Background: an optimization exercise with open tools, aiming at small area. Do not read the settings as production practice. At most, simulation tests tie the RTL to the original design; equivalence was not proved. Some runs may be left out. An edit can pass the tests and still lose a function that they never use. For runs 3 to 6, only the layout was checked, not whether the RTL still works. No activity file was given, so power comes from the tool's default toggle rates.

==> flow/config.mk <==
export PLATFORM = sky130hd
export DESIGN_NAME = sync_shfifo
export DESIGN_NICKNAME = sync_shfifo
export VERILOG_FILES = /design/flow/design.v
export SDC_FILE = /design/flow/constraint.sdc
export NUM_CORES = 4
export LEC_CHECK = 0
export CAP_MARGIN = 10
export CORE_MARGIN = 2
export CORE_UTILIZATION = 55
export CTS_BUF_LIST = sky130_fd_sc_hd__clkbuf_8
export CTS_CLUSTER_DIAMETER = 60
export CTS_CLUSTER_SIZE = 16
export SLEW_MARGIN = 10
export SYNTH_HIERARCHICAL = 1
==> flow/constraint.sdc <==
create_clock -name core_clock -period 7.0 [get_ports {clk}]
set_input_delay 1.4000 -clock core_clock [delete_from_list [all_inputs] [get_ports {clk}]]
set_output_delay 1.4000 -clock core_clock [all_outputs]
set_load 0.01 [all_outputs]
==> flow/design.v <==
module sync_shfifo #(
    parameter FIFO_WIDTH = 32,
    parameter FIFO_ADDR  = 5,
    parameter FIFO_DEPTH = 1 << FIFO_ADDR,
    parameter FIFO_AE_THRESHOLD = 1,
    parameter FIFO_AF_THRESHOLD = FIFO_DEPTH -1)
(
    input                           clk,
    input                           rst_n,
    input                           fifo_wen,
    input      [FIFO_WIDTH-1 :0]    fifo_wdat,
    input                           fifo_ren,
    output     [FIFO_WIDTH-1 :0]    fifo_rdat,
    output                          fifo_empty,
    output                          fifo_full,
    output                          fifo_aempty,
    output                          fifo_afull,
    output     [FIFO_ADDR :0]       fifo_wcnt,
    output reg [FIFO_ADDR :0]       fifo_rcnt,
    output reg                      fifo_wr_full_err,
    output reg                      fifo_rd_empty_err
);
reg  [FIFO_WIDTH-1 :0]   fifo_data[FIFO_DEPTH-1 :0];
reg  [FIFO_ADDR-1 :0]    fifo_wr_ptr;
reg  [FIFO_ADDR-1 :0]    fifo_rd_ptr;
wire wr_acc = fifo_wen & ~fifo_full;
wire rd_acc = fifo_ren & ~fifo_empty;
always @(posedge clk or negedge rst_n)
begin
    if(~rst_n)
        fifo_wr_ptr <= 'b0;
    else if(wr_acc)
        fifo_wr_ptr <= fifo_wr_ptr + 'b1;
end
always @(posedge clk)
begin
    if(wr_acc)
        fifo_data[fifo_wr_ptr] <= fifo_wdat;
end
always @(posedge clk or negedge rst_n)
begin
    if(~rst_n)
        fifo_rd_ptr <= 'b0;
    else if(rd_acc)
        fifo_rd_ptr <= fifo_rd_ptr + 'b1;
end
wire [FIFO_DEPTH-1 :0]   rd_sel;
genvar gk, gb;
generate
    for (gk = 0; gk < FIFO_DEPTH; gk = gk + 1) begin : g_sel
        assign rd_sel[gk] = fifo_rd_ptr == gk;
    end
    for (gb = 0; gb < FIFO_WIDTH; gb = gb + 1) begin : g_rd
        wire [FIFO_DEPTH-1 :0] col;
        for (gk = 0; gk < FIFO_DEPTH; gk = gk + 1) begin : g_col
            assign col[gk] = fifo_data[gk][gb];
        end
        sync_shfifo_rdbit u_rd (.d(col), .sel(rd_sel), .q(fifo_rdat[gb]));
    end
endgenerate
always @(posedge clk or negedge rst_n)
begin
    if(~rst_n)
        fifo_rcnt <= 'b0;
    else if(wr_acc & ~rd_acc)
        fifo_rcnt <= fifo_rcnt + 'b1;
    else if(rd_acc & ~wr_acc)
        fifo_rcnt <= fifo_rcnt - 'b1;
end
assign fifo_wcnt   = FIFO_DEPTH - fifo_rcnt;
assign fifo_full   = fifo_rcnt[FIFO_ADDR];
assign fifo_empty  = fifo_rcnt == 'b0;
assign fifo_aempty = fifo_rcnt <= FIFO_AE_THRESHOLD;
assign fifo_afull  = fifo_rcnt >= FIFO_AF_THRESHOLD;
always @(posedge clk or negedge rst_n) begin
    if(~rst_n)
        fifo_wr_full_err <= 'b0;
    else if(fifo_full & fifo_wen)
        fifo_wr_full_err <= 'b1;
end
always @(posedge clk or negedge rst_n) begin
    if(~rst_n)
        fifo_rd_empty_err <= 'b0;
    else if(fifo_empty & fifo_ren)
        fifo_rd_empty_err <= 'b1;
end
endmodule
module sync_shfifo_rdbit (
    input  [31:0] d,
    input  [31:0] sel,
    output        q
);
wire [10:0] g;
wire [2:0]  h;
genvar i;
generate
    for (i = 0; i < 10; i = i + 1) begin : g_aoi
        sync_shfifo_aoi222 u_aoi (.d(d[3*i+2:3*i]), .s(sel[3*i+2:3*i]), .y(g[i]));
    end
endgenerate
sync_shfifo_aoi222 u_aoi10 (.d({d[31:30], d[30]}), .s({sel[31:30], sel[30]}), .y(g[10]));
sync_shfifo_nand4  u_nd0 (.a(g[3:0]),  .y(h[0]));
sync_shfifo_nand4  u_nd1 (.a(g[7:4]),  .y(h[1]));
sync_shfifo_nand3  u_nd2 (.a(g[10:8]), .y(h[2]));
assign q = |h;
endmodule
module sync_shfifo_aoi222 (input [2:0] d, input [2:0] s, output y);
assign y = ~|(d & s);
endmodule
module sync_shfifo_nand4 (input [3:0] a, output y);
assign y = ~&a;
endmodule
module sync_shfifo_nand3 (input [2:0] a, output y);
assign y = ~&a;
endmodule
==> flow/run.sh <==
#!/bin/bash
# synth_recipe.tcl (not shown) runs the flow's synth.tcl, then flattens the netlist and writes it again
# the make line also repeats each setting of config.mk as NAME=value (left out here)
make -C /OpenROAD-flow-scripts/flow DESIGN_CONFIG=/design/flow/config.mk WORK_HOME=/design/flow/orfs CLKGATE_MAP_FILE= SYNTH_SCRIPT=/design/flow/synth_recipe.tcl finish
Fig. 1: run 1, the worst timing path
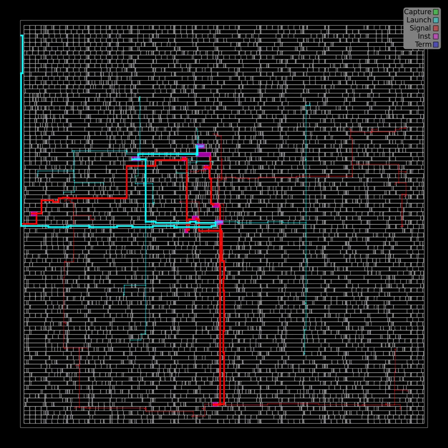
final worst path period need: 5.685 ns
setup_tns: 0 ns
Worst Setup Slack, final: 1.315 ns
non-filler instance count after layout: 2792
fin util: 61.52%

Fig. 2: run 1, I/O nets highlighted
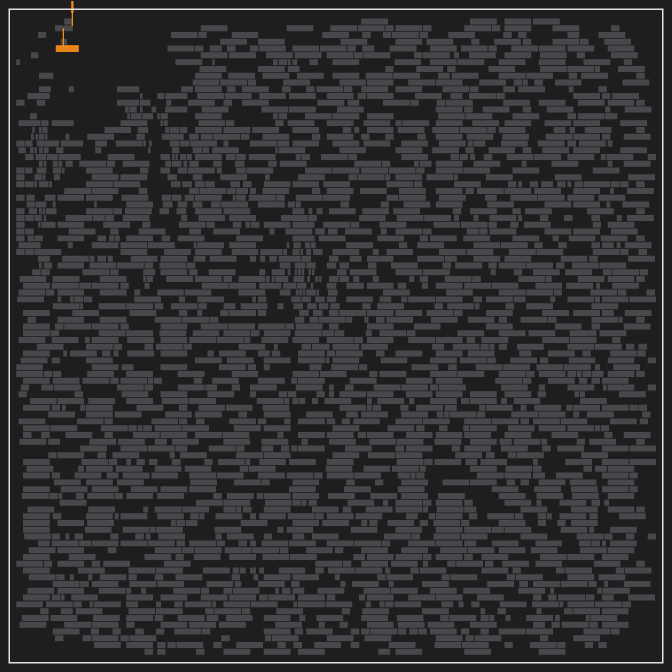
orange -> fifo_wr_full_err  # bits 1, direction output, end cells 1, wire 19.9 um
I/O pin count: 86
Port-buffer cells: 85

==> run_results.csv, run 1 <==
group,metric,value,unit
power,switching_share,30.84,%
synthesis,ys_warn_count,7,
clock_network,htreeDepth,3,
critical_path,end_kind,"primary output",
power,p_switching,0.004236,W
final_layout,syn2layout_area_growth,10.79,%
route,drt_first_pass_iters,15,
timing,worstMarginPinSlew,1.381,ns
timing,rsz0062_at_grt,"no",
clock_network,cts_tree,"built",
critical_path,r2r_cells,4,
synthesis,synth_edf_count,1024,
critical_path,crit_type,"reg -> out",
synthesis,synth_top_flop_cell,"edfxtp_1",
route,routedWlPerCell,37.63,um
synthesis,synth_area,36510,um^2
final_layout,drive_gt1_share,11.31,%
clock_network,path_clk_slew,0.08,ns
timing,hold_viol,0,
global_routing,overflow,0,
placed_design,dp_hpwl,59950,um
synthesis,yosysSeqAreaShare,85.46,%
final_layout,nets,1964,
power,power.internal,0.009499,W
placed_design,gp_congestion,0.8048,
timing,clock_skew,0.04108,ns
clock_network,cts_max_path_buffers,3,
route,avgViaCountPerCell,7.240,
global_routing,antenna_found_initial,5,
route,route.detailed.drc,0,
critical_path,setup.worst_path.end,"fifo_rdat[26]",
clock_network,clk_latency,0.71,ns
critical_path,r2r_end,"fifo_data[8][26]",
synthesis,syn_nets,1754,
clock_network,cts_sinks,1042,
clock_network,cts_resized,0,
critical_path,arrival,4.28,ns
job,cap_violations,0,
power,leakagePower,12.31,nW
synthesis,netlist_top_cells_area,"edfxtp_1, a222oi_1, dfrtp_1, nand4_1, nor2_1",
synthesis,synth_common_cells,"edfxtp_1, a222oi_1, nor2_1",
critical_path,startpoint,"fifo_rd_ptr[2]",
power,max-vdd-ir-drop,0.0002896,V
die,placementRows,94,
timing,slew_viol_final,0,
synthesis,synth_top_area_share,84.22,%
power,powerDensity,339.6,nW/um^2
critical_path,crit_fanout,17,
global_routing,grt_pass1_vias,19660,
clock_network,ctsHoldBuffers,0,
timing,finalSetupViolCount,0,
clock_network,cts_root_buf,"clkbuf_8",
timing,finalCritPeriodShare,81.21,%
global_routing,grt_pass1_wl,146800,um
timing,clock.fmax,0.1759,GHz
clock_network,post_cts_buffers,0,
power,p_seq_share,53.4,%
synthesis,synthArstFlopShare,1.727,%
timing,timing.max_slew.rel_slack,7.705,%
global_routing,track_usage,31.03,%
critical_path,start_kind,"flip-flop",
route,first_iter_violations,4345,
critical_path,cp.required,5.60,ns
worst_hold_path,hp-start,"fifo_wr_full_err",
synthesis,synth_top_cell_by_area,"edfxtp_1",
synthesis,yosysMostFrequentCell,"edfxtp_1",
critical_path,r2r_slack,3.49,ns
route,antenna_left,0,
outcome,status,"finished clean",
power,total_power,0.01374,W
global_routing,grt_max_degree,37,
synthesis,ys_types,31,
Fig. 3: run 1, signal wires on met3
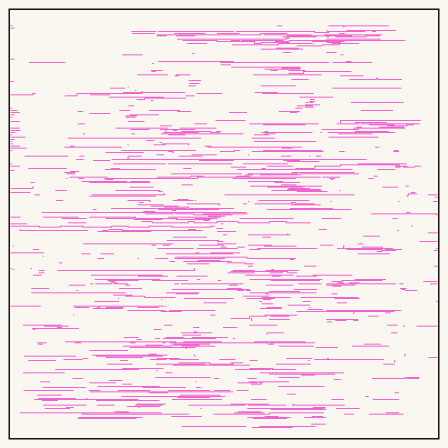
longest straight run = 156 um
wire length on this layer = 11800 um
main direction = horizontal
met3 Track Usage GR: 5.517%
vias: 20210
Post-Route WL: 105100 um

Fig. 4: run 1, cell density map
Bar = 100 um. The die is cut into 26 by 26 equal tiles; dark purple is low, yellow is high, 0 to 100% covered.
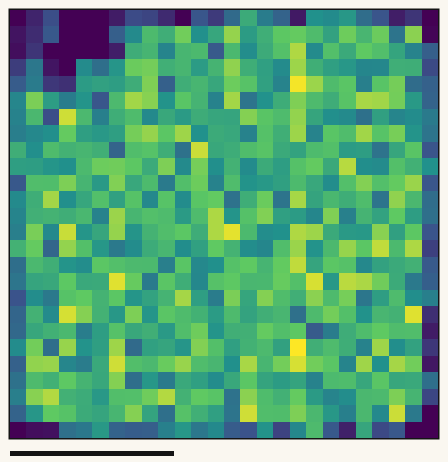
mean over tiles = 57%
tiles over 75% full = 19%
fullest tile = 100%
nearly empty tiles = 2.8%
emptiest ninth of the die = north-west
core footprint: 65750 um^2
initial core utilization: 55.53%

run 1: state kept, by name, summed over array words and instances, names as in the netlist:
signal / flops
fifo_data: 1024
fifo_rcnt: 6
fifo_rd_ptr: 5
fifo_wr_ptr: 5
fifo_rd_empty_err: 1
fifo_wr_full_err: 1
run 1: cell type report:
class / instances / area, um^2
diodes: 1 / 2.502
clock buffers: 77 / 1060
clock inverters: 15 / 86.33
fillers: 4568 / 25300
inverters: 9 / 33.78
multi-input cells: 640 / 5680
flip-flops and latches: 1042 / 31200
well taps: 864 / 1081
repair buffers: 144 / 1304
run 1: per-module statistics from Yosys, one instance, submodules excluded:
module              cells  area, um^2  flip-flops and latches
sync_shfifo_rdbit       1       6.256                       0
sync_shfifo_aoi222      1       10.01                       0
sync_shfifo_nand4       1       6.256                       0
sync_shfifo          1223       32220                    1042
sync_shfifo_nand3       1       5.005                       0
run 1: cell families after synthesis:
kind of cell	after synthesis	synth area share, %
flops	1042	85.46
compound gates	363	9.867
simple gates	244	3.437
buf+inv	21	0.2707
xor+xnor	16	0.3839
fa+ha+maj	15	0.5141
mux	2	0.06853
run 1: power by group through the flow:
stage	logic, W	registers [W]	clock network (W)
floorplan	0.00149	0.00742	0
global placement	0.00351	0.00746	0
detailed placement	0.00351	0.00747	0
CTS	0.00353	0.00733	0.00290
global route	0.00370	0.00736	0.00311
finish	0.00353	0.00733	0.00287
run 1: stage by stage:
step                instances  instance area, um^2  hold WS, ns  worst slack (ns)  utilization [%]
finish                   2792                40450       0.4623             1.315            61.52
global route             2792                40450       0.4897             1.260            61.52
CTS                      2789                40420       0.4703             1.340            61.48
detailed placement       2697                39270       0.4472             1.999            59.74
global placement         2697                39270       0.4476             2.075            59.74
floorplan                1703                36510       0.4882             2.303                -
run 1: worst min-delay path by stage:
stage | to | slack, ns | depth (start not counted)
4_1_cts | fifo_wr_full_err | 0.47 | 1
6_report | fifo_wr_full_err | 0.46 | 1
3_3_place_gp | fifo_wr_full_err | 0.45 | 1
2_1_floorplan | fifo_rd_ptr[3] | 0.49 | 1
3_5_place_dp | fifo_rd_empty_err | 0.45 | 1
5_1_grt | fifo_wr_full_err | 0.49 | 1
run 1: worst max-delay path, cell delays in order, from the launching register on:
cell	delay [ns]
dfrtp_1	0.44
nand2b_1	0.58
nor2_4	0.90
buf_4	0.45
a222oi_1	0.17
nand3_1	0.19
or3_1	0.27
clkdlybuf4s50_1	0.60
run 1: cell usage in the layout, fill, tap and decap left out, types with 5 or more instances in the layout:
master / n
buf_4: 57
or3_1: 34
ha_1: 13
nand2_1: 23
xnor2_1: 8
nor2_1: 11
clkdlybuf4s50_1: 82
edfxtp_1: 1024
o21ai_0: 5
inv_1: 17
nand3_1: 35
clkbuf_8: 77
nand4_1: 66
xor2_1: 8
dfrtp_1: 18
nor2_4: 62
a222oi_1: 352
run 1: layer usage:
layer | GRT usage (%) | share of wire (%) | up-vias
li1 | - | - | 8218
met1 | 44.55 | 38 | 10470
met2 | 49.38 | 48 | 1365
met3 | 5.517 | 11 | 159
met4 | 9.422 | 2.8 | 0
met5 | 0 | 0 | -
==> run 1 -> run 2 <==
--- a/flow/config.mk
+++ b/flow/config.mk
@@ -8,8 +8,8 @@
 export CAP_MARGIN = 10
 export CORE_MARGIN = 2
 export CORE_UTILIZATION = 55
-export CTS_BUF_LIST = sky130_fd_sc_hd__clkbuf_8
-export CTS_CLUSTER_DIAMETER = 60
-export CTS_CLUSTER_SIZE = 16
+export CTS_BUF_LIST = sky130_fd_sc_hd__clkbuf_16
+export CTS_CLUSTER_DIAMETER = 100
+export CTS_CLUSTER_SIZE = 30
 export SLEW_MARGIN = 10
 export SYNTH_HIERARCHICAL = 1
==> run 2 against run 1 <==
  * Cell area about the same
  * Global-route usage down 0.46 points
  * Total power up 0.54%
  * Die area unchanged
  * Critical endpoint unchanged
  * Via count down 0.37%
  * Clock power up 3%
  * Sequential cell count unchanged
==> run_results.csv, run 2 <==
group,metric,value,unit
outcome,status,"finished clean",
placed_design,io_buffers,85,
final_layout,fin_area,40480,um^2
final_layout,largest_register,"fifo_data",
critical_path,slowest_delay,0.89,ns
final_layout,layout_common_cells,"edfxtp_1, a222oi_1, clkdlybuf4s50_1",
clock_network,cts_tree,"built",
synthesis,synth_common_cells,"edfxtp_1, a222oi_1, nor2_1",
synthesis,synthArstFlopShare,1.727,%
final_layout,reg_top3,"fifo_data (1024), fifo_rcnt (6)",
synthesis,syn_nets,1754,
synthesis,synth_edf_count,1024,
critical_path,cpMaxStageDelayCell,"nor2_4",
timing,rsz0062_at_grt,"no",
die,ios,86,
clock_network,cts_max_path_buffers,3,
die,start_util,55.53,%
global_routing,grt_max_degree,37,
route,route.detailed.drc,0,
timing,clock_skew,0.02198,ns
synthesis,synth_top_flop_cell,"edfxtp_1",
timing,finalSetupViolCount,0,
final_layout,multi_input_area,5680,um^2
route,first_iter_violations,4405,
route,wl_met2,49660,um
global_routing,antenna_found_initial,4,
timing,hold_viol,0,
route,wl,103900,um
final_layout,diodes,0,
power,max-vdd-ir-drop,0.0002647,V
power,total_power,0.01381,W
die,placementRows,94,
power,powerDensity,341.1,nW/um^2
synthesis,yosysMostFrequentCell,"edfxtp_1",
timing,slew_viol_final,0,
final_layout,fillers,4564,
clock_network,cts_sinks,1042,
route,dr.max_layer_used,"met5",
placed_design,dp_hpwl,59950,um
clock_network,path_clk_slew,0.12,ns
clock_network,clk_latency,0.63,ns
clock_network,cts_resized,0,
critical_path,start_kind,"flip-flop",
route,antenna_left,0,
placed_design,gp_congestion,0.8048,
die,core,65750,um^2
clock_network,ctsHoldBuffers,0,
critical_path,cp.required,5.60,ns
timing,timing.max_slew.rel_slack,7.852,%
timing,clock.fmax,0.1783,GHz
route,avgViaCountPerCell,7.304,
synthesis,synth_area,36510,um^2
global_routing,grt_pass1_wl,145300,um
timing,finalCritPeriodShare,80.11,%
critical_path,crit_fanout,17,
run 2: Yosys stat by module, one instance, submodules excluded:
module / times used / cells inside / flip-flops and latches
sync_shfifo: 1 / 1223 / 1042
sync_shfifo_aoi222: 352 / 1 / 0
sync_shfifo_nand3: 32 / 1 / 0
sync_shfifo_nand4: 64 / 1 / 0
sync_shfifo_rdbit: 32 / 1 / 0
run 2: worst max-delay path: cells and delay by family, from the launching register on:
kind,cells,cell delay (ns)
DFF,1,0.45
AOI/OAI and AO/OA,1,0.17
and+or+nand+nor,4,1.91
buffers and inverters,2,1.04
run 2: final timing paths:
check | startpoint | endpoint | slack [ns] | cells past startpoint
max | fifo_rd_ptr[2] | fifo_rdat[26] | 1.39 | 7
min | fifo_wr_full_err | fifo_wr_full_err | 0.47 | 1
max reg2reg | fifo_rcnt[5] | fifo_data[8][8] | 3.43 | 4
min reg2reg | fifo_wr_full_err | fifo_wr_full_err | 0.47 | 1
max in group asynchronous | rst_n | fifo_wr_ptr[4] | 5.02 | 1
min in group asynchronous | rst_n | fifo_rd_ptr[4] | 1.35 | 1
run 2: metal layers:
metal	GRT usage [%]	vias up
met5	0	-
met4	8.081	2
met3	5.093	163
met2	49.08	1357
met1	44.25	10450
li1	-	8166
run 2: final cells by class:
cell class / count / share of cell area, %
Tap cell: 864 / 2.671
Timing Repair Buffer: 144 / 3.233
Sequential cell: 1042 / 77.07
Clock inverter: 16 / 0.3091
Inverter: 9 / 0.08345
Multi-Input combinational cell: 640 / 14.03
Clock buffer: 42 / 2.596
run 2: where the power goes:
| part | switching (W) | leakage (nW) | internal [W] |
|---|---|---|---|
| logic | 0.00222 | 2.27 | 0.00131 |
| clock network | 0.00178 | 0.622 | 0.00117 |
| registers | 0.000151 | 9.43 | 0.00718 |
run 2: logic make-up (layout without fill, tap and decap cells):
kind of cell	after synthesis	in the layout	synth area share [%]
AO/OA/AOI/OAI	363	363	9.867
buffers and inverters	21	211	0.2707
adder cells (fa/ha/maj)	15	15	0.5141
XOR/XNOR	16	16	0.3839
AND/OR/NAND/NOR	244	244	3.437
flip-flops	1042	1042	85.46
multiplexers	2	2	0.06853
run 2: metrics by stage:
step | setup slack (ns) | hold WS [ns] | std cells
floorplan | 2.303 | 0.4882 | 1703
global placement | 2.075 | 0.4476 | 2697
detailed placement | 1.999 | 0.4472 | 2697
CTS | 1.392 | 0.4753 | 2755
global route | 1.292 | 0.4997 | 2757
finish | 1.392 | 0.4707 | 2757
Fig. 5: run 2, I/O nets highlighted
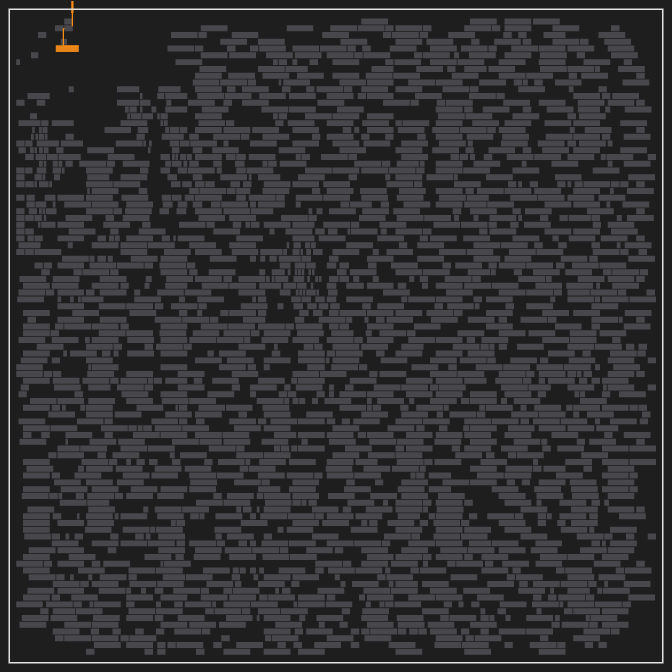

Fig. 6: run 2, the worst timing path
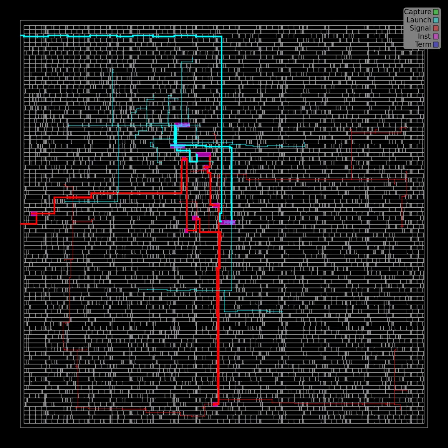
final worst path period need: 5.608 ns
fin util: 61.57%
non-filler instance count after layout: 2757
Worst Setup Slack, final: 1.392 ns

Fig. 7: run 2, sequential cells colored by netlist name
Bar = 100 um. Other sequential cells in the stronger gray, the rest of the logic in the fainter gray.
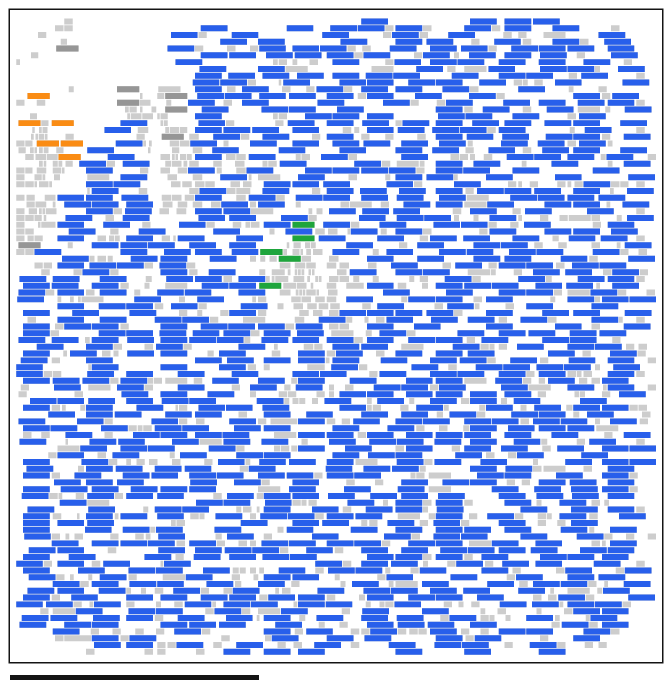
green -> fifo_rd_ptr  # flops 5
orange -> fifo_rcnt  # flops 6, where north-west
blue -> fifo_data  # flops 1024, where spread over the die
not colored = 7
register area: 31200 um^2
P_seq: 0.00733 W

Fig. 8: run 2, cell density map
Bar = 100 um. The die is cut into 26 by 26 equal tiles; dark purple is low, yellow is high, 0 to 100% covered.
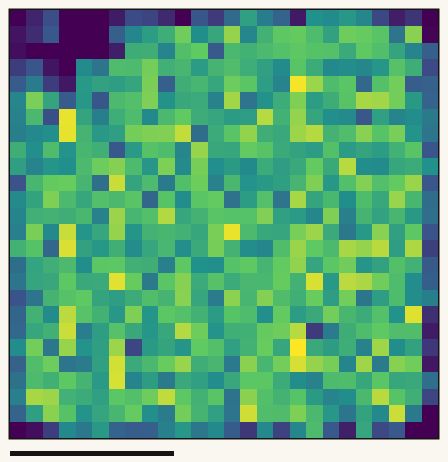
tiles over 75% full = 20%
nearly empty tiles = 3.0%
mean over tiles = 58%

==> run 2 -> run 3 <==
--- a/flow/design.v
+++ b/flow/design.v
@@ -44,18 +44,18 @@
     else if(rd_acc)
         fifo_rd_ptr <= fifo_rd_ptr + 'b1;
 end
-wire [FIFO_DEPTH-1 :0]   rd_sel;
+wire [FIFO_DEPTH-1 :0]   rd_sel_n;
 genvar gk, gb;
 generate
     for (gk = 0; gk < FIFO_DEPTH; gk = gk + 1) begin : g_sel
-        assign rd_sel[gk] = fifo_rd_ptr == gk;
+        assign rd_sel_n[gk] = fifo_rd_ptr != gk;
     end
     for (gb = 0; gb < FIFO_WIDTH; gb = gb + 1) begin : g_rd
         wire [FIFO_DEPTH-1 :0] col;
         for (gk = 0; gk < FIFO_DEPTH; gk = gk + 1) begin : g_col
             assign col[gk] = fifo_data[gk][gb];
         end
-        sync_shfifo_rdbit u_rd (.d(col), .sel(rd_sel), .q(fifo_rdat[gb]));
+        sync_shfifo_rdbit #(.N(FIFO_DEPTH)) u_rd (.d(col), .sel_n(rd_sel_n), .q(fifo_rdat[gb]));
     end
 endgenerate
 always @(posedge clk or negedge rst_n)
@@ -85,31 +85,10 @@
         fifo_rd_empty_err <= 'b1;
 end
 endmodule
-module sync_shfifo_rdbit (
-    input  [31:0] d,
-    input  [31:0] sel,
-    output        q
+module sync_shfifo_rdbit #(parameter N = 32) (
+    input  [N-1:0] d,
+    input  [N-1:0] sel_n,
+    output         q
 );
-wire [10:0] g;
-wire [2:0]  h;
-genvar i;
-generate
-    for (i = 0; i < 10; i = i + 1) begin : g_aoi
-        sync_shfifo_aoi222 u_aoi (.d(d[3*i+2:3*i]), .s(sel[3*i+2:3*i]), .y(g[i]));
-    end
-endgenerate
-sync_shfifo_aoi222 u_aoi10 (.d({d[31:30], d[30]}), .s({sel[31:30], sel[30]}), .y(g[10]));
-sync_shfifo_nand4  u_nd0 (.a(g[3:0]),  .y(h[0]));
-sync_shfifo_nand4  u_nd1 (.a(g[7:4]),  .y(h[1]));
-sync_shfifo_nand3  u_nd2 (.a(g[10:8]), .y(h[2]));
-assign q = |h;
+assign q = &(d | sel_n);
 endmodule
-module sync_shfifo_aoi222 (input [2:0] d, input [2:0] s, output y);
-assign y = ~|(d & s);
-endmodule
-module sync_shfifo_nand4 (input [3:0] a, output y);
-assign y = ~&a;
-endmodule
-module sync_shfifo_nand3 (input [2:0] a, output y);
-assign y = ~&a;
-endmodule
==> flow/config.mk (replaced) <==
export PLATFORM = sky130hd
export DESIGN_NAME = sync_shfifo
export DESIGN_NICKNAME = sync_shfifo
export VERILOG_FILES = /design/flow/design.v
export SDC_FILE = /design/flow/constraint.sdc
export NUM_CORES = 4
export LEC_CHECK = 0
export CAP_MARGIN = 0
export CORE_MARGIN = 2
export CORE_UTILIZATION = 60
export CTS_BUF_LIST = sky130_fd_sc_hd__clkbuf_4 sky130_fd_sc_hd__clkbuf_8
export SLEW_MARGIN = 0
export SYNTH_HIERARCHICAL = 1
==> run 3 against run 2 <==
  * Global-route usage is 1.0 points higher
  * Cell area is 5.2% higher
  * Critical path depth is 3 higher
  * Critical endpoint is now fifo_rdat[15]
  * Clock-buffer cell count is 184 higher
  * First-iteration DRC count is 40% lower
  * Highest routed layer unchanged
  * Synthesized area is 1.3% higher
  * Critical path type unchanged
  * Clock power is 63% higher
  * Fmax is 7.6% lower
  * Clock skew is 0.011 ns higher
  * Setup slack worse by 0.46 ns
  * Non-clock buffer count is 1 lower
  * Synthesized cell count is 23% higher
==> run_results.csv, run 3 <==
group,metric,value,unit
critical_path,arrival,4.67,ns
route,drt_first_pass_iters,5,
clock_network,cts_resized,0,
timing,worstMarginPinSlew,1.325,ns
die,core,61370,um^2
critical_path,end_kind,"primary output",
final_layout,nets,2429,
timing,clock_skew,0.03335,ns
timing,rsz0062_at_grt,"no",
worst_hold_path,hp-start,"fifo_wr_full_err",
critical_path,r2r_slack,3.38,ns
job,cap_violations,0,
clock_network,numCtsBuffers,161,
synthesis,synth_compound_area_share,8.941,%
synthesis,synth_top_area_share,83.11,%
die,start_util,60.29,%
final_layout,reg_top3,"fifo_data (1024), fifo_rcnt (6)",
timing,hold_viol,0,
critical_path,crit_type,"reg -> out",
final_layout,final_common_cell,"edfxtp_1",
global_routing,grt_max_degree,33,
clock_network,cts_max_path_buffers,3,
synthesis,synth_edf_count,1024,
die,ios,86,
power,powerDensity,368.3,nW/um^2
synthesis,synth_xor_area_share,0.3787,%
placed_design,pre_cts_ws,1.852,ns
route,first_iter_violations,2647,
route,antenna_left,0,
synthesis,yosysSeqAreaShare,84.32,%
critical_path,r2r_end,"fifo_data[13][22]",
power,max-vdd-ir-drop,0.0002864,V
synthesis,syn_nets,2138,
die,die_w,252.3,um
final_layout,fillers,4076,
synthesis,syn-instance-count,2087,
synthesis,yosysMostFrequentCell,"edfxtp_1",
route,met3_length,10440,um
clock_network,clk_latency,0.81,ns
critical_path,crit_fanout,23,
timing,timing.max_slew.rel_slack,11.39,%
die,placementRows,91,
placed_design,gp_congestion,0.7953,
final_layout,largest_register,"fifo_data",
clock_network,path_clk_slew,0.06,ns
clock_network,cts_sinks,1042,
synthesis,ys_ff_latch,1042,
synthesis,synth_area,37000,um^2
final_layout,layout_common_cells,"edfxtp_1, o22ai_1, nor2_1",
synthesis,synth_common_cells,"edfxtp_1, o22ai_1, nor2_1",
worst_hold_path,hold_end,"fifo_wr_full_err",
global_routing,grt_pass1_wl,141100,um
global_routing,track_usage,31.59,%
final_layout,syn2layout_area_growth,15.07,%
route,avgViaCountPerCell,6.560,
synthesis,synthAdderAreaFrac,0.5072,%
critical_path,cp.required,5.60,ns
route,wl_met2,46490,um
synthesis,synth_top_family_by_area,"compound AO/OA/AOI/OAI gates",
outcome,status,"finished clean",
critical_path,rr_startpoint,"fifo_rcnt[5]",
synthesis,yosys.area_share.simple,5.441,%
clock_network,ctsHoldBuffers,0,
clock_network,cts_root_buf,"clkbuf_8",
clock_network,cts_tree,"built",
route,dr.max_layer_used,"met5",
global_routing,antenna_found_initial,3,
timing,finalSetupViolCount,0,
placed_design,dp_hpwl,53380,um
critical_path,r2r_cells,4,
power,total_power,0.01568,W
placed_design,place_inst,3005,
route,wl_met1,39630,um
synthesis,synthArstFlopShare,1.727,%
synthesis,ys_types,40,
critical_path,start_kind,"flip-flop",
synthesis,synth.area.mux_share,0.08454,%
synthesis,syn_area_per_cell,17.73,um^2
timing,slew_viol_final,0,
timing,clock.fmax,0.1647,GHz
route,route.detailed.drc,0,
timing,finalCritPeriodShare,86.74,%
power,leakagePower,13.49,nW
placed_design,io_buffers,85,
synthesis,synth_top_flop_cell,"edfxtp_1",
worst_hold_path,min_path_cells,1,
synthesis,ys_warn_count,7,
die,dieArea,63670,um^2
==> run 3: changes by cell type after synthesis, sizes merged, moves of 3 or more <==
cell / change
o22ai: +511
a222oi: -352
nor2: +254
or3: -32
nand3: -17
nor2b: +6
o21ai: -4
a21oi: +3
buf: +3
nand4: +3
==> run 3: cell families after synthesis <==
| family | count (synthesis) |
|---|---|
| simple gates | 460 |
| fa+ha+maj | 15 |
| buf+inv | 25 |
| flops | 1042 |
| mux | 3 |
| compound gates | 526 |
| xor+xnor | 16 |
==> run 3: report_power, final <==
part           internal [W]  leakage (nW)  switching, W
Combinational       0.00127          2.45       0.00226
Clock               0.00256          1.61       0.00225
Sequential          0.00717          9.43      0.000171
Total                0.0110          13.5       0.00468
==> run 3: metrics by stage <==
| stage | area, um^2 | util (%) | hold WS [ns] |
|---|---|---|---|
| after floorplan | 37000 | - | 0.4932 |
| final | 42580 | 69.38 | 0.4517 |
| after global routing | 42570 | 69.37 | 0.4718 |
| after global placement | 39520 | 64.40 | 0.4395 |
| after detailed placement | 39520 | 64.40 | 0.4439 |
| after CTS | 42570 | 69.36 | 0.4566 |
==> run 3: cell type report <==
class / count / area (um^2) / area share [%]
Sequential cell: 1042 / 31200 / 73.28
Multi-Input combinational cell: 1020 / 6008 / 14.11
Clock buffer: 226 / 2748 / 6.453
Timing Repair Buffer: 143 / 1286 / 3.021
Tap cell: 790 / 988.4 / 2.321
Clock inverter: 56 / 300.3 / 0.7053
Inverter: 10 / 37.54 / 0.08816
Antenna cell: 4 / 10.01 / 0.02351
==> run 3: critical path: stages, from the launching register on <==
cell,delay (ns)
dfrtp_1,0.41
ha_1,0.31
and3_1,0.24
ha_1,0.19
inv_1,0.90
buf_4,0.39
o22ai_1,0.12
nor2_1,0.15
nand4_1,0.28
nor2_1,0.29
clkdlybuf4s50_1,0.58
==> run 3: worst max path at each step <==
stage                         from          endpoint  slack, ns  cells past startpoint
CTS                 fifo_rd_ptr[0]     fifo_rdat[15]       0.97                     10
finish              fifo_rd_ptr[0]     fifo_rdat[15]       0.93                     10
global route        fifo_rd_ptr[4]     fifo_rdat[26]       0.72                      9
floorplan                 fifo_wen  fifo_data[31][0]       3.30                      4
global placement    fifo_rd_ptr[0]     fifo_rdat[15]       1.88                     10
detailed placement  fifo_rd_ptr[0]     fifo_rdat[15]       1.85                     10
==> run 3: per-layer routing <==
| layer | global-route usage, % | vias to the layer above |
|---|---|---|
| li1 | - | 9249 |
| met2 | 48.86 | 1185 |
| met4 | 10.41 | 4 |
| met5 | 0 | - |
| met1 | 44.62 | 10960 |
| met3 | 8.177 | 189 |
Fig. 9: run 3, sequential cells colored by netlist name
Bar = 100 um. Other sequential cells in the stronger gray, the rest of the logic in the fainter gray.
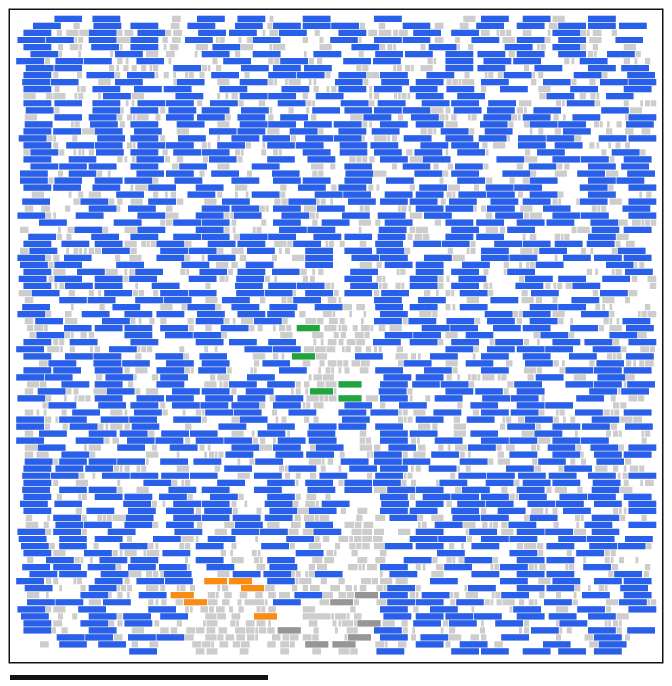
orange -> fifo_rcnt  # flops 6
green -> fifo_rd_ptr  # flops 5, where center
blue -> fifo_data  # flops 1024, where spread over the die
not colored = 7
Seq/total area: 73.28%
fin util: 69.38%
P_seq: 0.00734 W

Fig. 10: run 3, the worst timing path
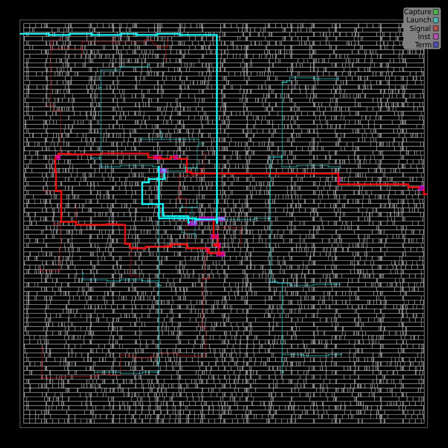
non-filler instance count after layout: 3291
Worst Setup Slack, final: 0.9281 ns
final worst path period need: 6.072 ns

Fig. 11: run 3, I/O nets highlighted
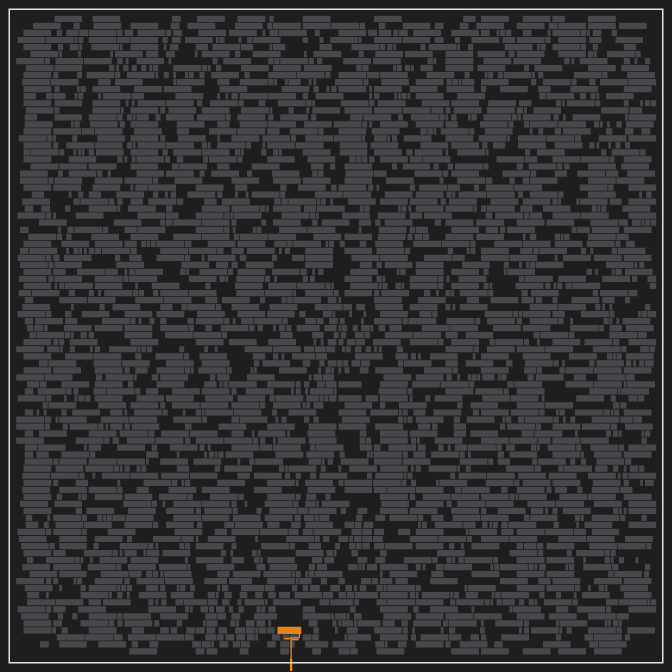
orange -> fifo_wr_full_err  # bits 1, direction output, end cells 1, wire 19.8 um

Fig. 12: run 3, signal wires on met3
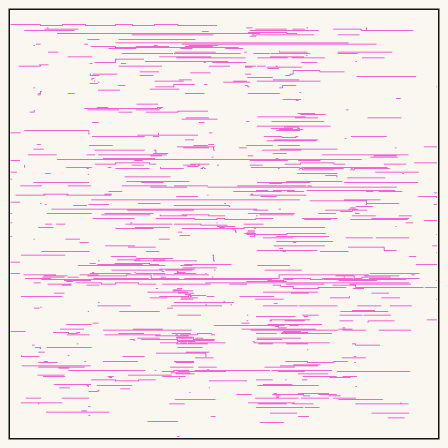
longest straight run = 179 um
wire length on this layer = 10400 um
met3 Track Usage GR: 8.177%
Post-Route WL: 99090 um
vias: 21590

==> run 3 -> run 4 <==
==> flow/config.mk (replaced) <==
export PLATFORM = sky130hd
export DESIGN_NAME = sync_shfifo
export DESIGN_NICKNAME = sync_shfifo
export VERILOG_FILES = /design/flow/design.v
export SDC_FILE = /design/flow/constraint.sdc
export NUM_CORES = 4
export LEC_CHECK = 0
export CAP_MARGIN = 20
export CORE_MARGIN = 2
export CORE_UTILIZATION = 40
export SLEW_MARGIN = 20
export SYNTH_HIERARCHICAL = 1
==> run 4 against run 3 <==
  * Still clean
  * Setup slack better by 0.12 ns
  * Worst hold slack better by 0.0062 ns
  * Register-to-register slack better by 0.04 ns
  * Core utilization down 22 points
  * Routed wire length up 7.3%
  * Die area up 49%
  * Fmax up 2.0%
  * Clock power up 11%
  * Final cell count up 9.6%
  * Combinational power up 3%
  * Sequential power about the same
  * Clock skew about the same
  * Critical path type unchanged
  * Critical endpoint is now fifo_rdat[16]
  * Largest cell class unchanged
==> run_results.csv, run 4 <==
group,metric,value,unit
timing,finalSetupViolCount,0,
die,ios,86,
power,p_seq_share,45.0,%
timing,slew_viol_final,0,
synthesis,synth_top_area_share,83.11,%
clock_network,post_cts_buffers,0,
clock_network,cts_tree,"built",
synthesis,synth_top_cell_by_area,"edfxtp_1",
power,p_switching,0.004829,W
timing,clock.fmax,0.1680,GHz
critical_path,rr_startpoint,"fifo_rcnt[5]",
timing,rsz0062_at_grt,"no",
synthesis,synth_edf_count,1024,
route,avgViaCountPerCell,6.007,
clock_network,cts_resized,0,
route,routedWlPerCell,29.48,um
route,first_iter_violations,2516,
synthesis,synthArstFlopShare,1.727,%
final_layout,multi_input_area,6036,um^2
power,switching_share,29.61,%
timing,clock_skew,0.03307,ns
clock_network,htreeDepth,3,
power,max-vdd-ir-drop,0.0002456,V
synthesis,ys_warn_count,7,
clock_network,numCtsBuffers,102,
die,start_util,40.37,%
die,dieArea,94950,um^2
synthesis,synth_area,37000,um^2
final_layout,final_common_cell,"edfxtp_1",
job,cap_violations,0,
worst_hold_path,hold_path.class,"reg -> reg",
die,core,91660,um^2
global_routing,antenna_found_initial,1,
critical_path,crit_type,"reg -> out",
critical_path,cpMostUsedCell,"nor2_1",
synthesis,yosysSeqAreaShare,84.32,%
critical_path,end_kind,"primary output",
timing,finalCritPeriodShare,85.02,%
critical_path,crit_fanout,21,
route,antenna_left,0,
power,powerDensity,376.3,nW/um^2
timing,whs,0.4579,ns
clock_network,path_clk_slew,0.06,ns
timing,hold_viol,0,
power,total_power,0.01631,W
critical_path,startpoint,"fifo_rd_ptr[4]",
global_routing,track_usage,22.31,%
critical_path,cp_cell_sequence,"nor2b_1 > nand2_2 > o22ai_1 > nor2_1 > nand4_1 > nor2_1 > clkdlybuf4s50_1",
final_layout,nets,2384,
die,placementRows,111,
power,power.internal,0.01148,W
synthesis,syn-instance-count,2087,
synthesis,ys_types,40,
final_layout,seq_area,31200,um^2
clock_network,cts_max_path_buffers,3,
placed_design,dp_hpwl,62880,um
clock_network,clk_latency,0.68,ns
critical_path,cp.required,5.60,ns
power,pwr-share-comb,22.2,%
synthesis,yosysMostFrequentCell,"edfxtp_1",
timing,worstMarginPinSlew,1.139,ns
synthesis,ys_ff_latch,1042,
synthesis,syn_nets,2138,
die,die_w,308.1,um
final_layout,layout_common_cells,"edfxtp_1, o22ai_1, nor2_1",
placed_design,io_buffers,85,
final_layout,fillers,7748,
power,p_clk_share,32.8,%
global_routing,grt_pass1_wl,151600,um
clock_network,cts_root_buf,"clkbuf_16",
synthesis,synth_top_flop_cell,"edfxtp_1",
worst_hold_path,hp-start,"fifo_wr_full_err",
power,leakagePower,13.57,nW
synthesis,syn_area_per_cell,17.73,um^2
placed_design,gp_congestion,0.8512,
critical_path,arrival,4.55,ns
critical_path,crit_family,"simple AND/OR/NAND/NOR gates",
route,drt_first_pass_iters,6,
critical_path,cpMaxStageDelayCell,"dfrtp_1",
final_layout,syn2layout_area_growth,17.16,%
outcome,status,"finished clean",
critical_path,slowest_delay,0.96,ns
critical_path,worst-path-buf-inv,1,
global_routing,grt_max_degree,33,
final_layout,largest_register,"fifo_data",
clock_network,cts_sinks,1042,
## run 4: cell families (layout without fill, tap and decap cells)
| kind of cell | Yosys count | after routing | share of synthesized area [%] |
|---|---|---|---|
| buf+inv | 25 | 357 | 0.3246 |
| mux | 3 | 3 | 0.08454 |
| other cells | 0 | 1 | 0 |
| fa+ha+maj | 15 | 15 | 0.5072 |
| simple gates | 460 | 460 | 5.441 |
| flops | 1042 | 1042 | 84.32 |
| xor+xnor | 16 | 16 | 0.3788 |
| compound gates | 526 | 526 | 8.941 |
## run 4: worst paths after layout
check / endpoint / slack, ns / depth (start not counted)
min reg2reg: fifo_wr_full_err / 0.46 / 1
max: fifo_rdat[16] / 1.05 / 7
max reg2reg: fifo_data[8][24] / 3.42 / 4
max in group asynchronous: fifo_rd_ptr[4] / 5.91 / 1
min in group asynchronous: fifo_wr_full_err / 0.70 / 1
min: fifo_wr_full_err / 0.46 / 1
## run 4: power groups by stage
stage | registers, W | logic, W | clock network, W
floorplan | 0.00740 | 0.00160 | 0
global placement | 0.00746 | 0.00358 | 0
detailed placement | 0.00747 | 0.00363 | 0
CTS | 0.00734 | 0.00364 | 0.00541
global route | 0.00736 | 0.00385 | 0.00564
finish | 0.00734 | 0.00362 | 0.00535
## run 4: metrics by stage
step / instances / cell area (um^2)
6_report: 3606 / 43350
3_5_place_dp: 3415 / 40190
4_1_cts: 3605 / 43450
3_3_place_gp: 3409 / 40100
2_1_floorplan: 2087 / 37000
5_1_grt: 3605 / 43350
## run 4: metal layers
layer	wire length, um	global-route usage, %
met1	42230	30.14
met2	50720	36.18
met3	9953	4.508
met4	3395	7.533
met5	0	0
## run 4: cell type report
cell class,instances,area share [%]
Clock buffer,121,6.102
Clock inverter,69,1.429
Antenna cell,1,0.005773
Multi-Input combinational cell,1020,13.92
Sequential cell,1042,71.97
Inverter,10,0.08659
Tap cell,1186,3.423
Timing Repair Buffer,157,3.059
Fig. 13: run 4, signal wires on met3
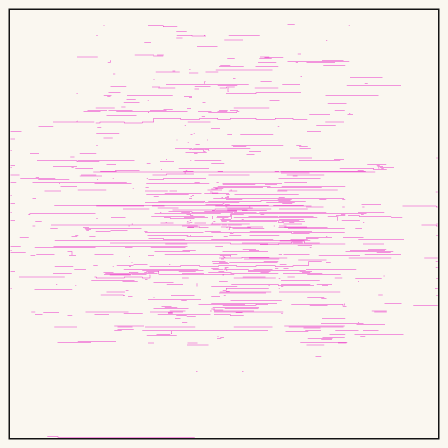
main direction = horizontal
share of all routed wire = 9.4%
met3 Track Usage GR: 4.508%
Post-Route WL: 106300 um
vias: 21660

Fig. 14: run 4, I/O nets highlighted
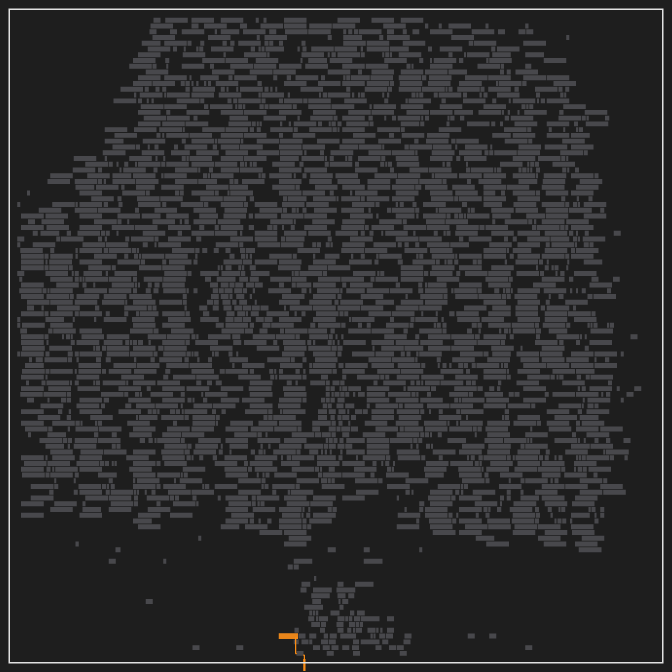
orange -> fifo_wr_full_err  # bits 1, direction output, end cells 1, wire 12.2 um

Fig. 15: run 4, the worst timing path
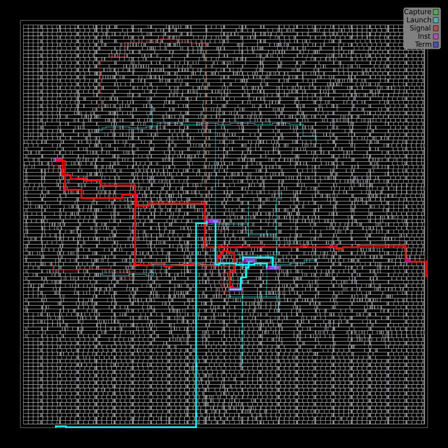
non-filler instance count after layout: 3606
fin util: 47.29%
final worst path period need: 5.952 ns
Worst Setup Slack, final: 1.048 ns

Fig. 16: run 4, sequential cells colored by netlist name
Bar = 100 um. Other sequential cells in the stronger gray, the rest of the logic in the fainter gray.
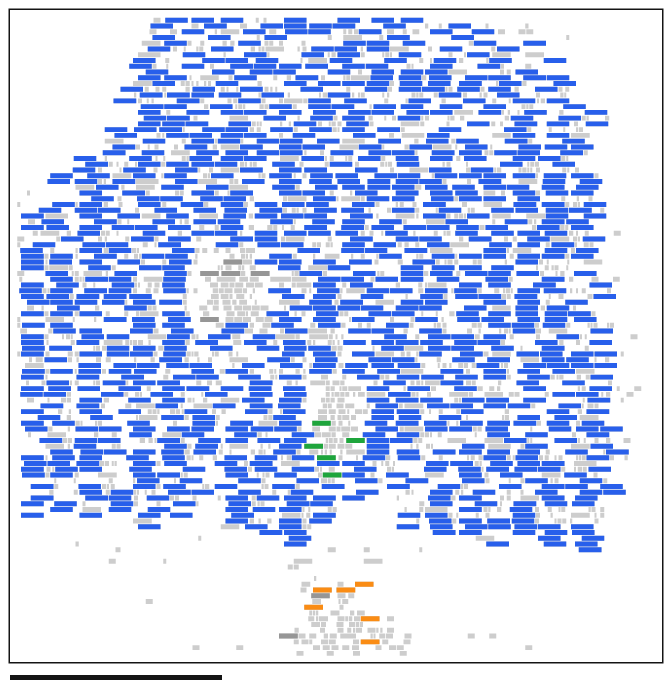
Seq/total area: 71.97%

==> run 4 -> run 5 <==
==> flow/design.v (replaced) <==
module sync_shfifo #(
    parameter FIFO_WIDTH = 32,
    parameter FIFO_ADDR  = 5,
    parameter FIFO_DEPTH = 1 << FIFO_ADDR,
    parameter FIFO_AE_THRESHOLD = 1,
    parameter FIFO_AF_THRESHOLD = FIFO_DEPTH -1) 
(
    input                           clk,
    input                           rst_n,
    input                           fifo_wen,
    input      [FIFO_WIDTH-1 :0]    fifo_wdat,
    input                           fifo_ren,
    output     [FIFO_WIDTH-1 :0]    fifo_rdat,
    output                          fifo_empty,
    output                          fifo_full,
    output                          fifo_aempty,
    output                          fifo_afull,
    output reg [FIFO_ADDR :0]       fifo_wcnt,
    output reg [FIFO_ADDR :0]       fifo_rcnt,
    output reg                      fifo_wr_full_err,
    output reg                      fifo_rd_empty_err
);
reg  [FIFO_WIDTH-1 :0]   fifo_data[FIFO_DEPTH-1 :0];
reg  [FIFO_ADDR-1 :0]    fifo_wr_ptr;
reg  [FIFO_ADDR-1 :0]    fifo_rd_ptr;
always @(posedge clk or negedge rst_n)
begin
    if(~rst_n) begin
        fifo_wr_ptr <= 'b0;
    end
    else if(fifo_wen & ~fifo_full) begin
        fifo_wr_ptr <= fifo_wr_ptr + 'b1;
    end
    else;
end
always @(posedge clk or negedge rst_n)
begin
    if(~rst_n) begin
        for(integer i = 0; i <= FIFO_DEPTH-1; i=i+1) begin
            fifo_data[i] <= 'b0;
        end
    end
    else if(fifo_wen & ~fifo_full) begin
        fifo_data[fifo_wr_ptr] <= fifo_wdat;
    end
    else;
end
always @(posedge clk or negedge rst_n)
begin
    if(~rst_n) begin
        fifo_rd_ptr <= 'b0;
    end
    else if(fifo_ren & ~fifo_empty) begin
        fifo_rd_ptr <= fifo_rd_ptr + 'b1;
    end
    else;
end
assign fifo_rdat = fifo_data[fifo_rd_ptr];
always@(posedge clk or negedge rst_n)
begin
    if(~rst_n) begin
        fifo_rcnt <= 'b0;
    end
    else if((fifo_wen & ~fifo_full) & ~(fifo_ren & ~fifo_empty)) begin
        fifo_rcnt <= fifo_rcnt + 'b1;
    end
    else if((fifo_ren & ~fifo_empty) & ~(fifo_wen & ~fifo_full)) begin
        fifo_rcnt <= fifo_rcnt - 'b1;
    end
    else;
end
always @(posedge clk or negedge rst_n)
begin
    if(~rst_n) begin
        fifo_wcnt <= FIFO_DEPTH;
    end
    else if((fifo_wen & ~fifo_full) & ~(fifo_ren & ~fifo_empty)) begin
        fifo_wcnt <= fifo_wcnt - 'b1;
    end
    else if((fifo_ren & ~fifo_empty) & ~(fifo_wen & ~fifo_full)) begin
        fifo_wcnt <= fifo_wcnt + 'b1;
    end
    else;
end
assign fifo_full = fifo_rcnt == FIFO_DEPTH;
assign fifo_empty = fifo_rcnt == 'b0;
assign fifo_aempty = fifo_rcnt <= FIFO_AE_THRESHOLD;
assign fifo_afull = fifo_rcnt >= FIFO_AF_THRESHOLD;
always @(posedge clk or negedge rst_n) begin
    if(~rst_n) begin
        fifo_wr_full_err <= 'b0;
    end
    else if(fifo_full & fifo_wen) begin
        fifo_wr_full_err <= 'b1;
    end
    else;
end
always @(posedge clk or negedge rst_n) begin
    if(~rst_n) begin
        fifo_rd_empty_err <= 'b0;
    end
    else if(fifo_empty & fifo_ren) begin
        fifo_rd_empty_err <= 'b1;
    end
    else;
end
endmodule
--- a/flow/config.mk
+++ b/flow/config.mk
@@ -9,4 +9,3 @@
 export CORE_MARGIN = 2
 export CORE_UTILIZATION = 40
 export SLEW_MARGIN = 20
-export SYNTH_HIERARCHICAL = 1
==> run 5 against run 4 <==
  * Still clean on timing, DRC and antenna
  * Die area up 27%
  * Setup slack worse by 0.75 ns
  * Cell area rose by 24%
  * Sequential share of layout area decreased by 23 points
  * Core utilization fell by 1.6 points
  * Combinational power rose by 150%
  * Worst hold slack better by 0.0032 ns
  * Total power rose by 56%
  * Clock power up 17%
  * Critical path type unchanged
  * Largest power group unchanged
==> run_results.csv, run 5 <==
group,metric,value,unit
final_layout,final_common_cell,"dfrtp_1",
clock_network,cts_max_path_buffers,3,
clock_network,path_clk_slew,0.07,ns
critical_path,worst-path-buf-inv,3,
timing,post-route-min-period,6.698,ns
global_routing,grt_pass1_wl,250200,um
job,cap_violations,0,
worst_hold_path,min_path_cells,1,
synthesis,syn_area_per_cell,13.52,um^2
global_routing,antenna_found_initial,3,
route,drt_first_pass_iters,6,
synthesis,yosysSeqAreaShare,55.43,%
clock_network,cts_tree,"built",
synthesis,synth_top_cell_by_area,"dfrtp_1",
route,avgViaCountPerCell,6.324,
synthesis,ys_warn_count,2,
outcome,status,"finished clean",
placed_design,io_buffers,85,
critical_path,r2r_end,"fifo_data[21][29]",
clock_network,post_cts_buffers,0,
critical_path,r2r_slack,2.92,ns
die,ios,86,
critical_path,cpMaxStageDelayCell,"dfrtp_4",
synthesis,syn-instance-count,3499,
power,powerDensity,472.9,nW/um^2
placed_design,dp_hpwl,106900,um
power,p_clk_share,24.6,%
clock_network,cts_resized,0,
timing,worstMarginPinSlew,1.211,ns
placed_design,placed_area,50070,um^2
worst_hold_path,hold_path.class,"reg -> reg",
clock_network,numCtsBuffers,114,
synthesis,synth_top_flop_cell,"dfrtp_1",
die,placementRows,126,
power,switching_share,35.81,%
critical_path,arrival,5.30,ns
timing,rsz0062_at_grt,"no",
global_routing,grt_max_degree,176,
synthesis,syn_nets,3553,
timing,finalSetupViolCount,0,
synthesis,synth_top_area_share,55.38,%
final_layout,fin_cells,5119,
critical_path,r2r_cells,7,
final_layout,largest_register,"fifo_data",
worst_hold_path,hp-start,"fifo_rd_empty_err",
worst_hold_path,hold_end,"fifo_rd_empty_err",
power,power.internal,0.01635,W
final_layout,layout_common_cells,"dfrtp_1, mux2_2, a22oi_1",
power,max-vdd-ir-drop,0.0002457,V
critical_path,end_kind,"primary output",
placed_design,gp_congestion,0.8877,
timing,slew_viol_final,0,
synthesis,synthArstFlopShare,100.0,%
critical_path,cp.required,5.60,ns
synthesis,synth_edf_count,0,
power,pwr-share-comb,35.4,%
clock_network,clk_latency,0.73,ns
final_layout,nets,3542,
timing,clock.fmax,0.1493,GHz
final_layout,fillers,10410,
timing,hold_viol,0,
final_layout,fin_area,53860,um^2
die,die_w,347.9,um
critical_path,crit_type,"reg -> out",
power,p_seq_share,40.0,%
die,dieArea,121000,um^2
## run 5: changes by cell type in the layout (fill, tap and decap cells not counted), sizes merged, moves of 108 or more
cell / previous run / this run
mux2: 1 / 1068
dfrtp: 18 / 1047
edfxtp: 1024 / 0
o22ai: 512 / 32
nor2: 327 / 75
a22oi: 0 / 190
mux2i: 2 / 110
## run 5: stage by stage
| stage | hold slack (ns) | utilization [%] | power, W |
|---|---|---|---|
| finish | 0.4611 | 45.74 | 0.02547 |
| CTS | 0.4607 | 45.80 | 0.02538 |
| detailed placement | 0.4472 | 42.52 | 0.01913 |
| floorplan | 0.4522 | - | 0.01506 |
| global placement | 0.4455 | 42.52 | 0.01893 |
| global route | 0.4775 | 45.73 | 0.02642 |
## run 5: worst max-delay path by stage
| stage | from | endpoint | slack [ns] | cells past startpoint |
|---|---|---|---|---|
| floorplan | fifo_rd_ptr[2] | fifo_rdat[11] | 2.66 | 14 |
| global placement | fifo_rd_ptr[4] | fifo_rdat[15] | 1.18 | 8 |
| detailed placement | fifo_rd_ptr[4] | fifo_rdat[15] | 1.18 | 8 |
| CTS | fifo_rd_ptr[4] | fifo_rdat[15] | 0.40 | 8 |
| global route | fifo_rd_ptr[4] | fifo_rdat[15] | 0.31 | 8 |
| finish | fifo_rd_ptr[4] | fifo_rdat[15] | 0.30 | 8 |
## run 5: power by group through the flow
stage               logic, W  registers [W]  clock network [W]
CTS                  0.00891         0.0102            0.00632
finish               0.00901         0.0102            0.00626
floorplan            0.00544        0.00962                  0
global route         0.00936         0.0105            0.00657
detailed placement   0.00888         0.0102                  0
global placement     0.00874         0.0102                  0
## run 5: layout make-up
type	count	share of cell area, %
Timing Repair Buffer	211	3.438
Sequential cell	1048	48.71
Inverter	14	0.09756
Antenna cell	3	0.01394
Clock inverter	48	1.141
Tap cell	1536	3.568
Clock buffer	160	6.026
Multi-Input combinational cell	2099	37.01
## run 5: kinds of logic after synthesis
logic type / count (synthesis) / synth area share [%]
buf+inv: 352 / 3.337
fa+ha+maj: 18 / 0.4760
mux: 1183 / 27.98
compound gates: 518 / 8.378
flops: 1048 / 55.43
xor+xnor: 18 / 0.3332
simple gates: 362 / 4.059
## run 5: routing by layer
metal  GRT usage (%)  vias to the layer above  part of all wire, %
met2           43.77                     1643                   44
met3           6.428                      420                  9.0
li1                -                    13040                    -
met4           12.98                        6                  5.0
met1           39.70                    17270                   42
met5               0                        -                0.020
Fig. 17: run 5, sequential cells colored by netlist name
Bar = 100 um. Other sequential cells in the stronger gray, the rest of the logic in the fainter gray.
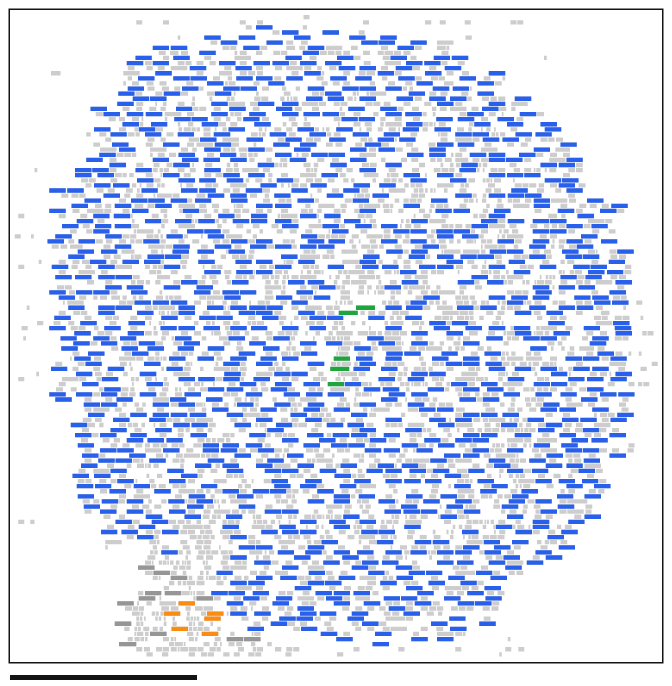
blue -> fifo_data  # flops 1024, where spread over the die
green -> fifo_rd_ptr  # flops 5, where center
orange -> fifo_rcnt  # flops 6
not colored = 13
register area: 26240 um^2
P_seq: 0.0102 W
Seq/total area: 48.71%
fin util: 45.74%

Fig. 18: run 5, signal wires on met3
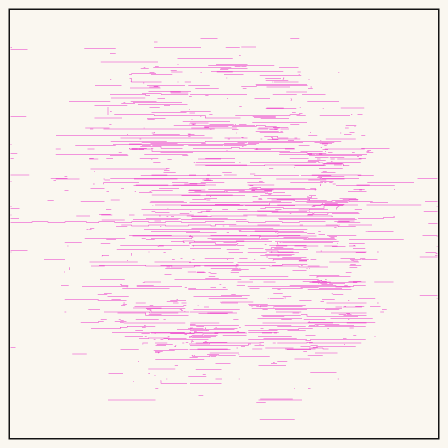
met3 Track Usage GR: 6.428%
Post-Route WL: 176300 um
vias: 32370

Fig. 19: run 5, I/O nets highlighted
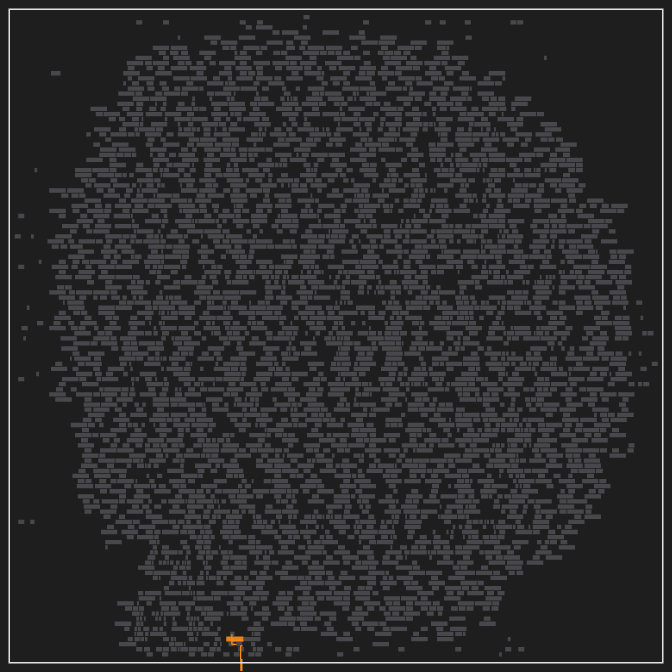

Fig. 20: run 5, cell density map
Bar = 100 um. The die is cut into 35 by 35 equal tiles; dark purple is low, yellow is high, 0 to 100% covered.
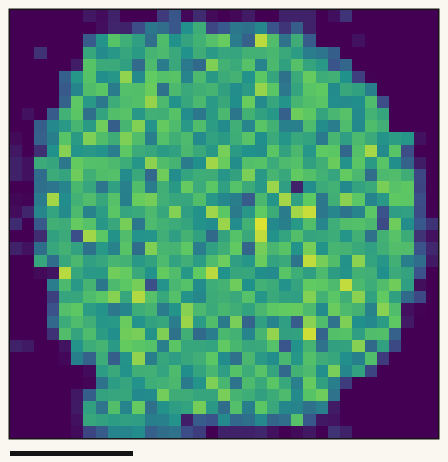
nearly empty tiles = 21%
fullest tile = 95%
mean over tiles = 43%
initial core utilization: 40.18%
core footprint: 117800 um^2

--- run 6 (changed files replaced; the others as in run 5) ---
removed: flow/run.sh
==> flow/design.v <==
module sync_shfifo #(
    parameter FIFO_WIDTH = 32,
    parameter FIFO_ADDR  = 5,
    parameter FIFO_DEPTH = 1 << FIFO_ADDR,
    parameter FIFO_AE_THRESHOLD = 1,
    parameter FIFO_AF_THRESHOLD = FIFO_DEPTH -1)
(
    input                           clk,
    input                           rst_n,
    input                           fifo_wen,
    input      [FIFO_WIDTH-1 :0]    fifo_wdat,
    input                           fifo_ren,
    output     [FIFO_WIDTH-1 :0]    fifo_rdat,
    output                          fifo_empty,
    output                          fifo_full,
    output                          fifo_aempty,
    output                          fifo_afull,
    output     [FIFO_ADDR :0]       fifo_wcnt,
    output reg [FIFO_ADDR :0]       fifo_rcnt,
    output reg                      fifo_wr_full_err,
    output reg                      fifo_rd_empty_err
);
reg  [FIFO_WIDTH-1 :0]   fifo_data[FIFO_DEPTH-1 :0];
reg  [FIFO_ADDR-1 :0]    fifo_rd_ptr;
wire [FIFO_ADDR-1 :0]    fifo_wr_ptr = fifo_rd_ptr + fifo_rcnt[FIFO_ADDR-1:0];
wire wr_acc = fifo_wen & ~fifo_full;
wire rd_acc = fifo_ren & ~fifo_empty;
wire [3:0]              wr_lo, rd_lo;
wire [7:0]              wr_hi, rd_hi;
wire [FIFO_DEPTH-1 :0]  wr_en, rd_sel;
genvar gk, gb;
generate
    for (gk = 0; gk < 4; gk = gk + 1) begin : g_lo
        assign wr_lo[gk] = wr_acc & (fifo_wr_ptr[1:0] == gk);
        assign rd_lo[gk] = fifo_rd_ptr[1:0] == gk;
    end
    for (gk = 0; gk < 8; gk = gk + 1) begin : g_hi
        assign wr_hi[gk] = fifo_wr_ptr[4:2] == gk;
        assign rd_hi[gk] = fifo_rd_ptr[4:2] == gk;
    end
    for (gk = 0; gk < FIFO_DEPTH; gk = gk + 1) begin : g_dec
        sync_shfifo_and2 u_wr (.a(wr_hi[gk/4]), .b(wr_lo[gk%4]), .y(wr_en[gk]));
        sync_shfifo_and2 u_rd (.a(rd_hi[gk/4]), .b(rd_lo[gk%4]), .y(rd_sel[gk]));
    end
endgenerate
integer i;
always @(posedge clk)
begin
    for (i = 0; i < FIFO_DEPTH; i = i + 1)
        if (wr_en[i])
            fifo_data[i] <= fifo_wdat;
end
generate
    for (gb = 0; gb < FIFO_WIDTH; gb = gb + 1) begin : g_rd
        wire [FIFO_DEPTH-1 :0] col;
        for (gk = 0; gk < FIFO_DEPTH; gk = gk + 1) begin : g_col
            assign col[gk] = fifo_data[gk][gb];
        end
        sync_shfifo_rdbit u_rd (.d(col), .sel(rd_sel), .q(fifo_rdat[gb]));
    end
endgenerate
always @(posedge clk or negedge rst_n)
begin
    if(~rst_n)
        fifo_rd_ptr <= 'b0;
    else if(rd_acc)
        fifo_rd_ptr <= fifo_rd_ptr + 'b1;
end
always @(posedge clk or negedge rst_n)
begin
    if(~rst_n)
        fifo_rcnt <= 'b0;
    else if(wr_acc & ~rd_acc)
        fifo_rcnt <= fifo_rcnt + 'b1;
    else if(rd_acc & ~wr_acc)
        fifo_rcnt <= fifo_rcnt - 'b1;
end
assign fifo_wcnt   = FIFO_DEPTH - fifo_rcnt;
assign fifo_full   = fifo_rcnt[FIFO_ADDR];
assign fifo_empty  = fifo_rcnt == 'b0;
assign fifo_aempty = fifo_rcnt <= FIFO_AE_THRESHOLD;
assign fifo_afull  = fifo_rcnt >= FIFO_AF_THRESHOLD;
always @(posedge clk or negedge rst_n) begin
    if(~rst_n)
        fifo_wr_full_err <= 'b0;
    else if(fifo_full & fifo_wen)
        fifo_wr_full_err <= 'b1;
end
always @(posedge clk or negedge rst_n) begin
    if(~rst_n)
        fifo_rd_empty_err <= 'b0;
    else if(fifo_empty & fifo_ren)
        fifo_rd_empty_err <= 'b1;
end
endmodule
module sync_shfifo_and2 (input a, input b, output y);
assign y = a & b;
endmodule
module sync_shfifo_rdbit (
    input  [31:0] d,
    input  [31:0] sel,
    output        q
);
wire [10:0] g;
wire [2:0]  h;
genvar i;
generate
    for (i = 0; i < 10; i = i + 1) begin : g_aoi
        sync_shfifo_aoi222 u_aoi (.d(d[3*i+2:3*i]), .s(sel[3*i+2:3*i]), .y(g[i]));
    end
endgenerate
sync_shfifo_aoi222 u_aoi10 (.d({d[31:30], d[30]}), .s({sel[31:30], sel[30]}), .y(g[10]));
sync_shfifo_nand4  u_nd0 (.a(g[3:0]),  .y(h[0]));
sync_shfifo_nand4  u_nd1 (.a(g[7:4]),  .y(h[1]));
sync_shfifo_nand3  u_nd2 (.a(g[10:8]), .y(h[2]));
assign q = |h;
endmodule
module sync_shfifo_aoi222 (input [2:0] d, input [2:0] s, output y);
assign y = ~|(d & s);
endmodule
module sync_shfifo_nand4 (input [3:0] a, output y);
assign y = ~&a;
endmodule
module sync_shfifo_nand3 (input [2:0] a, output y);
assign y = ~&a;
endmodule
==> flow/flow/run.sh <==
#!/bin/bash
# Standard ORFS layout (standard.sh, standard synthesis unchanged) with
# two changes to how the layout is made:
#  - port buffers are sky130_fd_sc_hd__buf_2 instead of the default pick;
#  - power recovery after global routing downsizes cells off the critical path.
set -uo pipefail
export BUFFER_PORTS_ARGS="-buffer_cell sky130_fd_sc_hd__buf_2"
export RECOVER_POWER=100
bash standard.sh > standard.log 2>&1
rc=$?
# keep every tool's log beside this run
mkdir -p orfs_logs
cp -r orfs/logs/. orfs_logs/ 2>/dev/null || true
exit $rc
==> flow/standard.sh <==
#!/bin/bash
# synth_recipe.tcl (not shown) runs the flow's synth.tcl, then flattens the netlist and writes it again
# the make line also repeats each setting of config.mk as NAME=value (left out here)
make -C /OpenROAD-flow-scripts/flow DESIGN_CONFIG=/design/flow/config.mk WORK_HOME=/design/flow/orfs CLKGATE_MAP_FILE= SYNTH_SCRIPT=/design/flow/synth_recipe.tcl "${@:-finish}"
==> flow/config.mk <==
export PLATFORM = sky130hd
export DESIGN_NAME = sync_shfifo
export DESIGN_NICKNAME = sync_shfifo
export VERILOG_FILES = /design/flow/design.v
export SDC_FILE = /design/flow/constraint.sdc
export NUM_CORES = 4
export LEC_CHECK = 0
export CAP_MARGIN = 10
export CORE_MARGIN = 2
export CORE_UTILIZATION = 55
export CTS_BUF_LIST = sky130_fd_sc_hd__clkbuf_8
export CTS_CLUSTER_DIAMETER = 60
export CTS_CLUSTER_SIZE = 16
export SLEW_MARGIN = 10
export SYNTH_HIERARCHICAL = 1
==> run 6 against run 5 <==
  * The layout now fails its checks (max-capacitance violations, max-slew violations)
  * Final cell count down 45%
  * Core utilization rose by 14 points
  * Sequential power shrank 23%
  * Synthesized area decreased by 22%
  * Total power decreased by 43%
  * Sequential share of layout area rose by 30 points
  * Synthesized cell count fell by 51%
  * Combinational power shrank 59%
  * Critical endpoint is now fifo_data[28][1]
  * Largest power group unchanged
==> run_results.csv, run 6 <==
group,metric,value,unit
final_layout,nets,1963,
critical_path,cp.required,7.29,ns
synthesis,synthArstFlopShare,1.254,%
route,vias,20660,
final_layout,layout_common_cells,"edfxtp_1, a222oi_1, clkbuf_1",
synthesis,synth_top_area_share,83.83,%
placed_design,pre_cts_ws,2.654,ns
synthesis,syn-instance-count,1713,
power,switching_share,33.20,%
synthesis,synth_edf_count,1024,
final_layout,largest_register,"fifo_data",
clock_network,cts_max_path_buffers,3,
timing,clock.fmax,0.1707,GHz
power,max-vdd-ir-drop,0.0002002,V
clock_network,numCtsBuffers,77,
global_routing,grt_pass1_wl,148500,um
final_layout,reg_top3,"fifo_data (1024), fifo_rcnt (6), fifo_rd_ptr (5)",
die,ios,86,
synthesis,yosysSeqAreaShare,84.72,%
clock_network,cts_tree,"built",
route,first_iter_violations,4097,
power,powerDensity,365.8,nW/um^2
power,pwr-share-comb,25.3,%
timing,rsz0062_at_grt,"no",
critical_path,end_kind,"flip-flop",
final_layout,final_common_cell,"edfxtp_1",
critical_path,crit_type,"reg -> reg",
power,p_clk_share,20.5,%
global_routing,antenna_found_initial,3,
critical_path,arrival,6.15,ns
job,cap_violations,42,
die,die_w,262.2,um
power,p_seq_share,54.2,%
synthesis,syn_area_per_cell,21.41,um^2
outcome,violations,"max-capacitance violations, max-slew violations",
placed_design,dp_hpwl,58080,um
route,wl,107100,um
synthesis,ys_warn_count,8,
synthesis,syn_nets,1762,
die,placementRows,94,
timing,worstMarginPinSlew,3.248,ns
placed_design,gp_congestion,0.8180,
clock_network,post_cts_buffers,0,
placed_design,io_buffers,85,
timing,finalSetupViolCount,0,
clock_network,path_clk_slew,0.09,ns
route,drt_first_pass_iters,14,
route,avgViaCountPerCell,7.356,
final_layout,largest_register_ffs,1024,
timing,slew_viol_final,1049,
route,routedWlPerCell,38.14,um
worst_hold_path,hold_path.class,"reg -> reg",
power,power.internal,0.009676,W
clock_network,clk_latency,0.71,ns
timing,hold_viol,0,
outcome,status,"complete, but fails checks",
synthesis,synth_top_cell_by_area,"edfxtp_1",
timing,whs,0.4709,ns
synthesis,synth_top_flop_cell,"edfxtp_1",
die,dieArea,68770,um^2
final_layout,fillers,4821,
-- run 6: changes by cell type after synthesis, sizes merged, moves of 168 or more --
| cell | change |
|---|---|
| a22oi | -190 |
| edfxtp | +1024 |
| a222oi | +324 |
| clkbuf | -168 |
| mux2 | -1068 |
| dfrtp | -1034 |
-- run 6: worst paths after layout --
| kind | from | slack, ns | to | cells after the start |
|---|---|---|---|---|
| max in group asynchronous | rst_n | 5.56 | fifo_rd_ptr[0] | 1 |
| min in group asynchronous | rst_n | 0.82 | fifo_rd_ptr[3] | 1 |
| min reg2reg | fifo_wr_full_err | 0.47 | fifo_wr_full_err | 1 |
| max reg2reg | fifo_rcnt[0] | 1.14 | fifo_data[28][1] | 8 |
| max | fifo_rcnt[0] | 1.14 | fifo_data[28][1] | 8 |
| min | fifo_wr_full_err | 0.47 | fifo_wr_full_err | 1 |
-- run 6: per-module statistics from Yosys, one instance, submodules excluded --
module,copies in the design,cells inside
sync_shfifo_nand4,64,1
sync_shfifo_aoi222,352,1
sync_shfifo_nand3,32,1
sync_shfifo,1,1169
sync_shfifo_rdbit,32,1
sync_shfifo_and2,64,1
-- run 6: final cells by class --
type / count / area share (%)
sequential: 1037 / 78.48
multi-input combinational: 656 / 14.03
clock buffer: 79 / 2.746
tap: 864 / 2.730
timing repair buffer: 136 / 1.482
clock inverter: 30 / 0.4740
inverter: 6 / 0.05688
antenna: 1 / 0.006320
-- run 6: power by group through the flow --
stage	logic, W	registers [W]	clock network (W)
3_3_place_gp	0.00372	0.00791	0
6_report	0.00367	0.00785	0.00296
2_1_floorplan	0.00192	0.00783	0
3_5_place_dp	0.00374	0.00794	0
5_1_grt	0.00382	0.00790	0.00321
4_1_cts	0.00376	0.00779	0.00300
-- run 6: critical path, cell delays in order, from the launching register on --
cell and delay, ns:
dfrtp_1 0.59, ha_1 0.35, fa_1 0.55, a21o_1 0.24
a21oi_1 0.26, xnor2_1 0.21, a211oi_1 0.36, and2_0 1.35
clkbuf_1 1.47
-- run 6: routing by layer --
metal | wire (um) | share of wire, % | vias up | global-route usage, %
met5 | 11 | 0.010 | - | 0
met4 | 4033 | 3.8 | 2 | 11.89
met3 | 13380 | 12 | 210 | 6.392
met2 | 50800 | 47 | 1521 | 48.73
met1 | 38900 | 36 | 10640 | 42.14
li1 | - | - | 8288 | -
-- run 6: metrics by stage --
stage	util, %	power [W]	instances	instance area, um^2
finish	60.12	0.01448	2809	39600
global route	60.12	0.01493	2809	39600
CTS	60.50	0.01455	2808	39850
detailed placement	58.57	0.01168	2699	38570
global placement	58.57	0.01164	2699	38570
floorplan	-	0.009751	1713	36680
-- run 6: kinds of logic (layout without fill, tap and decap cells) --
family,count (synthesis),count (layout),share of synthesized area [%]
multiplexers,1,1,0.02729
AND/OR/NAND/NOR,254,254,4.148
AO/OA/AOI/OAI,370,370,9.943
adder cells (fa/ha/maj),13,13,0.4639
other,0,1,0
XOR/XNOR,18,18,0.4298
flip-flops,1037,1037,84.72
buffers and inverters,20,251,0.2695
Fig. 21: run 6, I/O nets highlighted
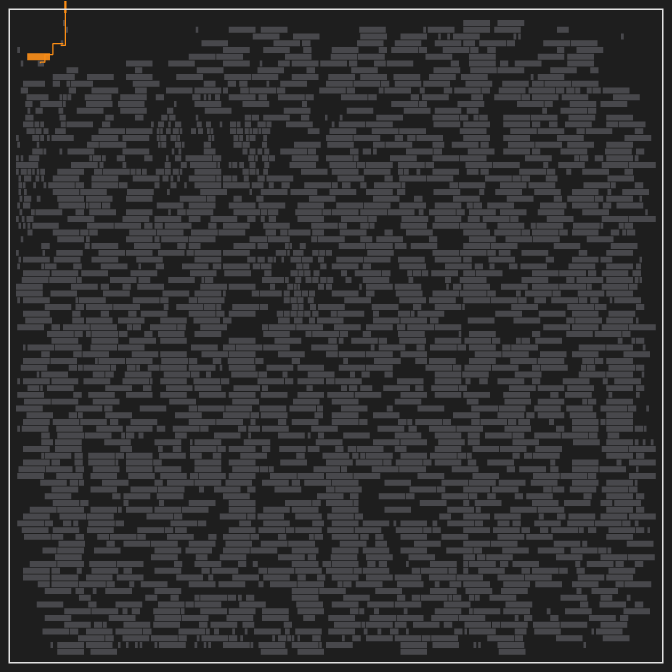
orange -> fifo_wr_full_err  # bits 1, direction output, end cells 1, wire 32.8 um

Fig. 22: run 6, the worst timing path
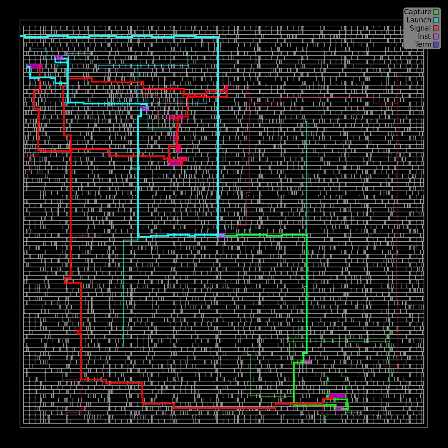
fin util: 60.12%
non-filler instance count after layout: 2809
final worst path period need: 5.860 ns
Worst Setup Slack, final: 1.140 ns

Fig. 23: run 6, sequential cells colored by netlist name
Bar = 100 um. Other sequential cells in the stronger gray, the rest of the logic in the fainter gray.
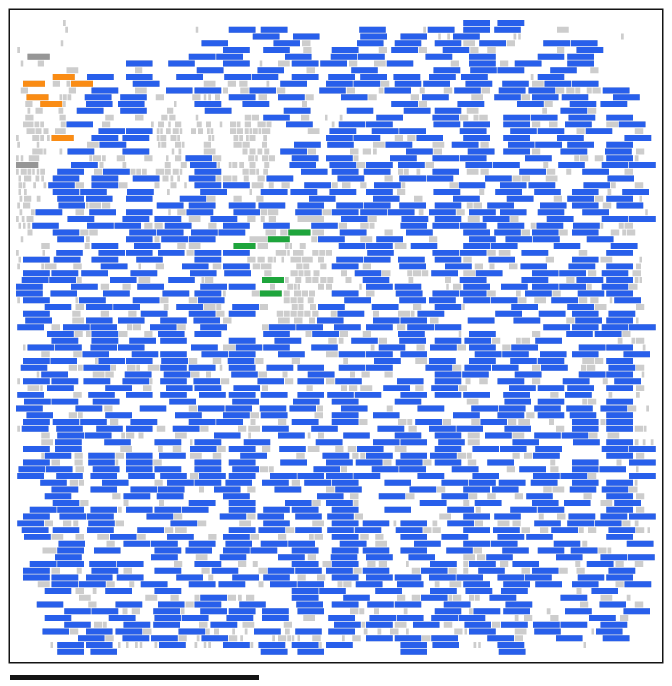
blue -> fifo_data  # flops 1024, where spread over the die
orange -> fifo_rcnt  # flops 6, where north-west
green -> fifo_rd_ptr  # flops 5
not colored = 2
register area: 31070 um^2
Seq/total area: 78.48%
P_seq: 0.00785 W

Fig. 24: run 6, cell density map
Bar = 100 um. The die is cut into 26 by 26 equal tiles; dark purple is low, yellow is high, 0 to 100% covered.
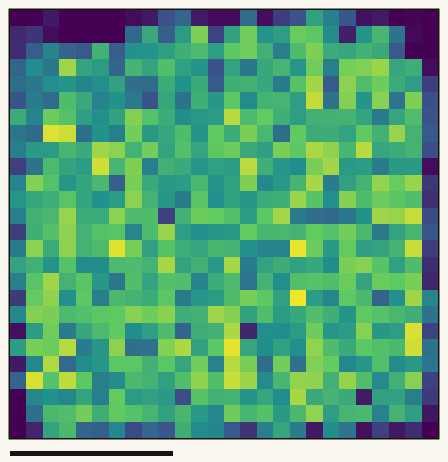
nearly empty tiles = 3.0%
emptiest ninth of the die = north-west
tiles over 75% full = 20%
fullest tile = 99%
mean over tiles = 56%
core footprint: 65860 um^2
initial core utilization: 55.69%

==> run 6 -> run 7 <==
--- a/flow/design.v
+++ b/flow/design.v
@@ -101,7 +101,7 @@
     input  [31:0] sel,
     output        q
 );
-wire [10:0] g;
+wire [9:0]  g;
 wire [2:0]  h;
 genvar i;
 generate
@@ -109,10 +109,9 @@
         sync_shfifo_aoi222 u_aoi (.d(d[3*i+2:3*i]), .s(sel[3*i+2:3*i]), .y(g[i]));
     end
 endgenerate
-sync_shfifo_aoi222 u_aoi10 (.d({d[31:30], d[30]}), .s({sel[31:30], sel[30]}), .y(g[10]));
 sync_shfifo_nand4  u_nd0 (.a(g[3:0]),  .y(h[0]));
 sync_shfifo_nand4  u_nd1 (.a(g[7:4]),  .y(h[1]));
-sync_shfifo_nand3  u_nd2 (.a(g[10:8]), .y(h[2]));
+sync_shfifo_aoi22_nand3 u_nd2 (.g(g[9:8]), .d(d[31:30]), .s(sel[31:30]), .y(h[2]));
 assign q = |h;
 endmodule
 module sync_shfifo_aoi222 (input [2:0] d, input [2:0] s, output y);
@@ -121,6 +120,6 @@
 module sync_shfifo_nand4 (input [3:0] a, output y);
 assign y = ~&a;
 endmodule
-module sync_shfifo_nand3 (input [2:0] a, output y);
-assign y = ~&a;
+module sync_shfifo_aoi22_nand3 (input [1:0] g, input [1:0] d, input [1:0] s, output y);
+assign y = ~(g[0] & g[1] & ~|(d & s));
 endmodule
==> flow/flow/run.sh (replaced) <==
#!/bin/bash
# Standard ORFS layout (standard.sh, standard synthesis unchanged) with:
#  - port buffers sky130_fd_sc_hd__buf_1;
#  - power recovery after global routing (downsizes cells off the critical
#    path), followed by a repair_design pass to restore slew/cap limits.
set -uo pipefail
export BUFFER_PORTS_ARGS="-buffer_cell sky130_fd_sc_hd__buf_1"
export RECOVER_POWER=100
export POST_GLOBAL_ROUTE_TCL=$PWD/flow/post_grt.tcl
bash standard.sh > standard.log 2>&1
rc=$?
mkdir -p orfs_logs
cp -r orfs/logs/. orfs_logs/ 2>/dev/null || true
exit $rc
==> flow/flow/post_grt.tcl (new file) <==
# after power recovery: fix any slew/cap violation it introduced
global_route -start_incremental
repair_design -verbose -cap_margin $::env(CAP_MARGIN) -slew_margin $::env(SLEW_MARGIN)
detailed_placement
global_route -end_incremental
estimate_parasitics -global_routing
report_check_types -max_slew -max_capacitance -violators
==> run 7 against run 6 <==
  * The run now finishes clean
  * Total power down 1.2%
  * Sequential power down 1%
  * Final cell count about the same
  * Setup slack better by 0.66 ns
  * Highest routed layer unchanged
  * Critical endpoint is now fifo_rdat[22]
  * Largest power group unchanged
==> run_results.csv, run 7 <==
group,metric,value,unit
outcome,status,"finished clean",
synthesis,yosysSeqAreaShare,84.90,%
job,cap_violations,0,
route,met3_length,13170,um
synthesis,ys_types,41,
synthesis,synth_edf_count,1024,
synthesis,ys_warn_count,8,
timing,fin_tns_setup,0,ns
critical_path,cp.required,5.60,ns
route,dr.max_layer_used,"met5",
final_layout,reg_top3,"fifo_data (1024), fifo_rcnt (6), fifo_rd_ptr (5)",
timing,slew_viol_final,0,
timing,worstMarginPinSlew,1.300,ns
placed_design,io_buffers,85,
route,first_iter_violations,4057,
critical_path,r2r_cells,8,
die,core,65860,um^2
clock_network,numCtsBuffers,75,
synthesis,synth_top_flop_cell,"edfxtp_1",
critical_path,crit_fanout,17,
route,wl_met2,47150,um
die,placementRows,94,
timing,whs,0.4660,ns
timing,clock_skew,0.02462,ns
synthesis,syn_area_per_cell,21.37,um^2
clock_network,cts_tree,"built",
clock_network,cts_max_path_buffers,3,
route,drt_first_pass_iters,10,
die,ios,86,
final_layout,fillers,4732,
global_routing,grt_max_degree,33,
final_layout,layout_common_cells,"edfxtp_1, a222oi_1, clkbuf_8",
final_layout,largest_register_ffs,1024,
clock_network,post_cts_buffers,0,
worst_hold_path,min_path_cells,1,
route,wl_met1,39690,um
power,max-vdd-ir-drop,0.0003492,V
clock_network,htreeDepth,3,
clock_network,path_clk_slew,0.10,ns
synthesis,syn-instance-count,1713,
global_routing,grt_pass1_vias,20080,
critical_path,crit_type,"reg -> out",
timing,hold_viol,0,
global_routing,grt_pass1_wl,144800,um
final_layout,final_common_cell,"edfxtp_1",
die,dieArea,68630,um^2
route,avgViaCountPerCell,7.332,
route,route.detailed.drc,0,
route,routedWlPerCell,37.04,um
critical_path,arrival,3.80,ns
worst_hold_path,hold_path.class,"reg -> reg",
timing,clock.fmax,0.1923,GHz
global_routing,antenna_found_initial,8,
power,powerDensity,358.1,nW/um^2
critical_path,end_kind,"primary output",
synthesis,synthArstFlopShare,1.254,%
synthesis,syn_nets,1762,
placed_design,gp_congestion,0.8093,
timing,finalSetupViolCount,0,
global_routing,overflow,0,
die,die_w,262.0,um
placed_design,dp_hpwl,53350,um
synthesis,synth_top_cell_by_area,"edfxtp_1",
power,leakagePower,12.32,nW
synthesis,synth_top_area_share,84.01,%
clock_network,clk_latency,0.69,ns
final_layout,largest_register,"fifo_data",
final_layout,nets,1983,
## run 7: cell count changes in the layout (fill, tap and decap cells not counted), moves of 10 or more
cell	before	now
a22oi_1	0	32
and2_0	15	3
a222oi_1	352	320
inv_1	24	14
clkbuf_2	0	36
buf_12	0	14
clkbuf_1	113	7
buf_1	0	66
## run 7: per-layer routing
metal | vias up | track usage (%)
met2 | 1461 | 45.40
met5 | - | 0
li1 | 8246 | -
met4 | 8 | 13.15
met3 | 213 | 7.108
met1 | 10680 | 44.09
## run 7: cells by family after synthesis
logic type	after synthesis	synth area share, %
AOI/OAI and AO/OA	370	9.746
buffers and inverters	20	0.2701
muxes	1	0.02735
and+or+nand+nor	254	4.157
adders and majority gates	13	0.4649
xor gates and xnor gates	18	0.4308
DFF	1037	84.90
## run 7: per-module statistics from Yosys, one instance, submodules excluded
module                   flops+latches  copies in the design  cell area [um^2]
sync_shfifo                       1037                     1             32000
sync_shfifo_aoi22_nand3              0                    32             12.51
sync_shfifo_aoi222                   0                   320             10.01
sync_shfifo_and2                     0                    64             6.256
sync_shfifo_nand4                    0                    64             6.256
sync_shfifo_rdbit                    0                    32             6.256
## run 7: final cells by class
cell class / count / area [um^2] / area share [%]
flip-flops and latches: 1037 / 31070 / 77.81
multi-input cells: 656 / 5479 / 13.72
repair buffers: 158 / 1165 / 2.917
well taps: 864 / 1081 / 2.707
clock buffers: 76 / 1046 / 2.619
clock inverters: 13 / 67.56 / 0.1692
inverters: 6 / 22.52 / 0.05639
diodes: 1 / 2.502 / 0.006266
## run 7: through the flow
step           util, %  std cells  setup WS (ns)  cell area, um^2  power [W]
2_1_floorplan        -       1713          3.493            36600   0.009728
3_3_place_gp     58.24       2696          2.675            38360    0.01144
3_5_place_dp     58.24       2696          2.556            38360    0.01151
4_1_cts          59.93       2785          1.786            39470    0.01424
6_report         60.64       2811          1.800            39940    0.01430
## run 7: where the power goes
part | switching, W | internal (W)
Clock | 0.00182 | 0.000995
Sequential | 0.000227 | 0.00754
Combinational | 0.00266 | 0.00106
## run 7: worst paths after layout
check	from	endpoint	slack [ns]
hold / removal	fifo_rd_empty_err	fifo_rd_empty_err	0.47
setup reg to reg	fifo_rcnt[0]	fifo_data[29][8]	2.66
hold reg to reg	fifo_rd_empty_err	fifo_rd_empty_err	0.47
max in group asynchronous	rst_n	fifo_rcnt[3]	5.74
min in group asynchronous	rst_n	fifo_rd_ptr[1]	0.77
setup / recovery	fifo_rd_ptr[0]	fifo_rdat[22]	1.80
## run 7: critical path: stages, from the launching register on
cell      delay (ns)
dfrtp_1         0.45
inv_1           0.12
ha_1            0.31
and2_1          0.53
buf_4           0.43
a222oi_1        0.41
nand4_1         0.29
or3_1           0.41
buf_1           0.14
Fig. 25: run 7, signal wires on met3
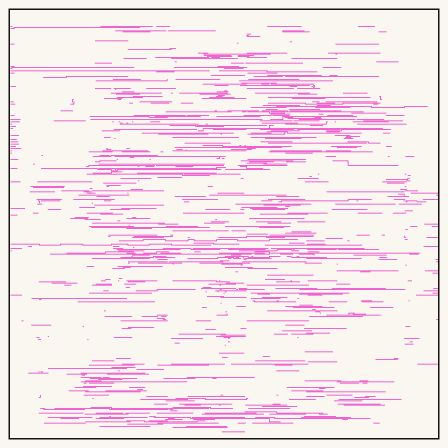
share of all routed wire = 13%
nets with wire on the layer = 284
wire length on this layer = 13200 um
Post-Route WL: 104100 um
vias: 20610
met3 Track Usage GR: 7.108%

Fig. 26: run 7, the worst timing path
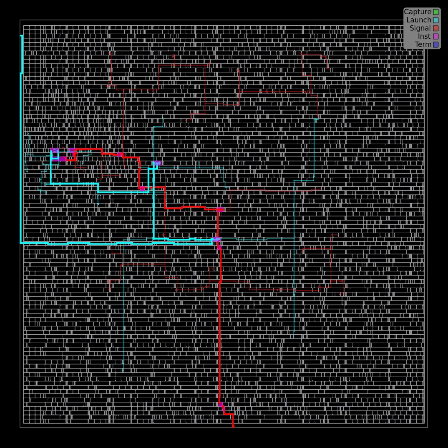
non-filler instance count after layout: 2811
Worst Setup Slack, final: 1.800 ns
fin util: 60.64%
final worst path period need: 5.200 ns

Fig. 27: run 7, cell density map
Bar = 100 um. The die is cut into 26 by 26 equal tiles; dark purple is low, yellow is high, 0 to 100% covered.
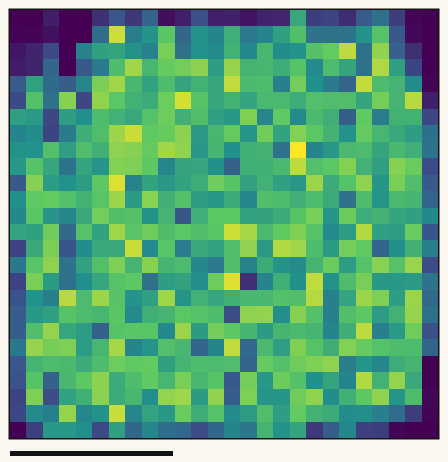
emptiest ninth of the die = north-west
tiles over 75% full = 20%
nearly empty tiles = 3.6%
fullest tile = 100%
initial core utilization: 55.57%

Fig. 28: run 7, I/O nets highlighted
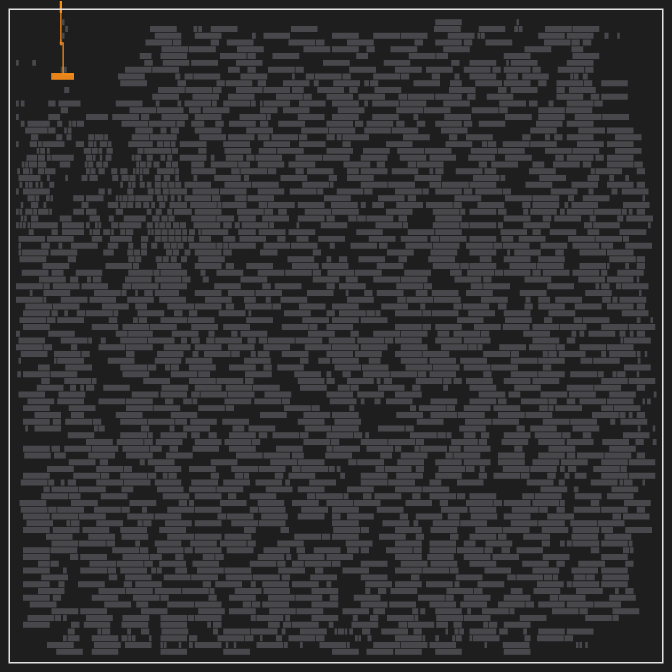
orange -> fifo_wr_full_err  # bits 1, direction output, end cells 1, wire 32.2 um

==> run 7 -> run 8 <==
==> flow/flow/run.sh (replaced) <==
#!/bin/bash
# Standard ORFS layout (standard.sh, standard synthesis unchanged);
# the only change: port buffers are sky130_fd_sc_hd__buf_1 (repair_design
# then sizes up or buffers the ones with large loads).
set -uo pipefail
export BUFFER_PORTS_ARGS="-buffer_cell sky130_fd_sc_hd__buf_1"
bash standard.sh > standard.log 2>&1
rc=$?
mkdir -p orfs_logs
cp -r orfs/logs/. orfs_logs/ 2>/dev/null || true
exit $rc
==> flow/config.mk (replaced) <==
export PLATFORM = sky130hd
export DESIGN_NAME = sync_shfifo
export DESIGN_NICKNAME = sync_shfifo
export VERILOG_FILES = /design/flow/design.v
export SDC_FILE = /design/flow/constraint.sdc
export NUM_CORES = 4
export LEC_CHECK = 0
export CAP_MARGIN = 10
export CORE_MARGIN = 2
export CORE_UTILIZATION = 65
export CTS_BUF_LIST = sky130_fd_sc_hd__clkbuf_4
export CTS_CLUSTER_DIAMETER = 40
export CTS_CLUSTER_SIZE = 10
export SLEW_MARGIN = 10
export SYNTH_HIERARCHICAL = 1
removed: flow/flow/post_grt.tcl
==> run 8 against run 7 <==
  * Routed wire length shrank 1.2%
  * Sequential cell count is the same
  * Combinational power shrank 3%
  * Non-clock buffer count shrank 24
  * Critical path type unchanged
  * Critical path depth is the same
  * Synthesized cell count is the same
  * Setup slack lost 0.30 ns
  * Core utilization grew 11 points
  * Worst hold slack lost 0.064 ns
==> run_results.csv, run 8 <==
group,metric,value,unit
outcome,status,"finished clean",
synthesis,synth_xor_area_share,0.4307,%
clock_network,cts_max_path_buffers,3,
final_layout,layout_common_cells,"edfxtp_1, a222oi_1, clkbuf_4",
synthesis,synth_top_area_share,84.01,%
synthesis,syn_area_per_cell,21.37,um^2
synthesis,synth_top_cell_by_area,"edfxtp_1",
synthesis,ys_types,41,
timing,hold_viol,0,
synthesis,synth_edf_count,1024,
die,die_w,241.3,um
final_layout,final_common_cell,"edfxtp_1",
critical_path,cpMaxStageDelayCell,"dfrtp_1",
critical_path,crit_type,"reg -> out",
clock_network,numCtsBuffers,134,
timing,fin_tns_setup,0,ns
synthesis,synthArstFlopShare,1.254,%
critical_path,rr_startpoint,"fifo_rcnt[0]",
route,first_iter_violations,4115,
final_layout,largest_register_ffs,1024,
critical_path,r2r_end,"fifo_data[30][23]",
die,dieArea,58220,um^2
clock_network,htreeDepth,4,
power,leakagePower,12.53,nW
critical_path,end_kind,"primary output",
die,placementRows,86,
critical_path,r2r_cells,8,
critical_path,cp.required,5.60,ns
timing,finalSetupViolCount,0,
critical_path,cp_cell_sequence,"inv_1 > ha_1 > and2_1 > buf_4 > a222oi_1 > nand4_1 > or3_1 > buf_1",
job,cap_violations,0,
timing,slew_viol_final,0,
clock_network,cts_tree,"built",
final_layout,largest_register,"fifo_data",
die,die_h,241.3,um
synthesis,yosys.area_share.simple,4.157,%
critical_path,arrival,4.10,ns
global_routing,overflow,0,
clock_network,clk_latency,1.05,ns
synthesis,synth_compound_area_share,9.746,%
die,ios,86,
final_layout,reg_top3,"fifo_data (1024), fifo_rcnt (6), fifo_rd_ptr (5)",
critical_path,slowest_delay,0.47,ns
power,total_power,0.01483,W
timing,clock.fmax,0.1817,GHz
global_routing,grt_pass1_wl,143900,um
route,route.detailed.drc,0,
route,avgViaCountPerCell,7.449,
clock_network,path_clk_slew,0.11,ns
synthesis,syn-instance-count,1713,
timing,whs,0.4024,ns
placed_design,dp_hpwl,54770,um
timing,worstMarginPinSlew,1.322,ns
critical_path,r2r_slack,3.05,ns
synthesis,synth.area.mux_share,0.02735,%
global_routing,grt_pass1_vias,20360,
clock_network,post_cts_buffers,0,
timing,clock_skew,0.03531,ns
placed_design,io_buffers,85,
power,max-vdd-ir-drop,0.0002276,V
synthesis,yosysSeqAreaShare,84.90,%
route,routedWlPerCell,36.77,um
synthesis,synth_top_family_by_area,"compound AO/OA/AOI/OAI gates",
placed_design,gp_congestion,0.8228,
-- run 8: layer usage --
layer,routed length (um),global-route usage (%),vias to the layer above
met3,13580,10.19,266
met4,5103,18.87,4
met1,36100,48.56,10550
met5,26,0,-
met2,48100,55.63,1591
li1,-,-,8438
-- run 8: worst max-delay path, delay by kind of cell (launching register included) --
family / cells / cell delay [ns]
simple gates: 3 / 1.31
buf+inv: 3 / 0.62
flops: 1 / 0.47
compound gates: 1 / 0.38
fa+ha+maj: 1 / 0.28
-- run 8: per-module statistics from Yosys (local to each module, per instance) --
module / cell area (um^2) / copies in the design
sync_shfifo_aoi222: 10.01 / 320
sync_shfifo_nand4: 6.256 / 64
sync_shfifo: 32000 / 1
sync_shfifo_aoi22_nand3: 12.51 / 32
sync_shfifo_rdbit: 6.256 / 32
sync_shfifo_and2: 6.256 / 64
-- run 8: area by class of cell --
| class | instances | area (um^2) |
|---|---|---|
| clock buffers | 162 | 1216 |
| multi-input cells | 656 | 5492 |
| well taps | 748 | 935.9 |
| flip-flops and latches | 1037 | 31070 |
| clock inverters | 44 | 457.9 |
| inverters | 6 | 22.52 |
| repair buffers | 134 | 711.9 |
| fillers | 3452 | 15470 |
| diodes | 12 | 30.03 |
-- run 8: worst max path at each step --
stage	from	cells past startpoint	slack (ns)	endpoint
3_5_place_dp	fifo_rd_ptr[1]	8	2.62	fifo_rdat[20]
4_1_cts	fifo_rd_ptr[1]	8	1.52	fifo_rdat[20]
5_1_grt	fifo_rd_ptr[1]	8	1.34	fifo_rdat[18]
2_1_floorplan	fifo_rd_ptr[3]	6	3.49	fifo_rdat[0]
6_report	fifo_rd_ptr[1]	8	1.50	fifo_rdat[20]
3_3_place_gp	fifo_rd_ptr[1]	8	2.69	fifo_rdat[5]
-- run 8: power by group --
part           internal, W  total (W)  switching, W  leakage [nW]
sequential         0.00755    0.00778      0.000230          9.37
combinational     0.000990    0.00362       0.00263          2.18
clock              0.00147    0.00343       0.00196         0.991
total               0.0100     0.0148       0.00482          12.5
-- run 8: cell families (layout without fill, tap and decap cells) --
| family | after synthesis | in the layout |
|---|---|---|
| flip-flops | 1037 | 1037 |
| AO/OA/AOI/OAI | 370 | 370 |
| AND/OR/NAND/NOR | 254 | 254 |
| buffers and inverters | 20 | 346 |
| XOR/XNOR | 18 | 18 |
| adder cells (fa/ha/maj) | 13 | 13 |
| multiplexers | 1 | 1 |
| other | 0 | 12 |
-- run 8: stage by stage --
stage,area [um^2],worst slack (ns),util (%),cells
3_3_place_gp,38210,2.695,68.95,2581
4_1_cts,39890,1.520,71.98,2787
5_1_grt,39940,1.343,72.07,2797
3_5_place_dp,38210,2.624,68.95,2581
2_1_floorplan,36600,3.493,-,1713
6_report,39940,1.497,72.08,2799
Fig. 29: run 8, sequential cells colored by netlist name
Bar = 50 um. Other sequential cells in the stronger gray, the rest of the logic in the fainter gray.
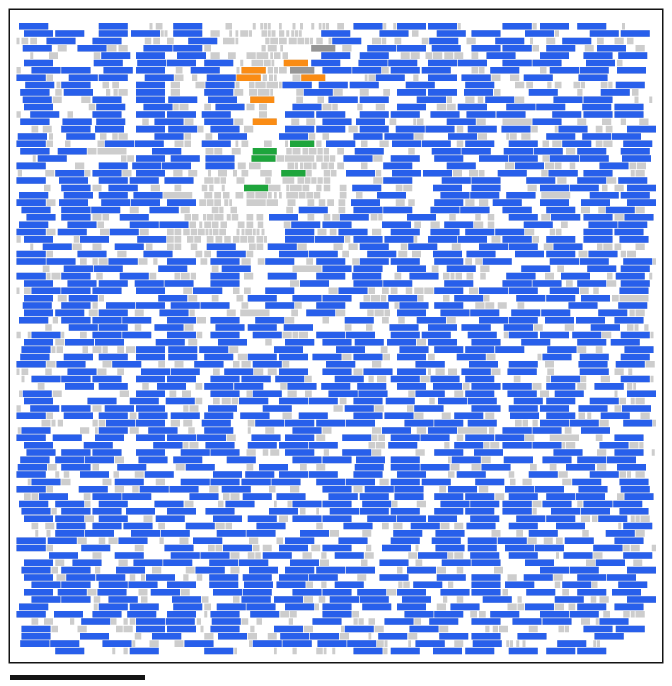
green -> fifo_rd_ptr  # flops 5, where north
blue -> fifo_data  # flops 1024, where spread over the die
orange -> fifo_rcnt  # flops 6, where north
not colored = 2
fin util: 72.08%
Seq/total area: 77.80%
P_seq: 0.00778 W

Fig. 30: run 8, I/O nets highlighted
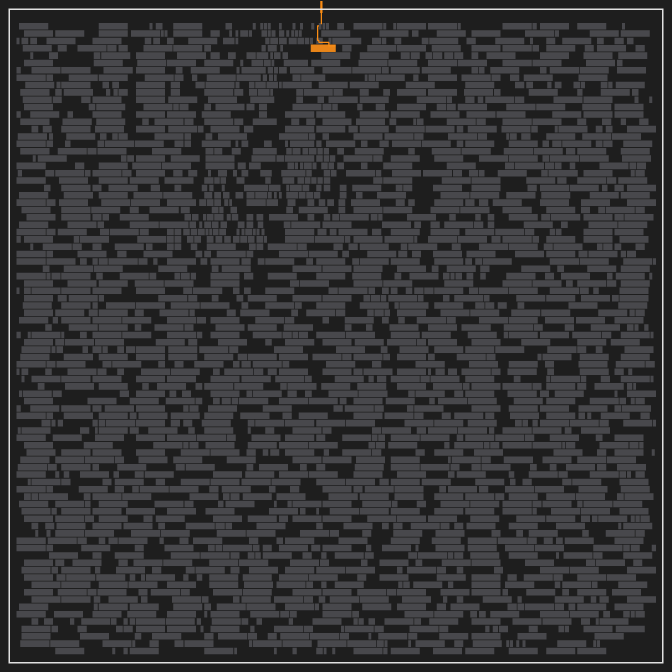
orange -> fifo_wr_full_err  # bits 1, direction output, end cells 1, wire 19.3 um

Fig. 31: run 8, the worst timing path
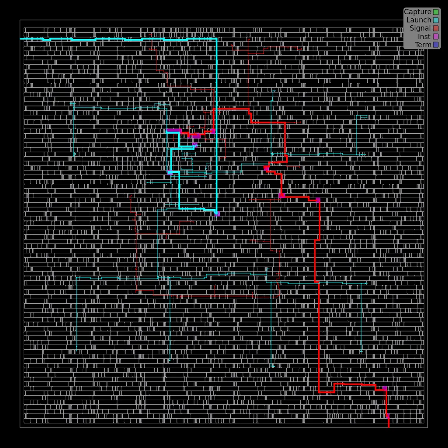
non-filler instance count after layout: 2799
Worst Setup Slack, final: 1.497 ns
final worst path period need: 5.503 ns

Fig. 32: run 8, cell density map
Bar = 50 um. The die is cut into 24 by 24 equal tiles; dark purple is low, yellow is high, 0 to 100% covered.
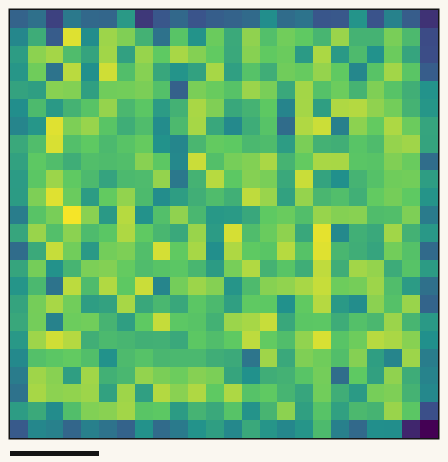
initial core utilization: 66.05%
core footprint: 55420 um^2

==> run 8 -> run 9 <==
--- a/flow/config.mk
+++ b/flow/config.mk
@@ -8,8 +8,8 @@
 export CAP_MARGIN = 10
 export CORE_MARGIN = 2
 export CORE_UTILIZATION = 65
-export CTS_BUF_LIST = sky130_fd_sc_hd__clkbuf_4
-export CTS_CLUSTER_DIAMETER = 40
-export CTS_CLUSTER_SIZE = 10
+export CTS_BUF_LIST = sky130_fd_sc_hd__clkbuf_16
+export CTS_CLUSTER_DIAMETER = 60
+export CTS_CLUSTER_SIZE = 32
 export SLEW_MARGIN = 10
 export SYNTH_HIERARCHICAL = 1
==> run 9 against run 8 <==
  * Clock power about the same
  * Synthesized cell count stayed put
  * Setup slack better by 0.42 ns
  * Largest power group unchanged
==> run_results.csv, run 9 <==
group,metric,value,unit
route,wl_met1,35570,um
final_layout,reg_top3,"fifo_data (1024), fifo_rcnt (6), fifo_rd_ptr (5)",
synthesis,synth_common_cells,"edfxtp_1, a222oi_1, nand4_1",
route,routedWlPerCell,37.86,um
synthesis,yosys.area_share.simple,4.157,%
clock_network,cts_tree,"built",
clock_network,path_clk_slew,0.10,ns
placed_design,pre_cts_ws,2.624,ns
final_layout,final_common_cell,"edfxtp_1",
global_routing,grt_pass1_wl,141000,um
die,die_h,241.3,um
synthesis,synthArstFlopShare,1.254,%
die,placementRows,86,
clock_network,htreeDepth,2,
synthesis,syn_area_per_cell,21.37,um^2
synthesis,synth_edf_count,1024,
clock_network,post_cts_buffers,0,
route,met3_length,12840,um
route,wl_met2,47750,um
final_layout,largest_register_ffs,1024,
final_layout,drive_gt1_share,10.68,%
timing,hold_viol,0,
critical_path,arrival,3.69,ns
final_layout,nets,1932,
synthesis,synth.area.mux_share,0.02735,%
final_layout,fin_area,39920,um^2
placed_design,place_inst,2581,
timing,clock.fmax,0.1966,GHz
final_layout,largest_register,"fifo_data",
timing,rsz0062_at_grt,"no",
synthesis,synth_area,36600,um^2
power,total_power,0.01484,W
clock_network,cts_max_path_buffers,3,
timing,clock_skew,0.04691,ns
critical_path,end_kind,"primary output",
die,core,55420,um^2
global_routing,grt_pass1_vias,19420,
timing,slew_viol_final,0,
global_routing,overflow,0,
final_layout,fillers,3356,
die,start_util,66.05,%
synthesis,yosysSeqAreaShare,84.90,%
placed_design,placed_area,38210,um^2
synthesis,synth_xor_area_share,0.4307,%
critical_path,crit_type,"reg -> out",
die,dieArea,58220,um^2
route,dr.max_layer_used,"met5",
route,avgViaCountPerCell,7.633,
clock_network,numCtsBuffers,48,
route,route.detailed.drc,0,
synthesis,syn-instance-count,1713,
outcome,status,"finished clean",
power,leakagePower,12.36,nW
placed_design,io_buffers,85,
synthesis,synth_top_area_share,84.01,%
die,ios,86,
clock_network,clk_latency,0.66,ns
power,max-vdd-ir-drop,0.0003389,V
route,first_iter_violations,4003,
final_layout,layout_common_cells,"edfxtp_1, a222oi_1, nand4_1",
synthesis,synth_compound_area_share,9.746,%
global_routing,grt_max_degree,33,
placed_design,gp_congestion,0.8228,
timing,worstMarginPinSlew,1.297,ns
job,cap_violations,0,
synthesis,ys_types,41,
synthesis,synth_top_family_by_area,"compound AO/OA/AOI/OAI gates",
timing,fin_tns_setup,0,ns
clock_network,ctsHoldBuffers,0,
final_layout,syn2layout_area_growth,9.076,%
placed_design,dp_hpwl,54770,um
critical_path,cp.required,5.60,ns
die,die_w,241.3,um
synthesis,synth_top_cell_by_area,"edfxtp_1",
[run 9: final cells by class]
| cell class | instances | area (um^2) | share of cell area [%] |
|---|---|---|---|
| Clock inverter | 36 | 422.9 | 1.059 |
| Multi-Input combinational cell | 656 | 5492 | 13.76 |
| Clock buffer | 50 | 1251 | 3.134 |
| Inverter | 6 | 22.52 | 0.05641 |
| Timing Repair Buffer | 134 | 710.7 | 1.780 |
| Antenna cell | 5 | 12.51 | 0.03134 |
| Sequential cell | 1037 | 31070 | 77.84 |
| Tap cell | 748 | 935.9 | 2.344 |
[run 9: critical path, cell delays in order (launching register included)]
cell and delay [ns]:
dfrtp_1 0.47, inv_1 0.11, ha_1 0.26, and2_1 0.50, buf_4 0.41, a222oi_1 0.36
nand4_1 0.32, or3_1 0.48, buf_1 0.15
[run 9: final timing paths]
path,start,to,slack [ns],cells after the start
worst max-delay path,fifo_rd_ptr[1],fifo_rdat[5],1.91,8
worst min-delay path,fifo_wr_full_err,fifo_wr_full_err,0.47,1
worst max register to register,fifo_rcnt[0],fifo_data[30][8],3.02,8
worst min register to register,fifo_wr_full_err,fifo_wr_full_err,0.47,1
max in group asynchronous,rst_n,fifo_rd_ptr[4],5.73,1
min in group asynchronous,rst_n,fifo_wr_full_err,0.80,1
[run 9: report_power, final]
group          switching [W]  total, W  leakage (nW)  internal (W)
Clock                0.00203   0.00345         0.822       0.00142
Combinational        0.00262   0.00361          2.17      0.000990
Sequential          0.000229   0.00778          9.37       0.00755
[run 9: logic make-up (layout without fill, tap and decap cells)]
group | Yosys count | in the layout
and+or+nand+nor | 254 | 254
other | 0 | 5
DFF | 1037 | 1037
AOI/OAI and AO/OA | 370 | 370
xor gates and xnor gates | 18 | 18
muxes | 1 | 1
adders and majority gates | 13 | 13
buffers and inverters | 20 | 226
[run 9: Yosys stat by module, one instance, submodules excluded]
| module | cells inside | flip-flops and latches | times used | area, um^2 |
|---|---|---|---|---|
| sync_shfifo_aoi22_nand3 | 2 | 0 | 32 | 12.51 |
| sync_shfifo | 1169 | 1037 | 1 | 32000 |
| sync_shfifo_rdbit | 1 | 0 | 32 | 6.256 |
| sync_shfifo_and2 | 1 | 0 | 64 | 6.256 |
| sync_shfifo_nand4 | 1 | 0 | 64 | 6.256 |
| sync_shfifo_aoi222 | 1 | 0 | 320 | 10.01 |
[run 9: stage by stage]
stage | hold WS, ns | util, %
final | 0.4694 | 72.04
after global placement | 0.4385 | 68.95
after floorplan | 0.4932 | -
after detailed placement | 0.4516 | 68.95
after global routing | 0.4993 | 72.03
after CTS | 0.4747 | 71.98
[run 9: routing by layer]
metal	vias up	track usage, %
met1	10500	48.43
met4	2	16.18
li1	8204	-
met5	-	0
met2	1459	55.23
met3	235	8.352
Fig. 33: run 9, cell density map
Bar = 50 um. The die is cut into 24 by 24 equal tiles; dark purple is low, yellow is high, 0 to 100% covered.
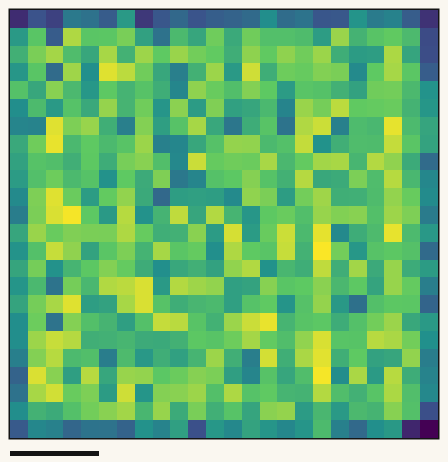
fullest tile = 100%
nearly empty tiles = 0.20%
tiles over 75% full = 37%
mean over tiles = 67%
fin util: 72.04%

Fig. 34: run 9, I/O nets highlighted
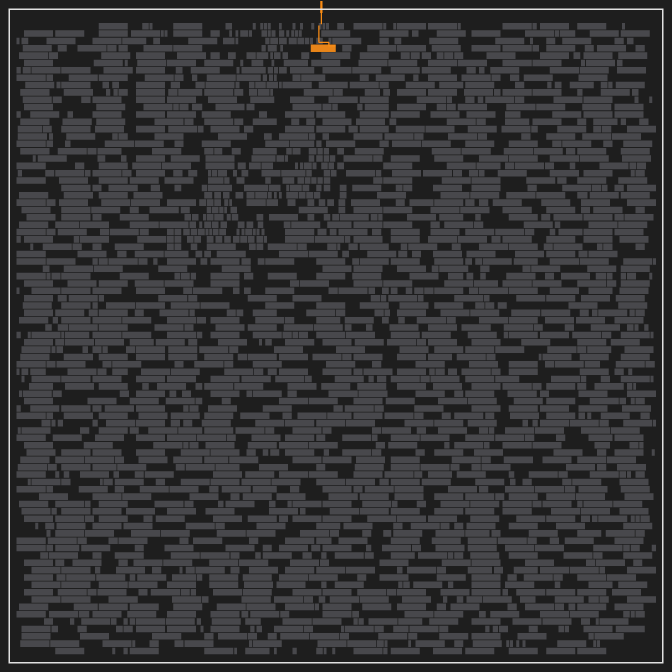
orange -> fifo_wr_full_err  # bits 1, direction output, end cells 1, wire 18.4 um

Fig. 35: run 9, the worst timing path
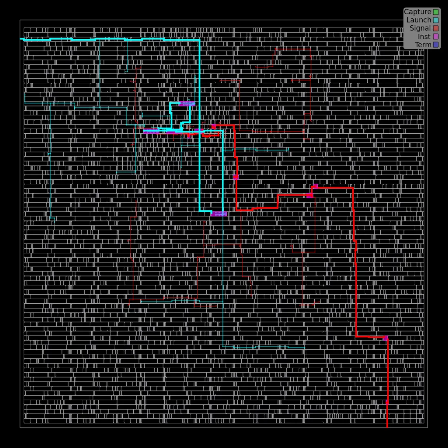
non-filler instance count after layout: 2672
final worst path period need: 5.087 ns
Worst Setup Slack, final: 1.913 ns

Fig. 36: run 9, signal wires on met3
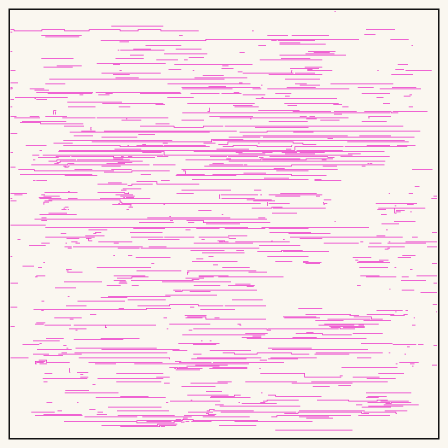
nets with wire on the layer = 256
longest straight run = 133 um
wire length on this layer = 12800 um
main direction = horizontal
share of all routed wire = 13%
vias: 20400
Post-Route WL: 101200 um
met3 Track Usage GR: 8.352%

==> run 9 -> run 10 <==
--- a/flow/config.mk
+++ b/flow/config.mk
@@ -7,9 +7,10 @@
 export LEC_CHECK = 0
 export CAP_MARGIN = 10
 export CORE_MARGIN = 2
-export CORE_UTILIZATION = 65
-export CTS_BUF_LIST = sky130_fd_sc_hd__clkbuf_16
+export CORE_UTILIZATION = 55
+export CTS_BUF_LIST = sky130_fd_sc_hd__clkbuf_8
 export CTS_CLUSTER_DIAMETER = 60
-export CTS_CLUSTER_SIZE = 32
+export CTS_CLUSTER_SIZE = 16
+export GPL_TIMING_DRIVEN = 0
 export SLEW_MARGIN = 10
 export SYNTH_HIERARCHICAL = 1
==> run 10 against run 9 <==
  * Synthesized area is the same
  * Clock skew is 0.020 ns lower
  * Non-clock buffer count increased by 33
  * Die area rose by 18%
  * Sequential share of layout area fell by 1.5 points
  * Critical path depth unchanged
  * Sequential power shrank 0.8%
  * Routed wire length is 1.3% lower
  * Total power down 2.9%
  * Synthesized cell count stayed put
==> run_results.csv, run 10 <==
group,metric,value,unit
outcome,status,"finished clean",
critical_path,arrival,3.58,ns
critical_path,cp_cell_sequence,"clkbuf_1 > and3b_1 > and2_2 > buf_16 > a222oi_1 > nand3_1 > or3_1 > buf_1",
synthesis,ys_types,41,
clock_network,htreeDepth,3,
final_layout,fin_area,40710,um^2
global_routing,grt_pass1_wl,139700,um
clock_network,clk_latency,0.69,ns
critical_path,crit_type,"reg -> out",
critical_path,worst-path-stages,8,
die,dieArea,68630,um^2
route,vias,20200,
global_routing,track_usage,29.29,%
synthesis,yosysMostFrequentCell,"edfxtp_1",
timing,timing.max_slew.rel_slack,17.41,%
placed_design,dp_hpwl,63100,um
clock_network,post_cts_buffers,0,
synthesis,ys_ff_latch,1037,
route,drt_first_pass_iters,10,
clock_network,cts_max_path_buffers,3,
clock_network,cts_resized,0,
clock_network,cts_sinks,1037,
die,ios,86,
global_routing,grt_max_degree,33,
clock_network,cts_tree,"built",
clock_network,numCtsBuffers,75,
critical_path,startpoint,"fifo_rd_ptr[2]",
power,total_power,0.01441,W
timing,rsz0062_at_grt,"no",
final_layout,layout_common_cells,"edfxtp_1, a222oi_1, clkbuf_8",
placed_design,gp_congestion,0.7675,
final_layout,syn2layout_area_growth,11.22,%
route,first_iter_violations,3571,
synthesis,netlist_top_cells_area,"edfxtp_1, a222oi_1, nand4_1, and2_1, dfrtp_1",
die,die_h,262.0,um
critical_path,r2r_cells,9,
clock_network,cts_root_buf,"clkbuf_8",
power,leakagePower,12.53,nW
clock_network,path_clk_slew,0.10,ns
global_routing,overflow,0,
synthesis,synth_top_flop_cell,"edfxtp_1",
final_layout,reg_top3,"fifo_data (1024), fifo_rcnt (6), fifo_rd_ptr (5)",
power,max-vdd-ir-drop,0.0002655,V
synthesis,synth_area,36600,um^2
placed_design,io_buffers,85,
critical_path,slowest_delay,0.45,ns
worst_hold_path,min_path_cells,1,
final_layout,final_common_cell,"edfxtp_1",
timing,fin_tns_setup,0,ns
synthesis,synth_top_area_share,84.01,%
timing,hold_viol,0,
synthesis,synth_top_cell_by_area,"edfxtp_1",
critical_path,cp.required,5.60,ns
placed_design,placed_area,39540,um^2
synthesis,yosysSeqAreaShare,84.90,%
synthesis,synth_common_cells,"edfxtp_1, a222oi_1, nand4_1",
route,routedWlPerCell,35.47,um
final_layout,nets,1992,
critical_path,rr_startpoint,"fifo_rcnt[0]",
critical_path,end_kind,"primary output",
final_layout,drive_gt1_share,12.41,%
synthesis,syn_area_per_cell,21.37,um^2
die,die_w,262.0,um
critical_path,worst-path-buf-inv,3,
synthesis,ys_warn_count,8,
timing,slew_viol_final,0,
timing,finalCritPeriodShare,71.09,%
clock_network,ctsHoldBuffers,0,
synthesis,syn_nets,1762,
global_routing,antenna_found_initial,4,
final_layout,largest_register,"fifo_data",
route,route.detailed.drc,0,
worst_hold_path,hold_path.class,"reg -> reg",
route,avgViaCountPerCell,7.175,
timing,clock_skew,0.02678,ns
synthesis,synth_edf_count,1024,
synthesis,syn-instance-count,1713,
worst_hold_path,hp-start,"fifo_wr_full_err",
timing,clock.fmax,0.2009,GHz
timing,finalSetupViolCount,0,
final_layout,largest_register_ffs,1024,
route,antenna_left,0,
timing,worstMarginPinSlew,1.239,ns
global_routing,grt_pass1_vias,19980,
critical_path,cpMaxStageDelayCell,"or3_1",
die,placementRows,94,
job,cap_violations,0,
critical_path,crit_family,"simple AND/OR/NAND/NOR gates",
synthesis,synthArstFlopShare,1.254,%
run 10: cell families after synthesis:
| family | count (synthesis) | share of synthesized area [%] |
|---|---|---|
| flip-flops | 1037 | 84.90 |
| AO/OA/AOI/OAI | 370 | 9.746 |
| AND/OR/NAND/NOR | 254 | 4.157 |
| buffers and inverters | 20 | 0.2701 |
| XOR/XNOR | 18 | 0.4308 |
| adder cells (fa/ha/maj) | 13 | 0.4649 |
| multiplexers | 1 | 0.02735 |
run 10: cell type report:
| cell class | count | area, um^2 |
|---|---|---|
| Clock buffer | 77 | 1060 |
| Buffer | 14 | 76.32 |
| Fill cell | 4668 | 25160 |
| Antenna cell | 1 | 2.502 |
| Timing Repair Buffer | 153 | 1836 |
| Clock inverter | 7 | 47.55 |
| Tap cell | 864 | 1081 |
| Inverter | 6 | 22.52 |
| Multi-Input combinational cell | 656 | 5507 |
| Sequential cell | 1037 | 31070 |
run 10: modules after synthesis, one instance, submodules excluded:
module,times used,flip-flops and latches
sync_shfifo,1,1037
sync_shfifo_and2,64,0
sync_shfifo_aoi222,320,0
sync_shfifo_aoi22_nand3,32,0
sync_shfifo_nand4,64,0
sync_shfifo_rdbit,32,0
run 10: report_power, final:
part	switching, W	leakage (nW)	internal [W]
combinational	0.00269	2.58	0.00123
clock	0.00178	0.581	0.000999
sequential	0.000177	9.37	0.00754
total	0.00465	12.5	0.00976
run 10: per-layer routing:
layer  GRT usage [%]  routed length (um)  vias to the layer above
li1                -                   -                     8261
met1           41.45               38120                    10490
met2           47.04               47830                     1241
met3           4.861               10760                      201
met5               0                  39                        -
met4           9.887                3082                        6
run 10: worst reg2reg max path, cell delays in order (launching register included):
cell and delay [ns]:
dfrtp_1 0.55, ha_1 0.32, fa_1 0.35, buf_2 0.18, a21o_1 0.20, a21oi_2 0.18
xnor2_1 0.16, a211oi_1 0.47, and2_2 0.69, buf_12 0.27
run 10: final timing paths:
kind,slack (ns),end
setup reg to reg,3.27,fifo_data[30][16]
setup / recovery,2.02,fifo_rdat[18]
hold reg to reg,0.46,fifo_wr_full_err
min in group asynchronous,0.72,fifo_rd_empty_err
hold / removal,0.46,fifo_wr_full_err
max in group asynchronous,5.83,fifo_rd_ptr[4]
run 10: per-stage QoR:
step	setup WS, ns	util (%)	hold slack, ns	cells
2_1_floorplan	3.493	-	0.4932	1713
3_3_place_gp	1.827	57.70	0.4409	2662
3_5_place_dp	2.789	60.04	0.4461	2727
4_1_cts	1.995	61.72	0.4706	2811
5_1_grt	1.844	61.80	0.4849	2815
6_report	2.023	61.80	0.4645	2815
Fig. 37: run 10, sequential cells colored by netlist name
Bar = 100 um. Other sequential cells in the stronger gray, the rest of the logic in the fainter gray.
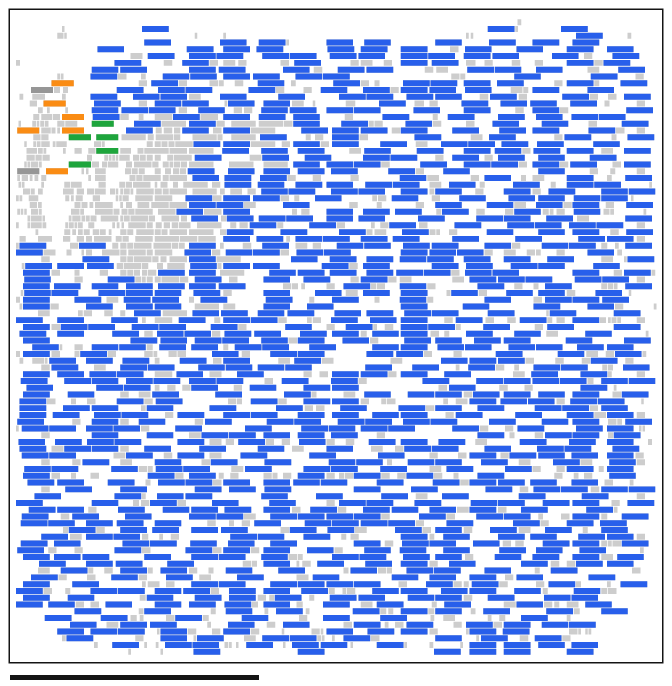
green -> fifo_rd_ptr  # flops 5, where north-west
orange -> fifo_rcnt  # flops 6, where north-west
blue -> fifo_data  # flops 1024, where spread over the die
fin util: 61.80%
Seq/total area: 76.34%
P_seq: 0.00772 W

Fig. 38: run 10, the worst timing path
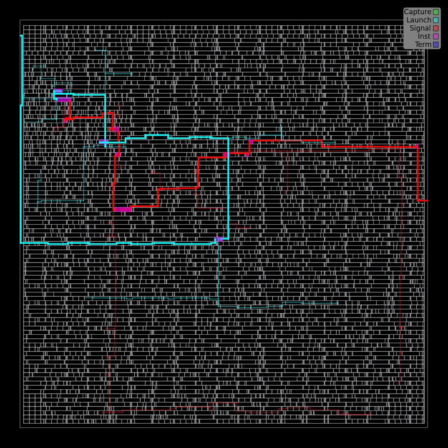
Worst Setup Slack, final: 2.023 ns
non-filler instance count after layout: 2815
final worst path period need: 4.977 ns

Fig. 39: run 10, signal wires on met3
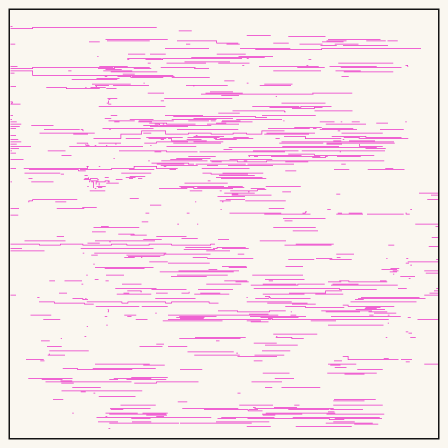
wire length on this layer = 10800 um
main direction = horizontal
Post-Route WL: 99840 um
met3 Track Usage GR: 4.861%

Fig. 40: run 10, cell density map
Bar = 100 um. The die is cut into 26 by 26 equal tiles; dark purple is low, yellow is high, 0 to 100% covered.
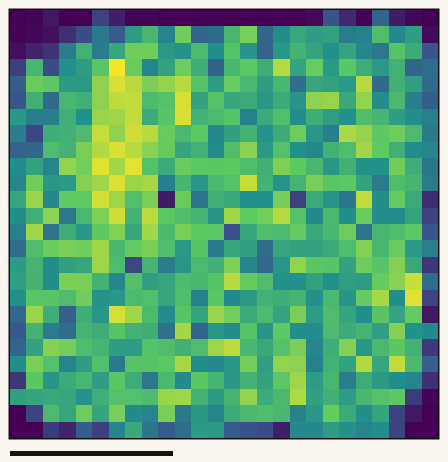
tiles over 75% full = 21%
mean over tiles = 58%
nearly empty tiles = 3.8%
fullest tile = 99%
core footprint: 65860 um^2
initial core utilization: 55.57%


==> layout pictures side by side <==
Signal wires on met3.
picture 1
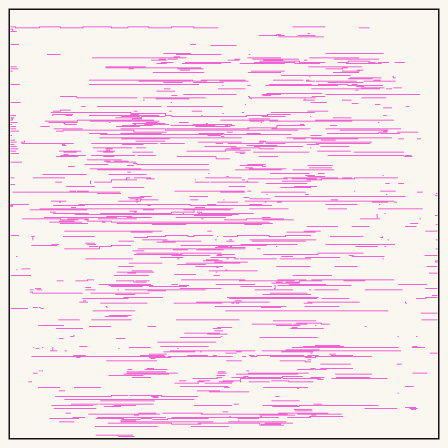
picture 2
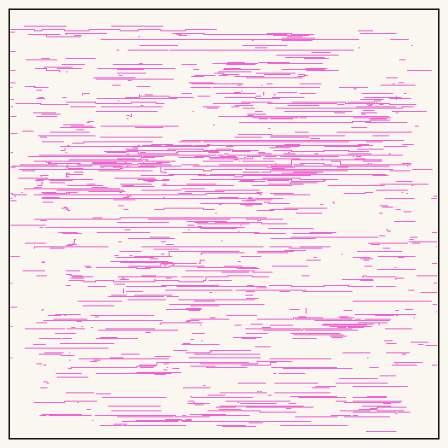
picture 3
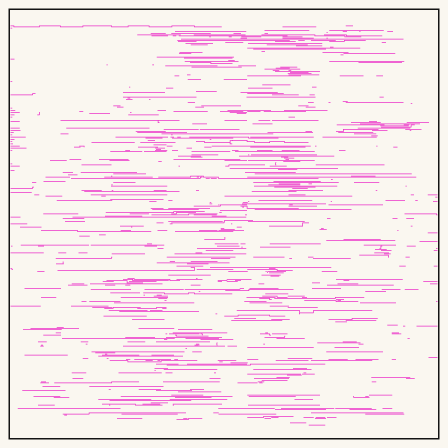
run 2 -> picture 3
run 8 -> picture 2
run 6 -> picture 1

afterwards: timing with drivers on the ports:
The flow's constraints put no driver on any port. The routed layouts listed below were extracted and timed again, unchanged, in two steps. Step 1 assumes that a clkbuf_16 drives the clock port and a buf_2 every other input. Step 2 also shifts input and output timing later by t, the mid clock arrival at the registers, as if the neighbouring blocks saw the same clock. Three values: ideal ports, drivers, drivers and shift; two values: the first two.
| run | t (ns) | setup slack, ns | pins driven straight from the clock port |
|---|---|---|---|
| run 1 | 0.748 | 1.315 / 1.256 / 2.004 | 1 |
| run 2 | 0.681 | 1.392 / 1.327 / 2.009 | 1 |
| run 3 | 0.855 | 0.928 / 0.866 / 1.721 | 1 |
| run 4 | 0.724 | 1.048 / 0.986 / 1.710 | 1 |
| run 5 | 0.784 | 0.302 / 0.233 / 1.017 | 1 |
| run 6 | 0.757 | 1.140 / 1.140 / 0.966 | 1 |
| run 7 | 0.740 | 1.800 / 1.740 / 2.360 | 1 |
| run 8 | 1.081 | 1.497 / 1.437 / 2.518 | 1 |
| run 9 | 0.694 | 1.913 / 1.853 / 2.546 | 1 |
| run 10 | 0.744 | 2.023 / 1.962 / 2.706 | 1 |
The setup slack of run 6, which loses most, moves by 0.000 ns with the drivers and by -0.174 ns with both steps.
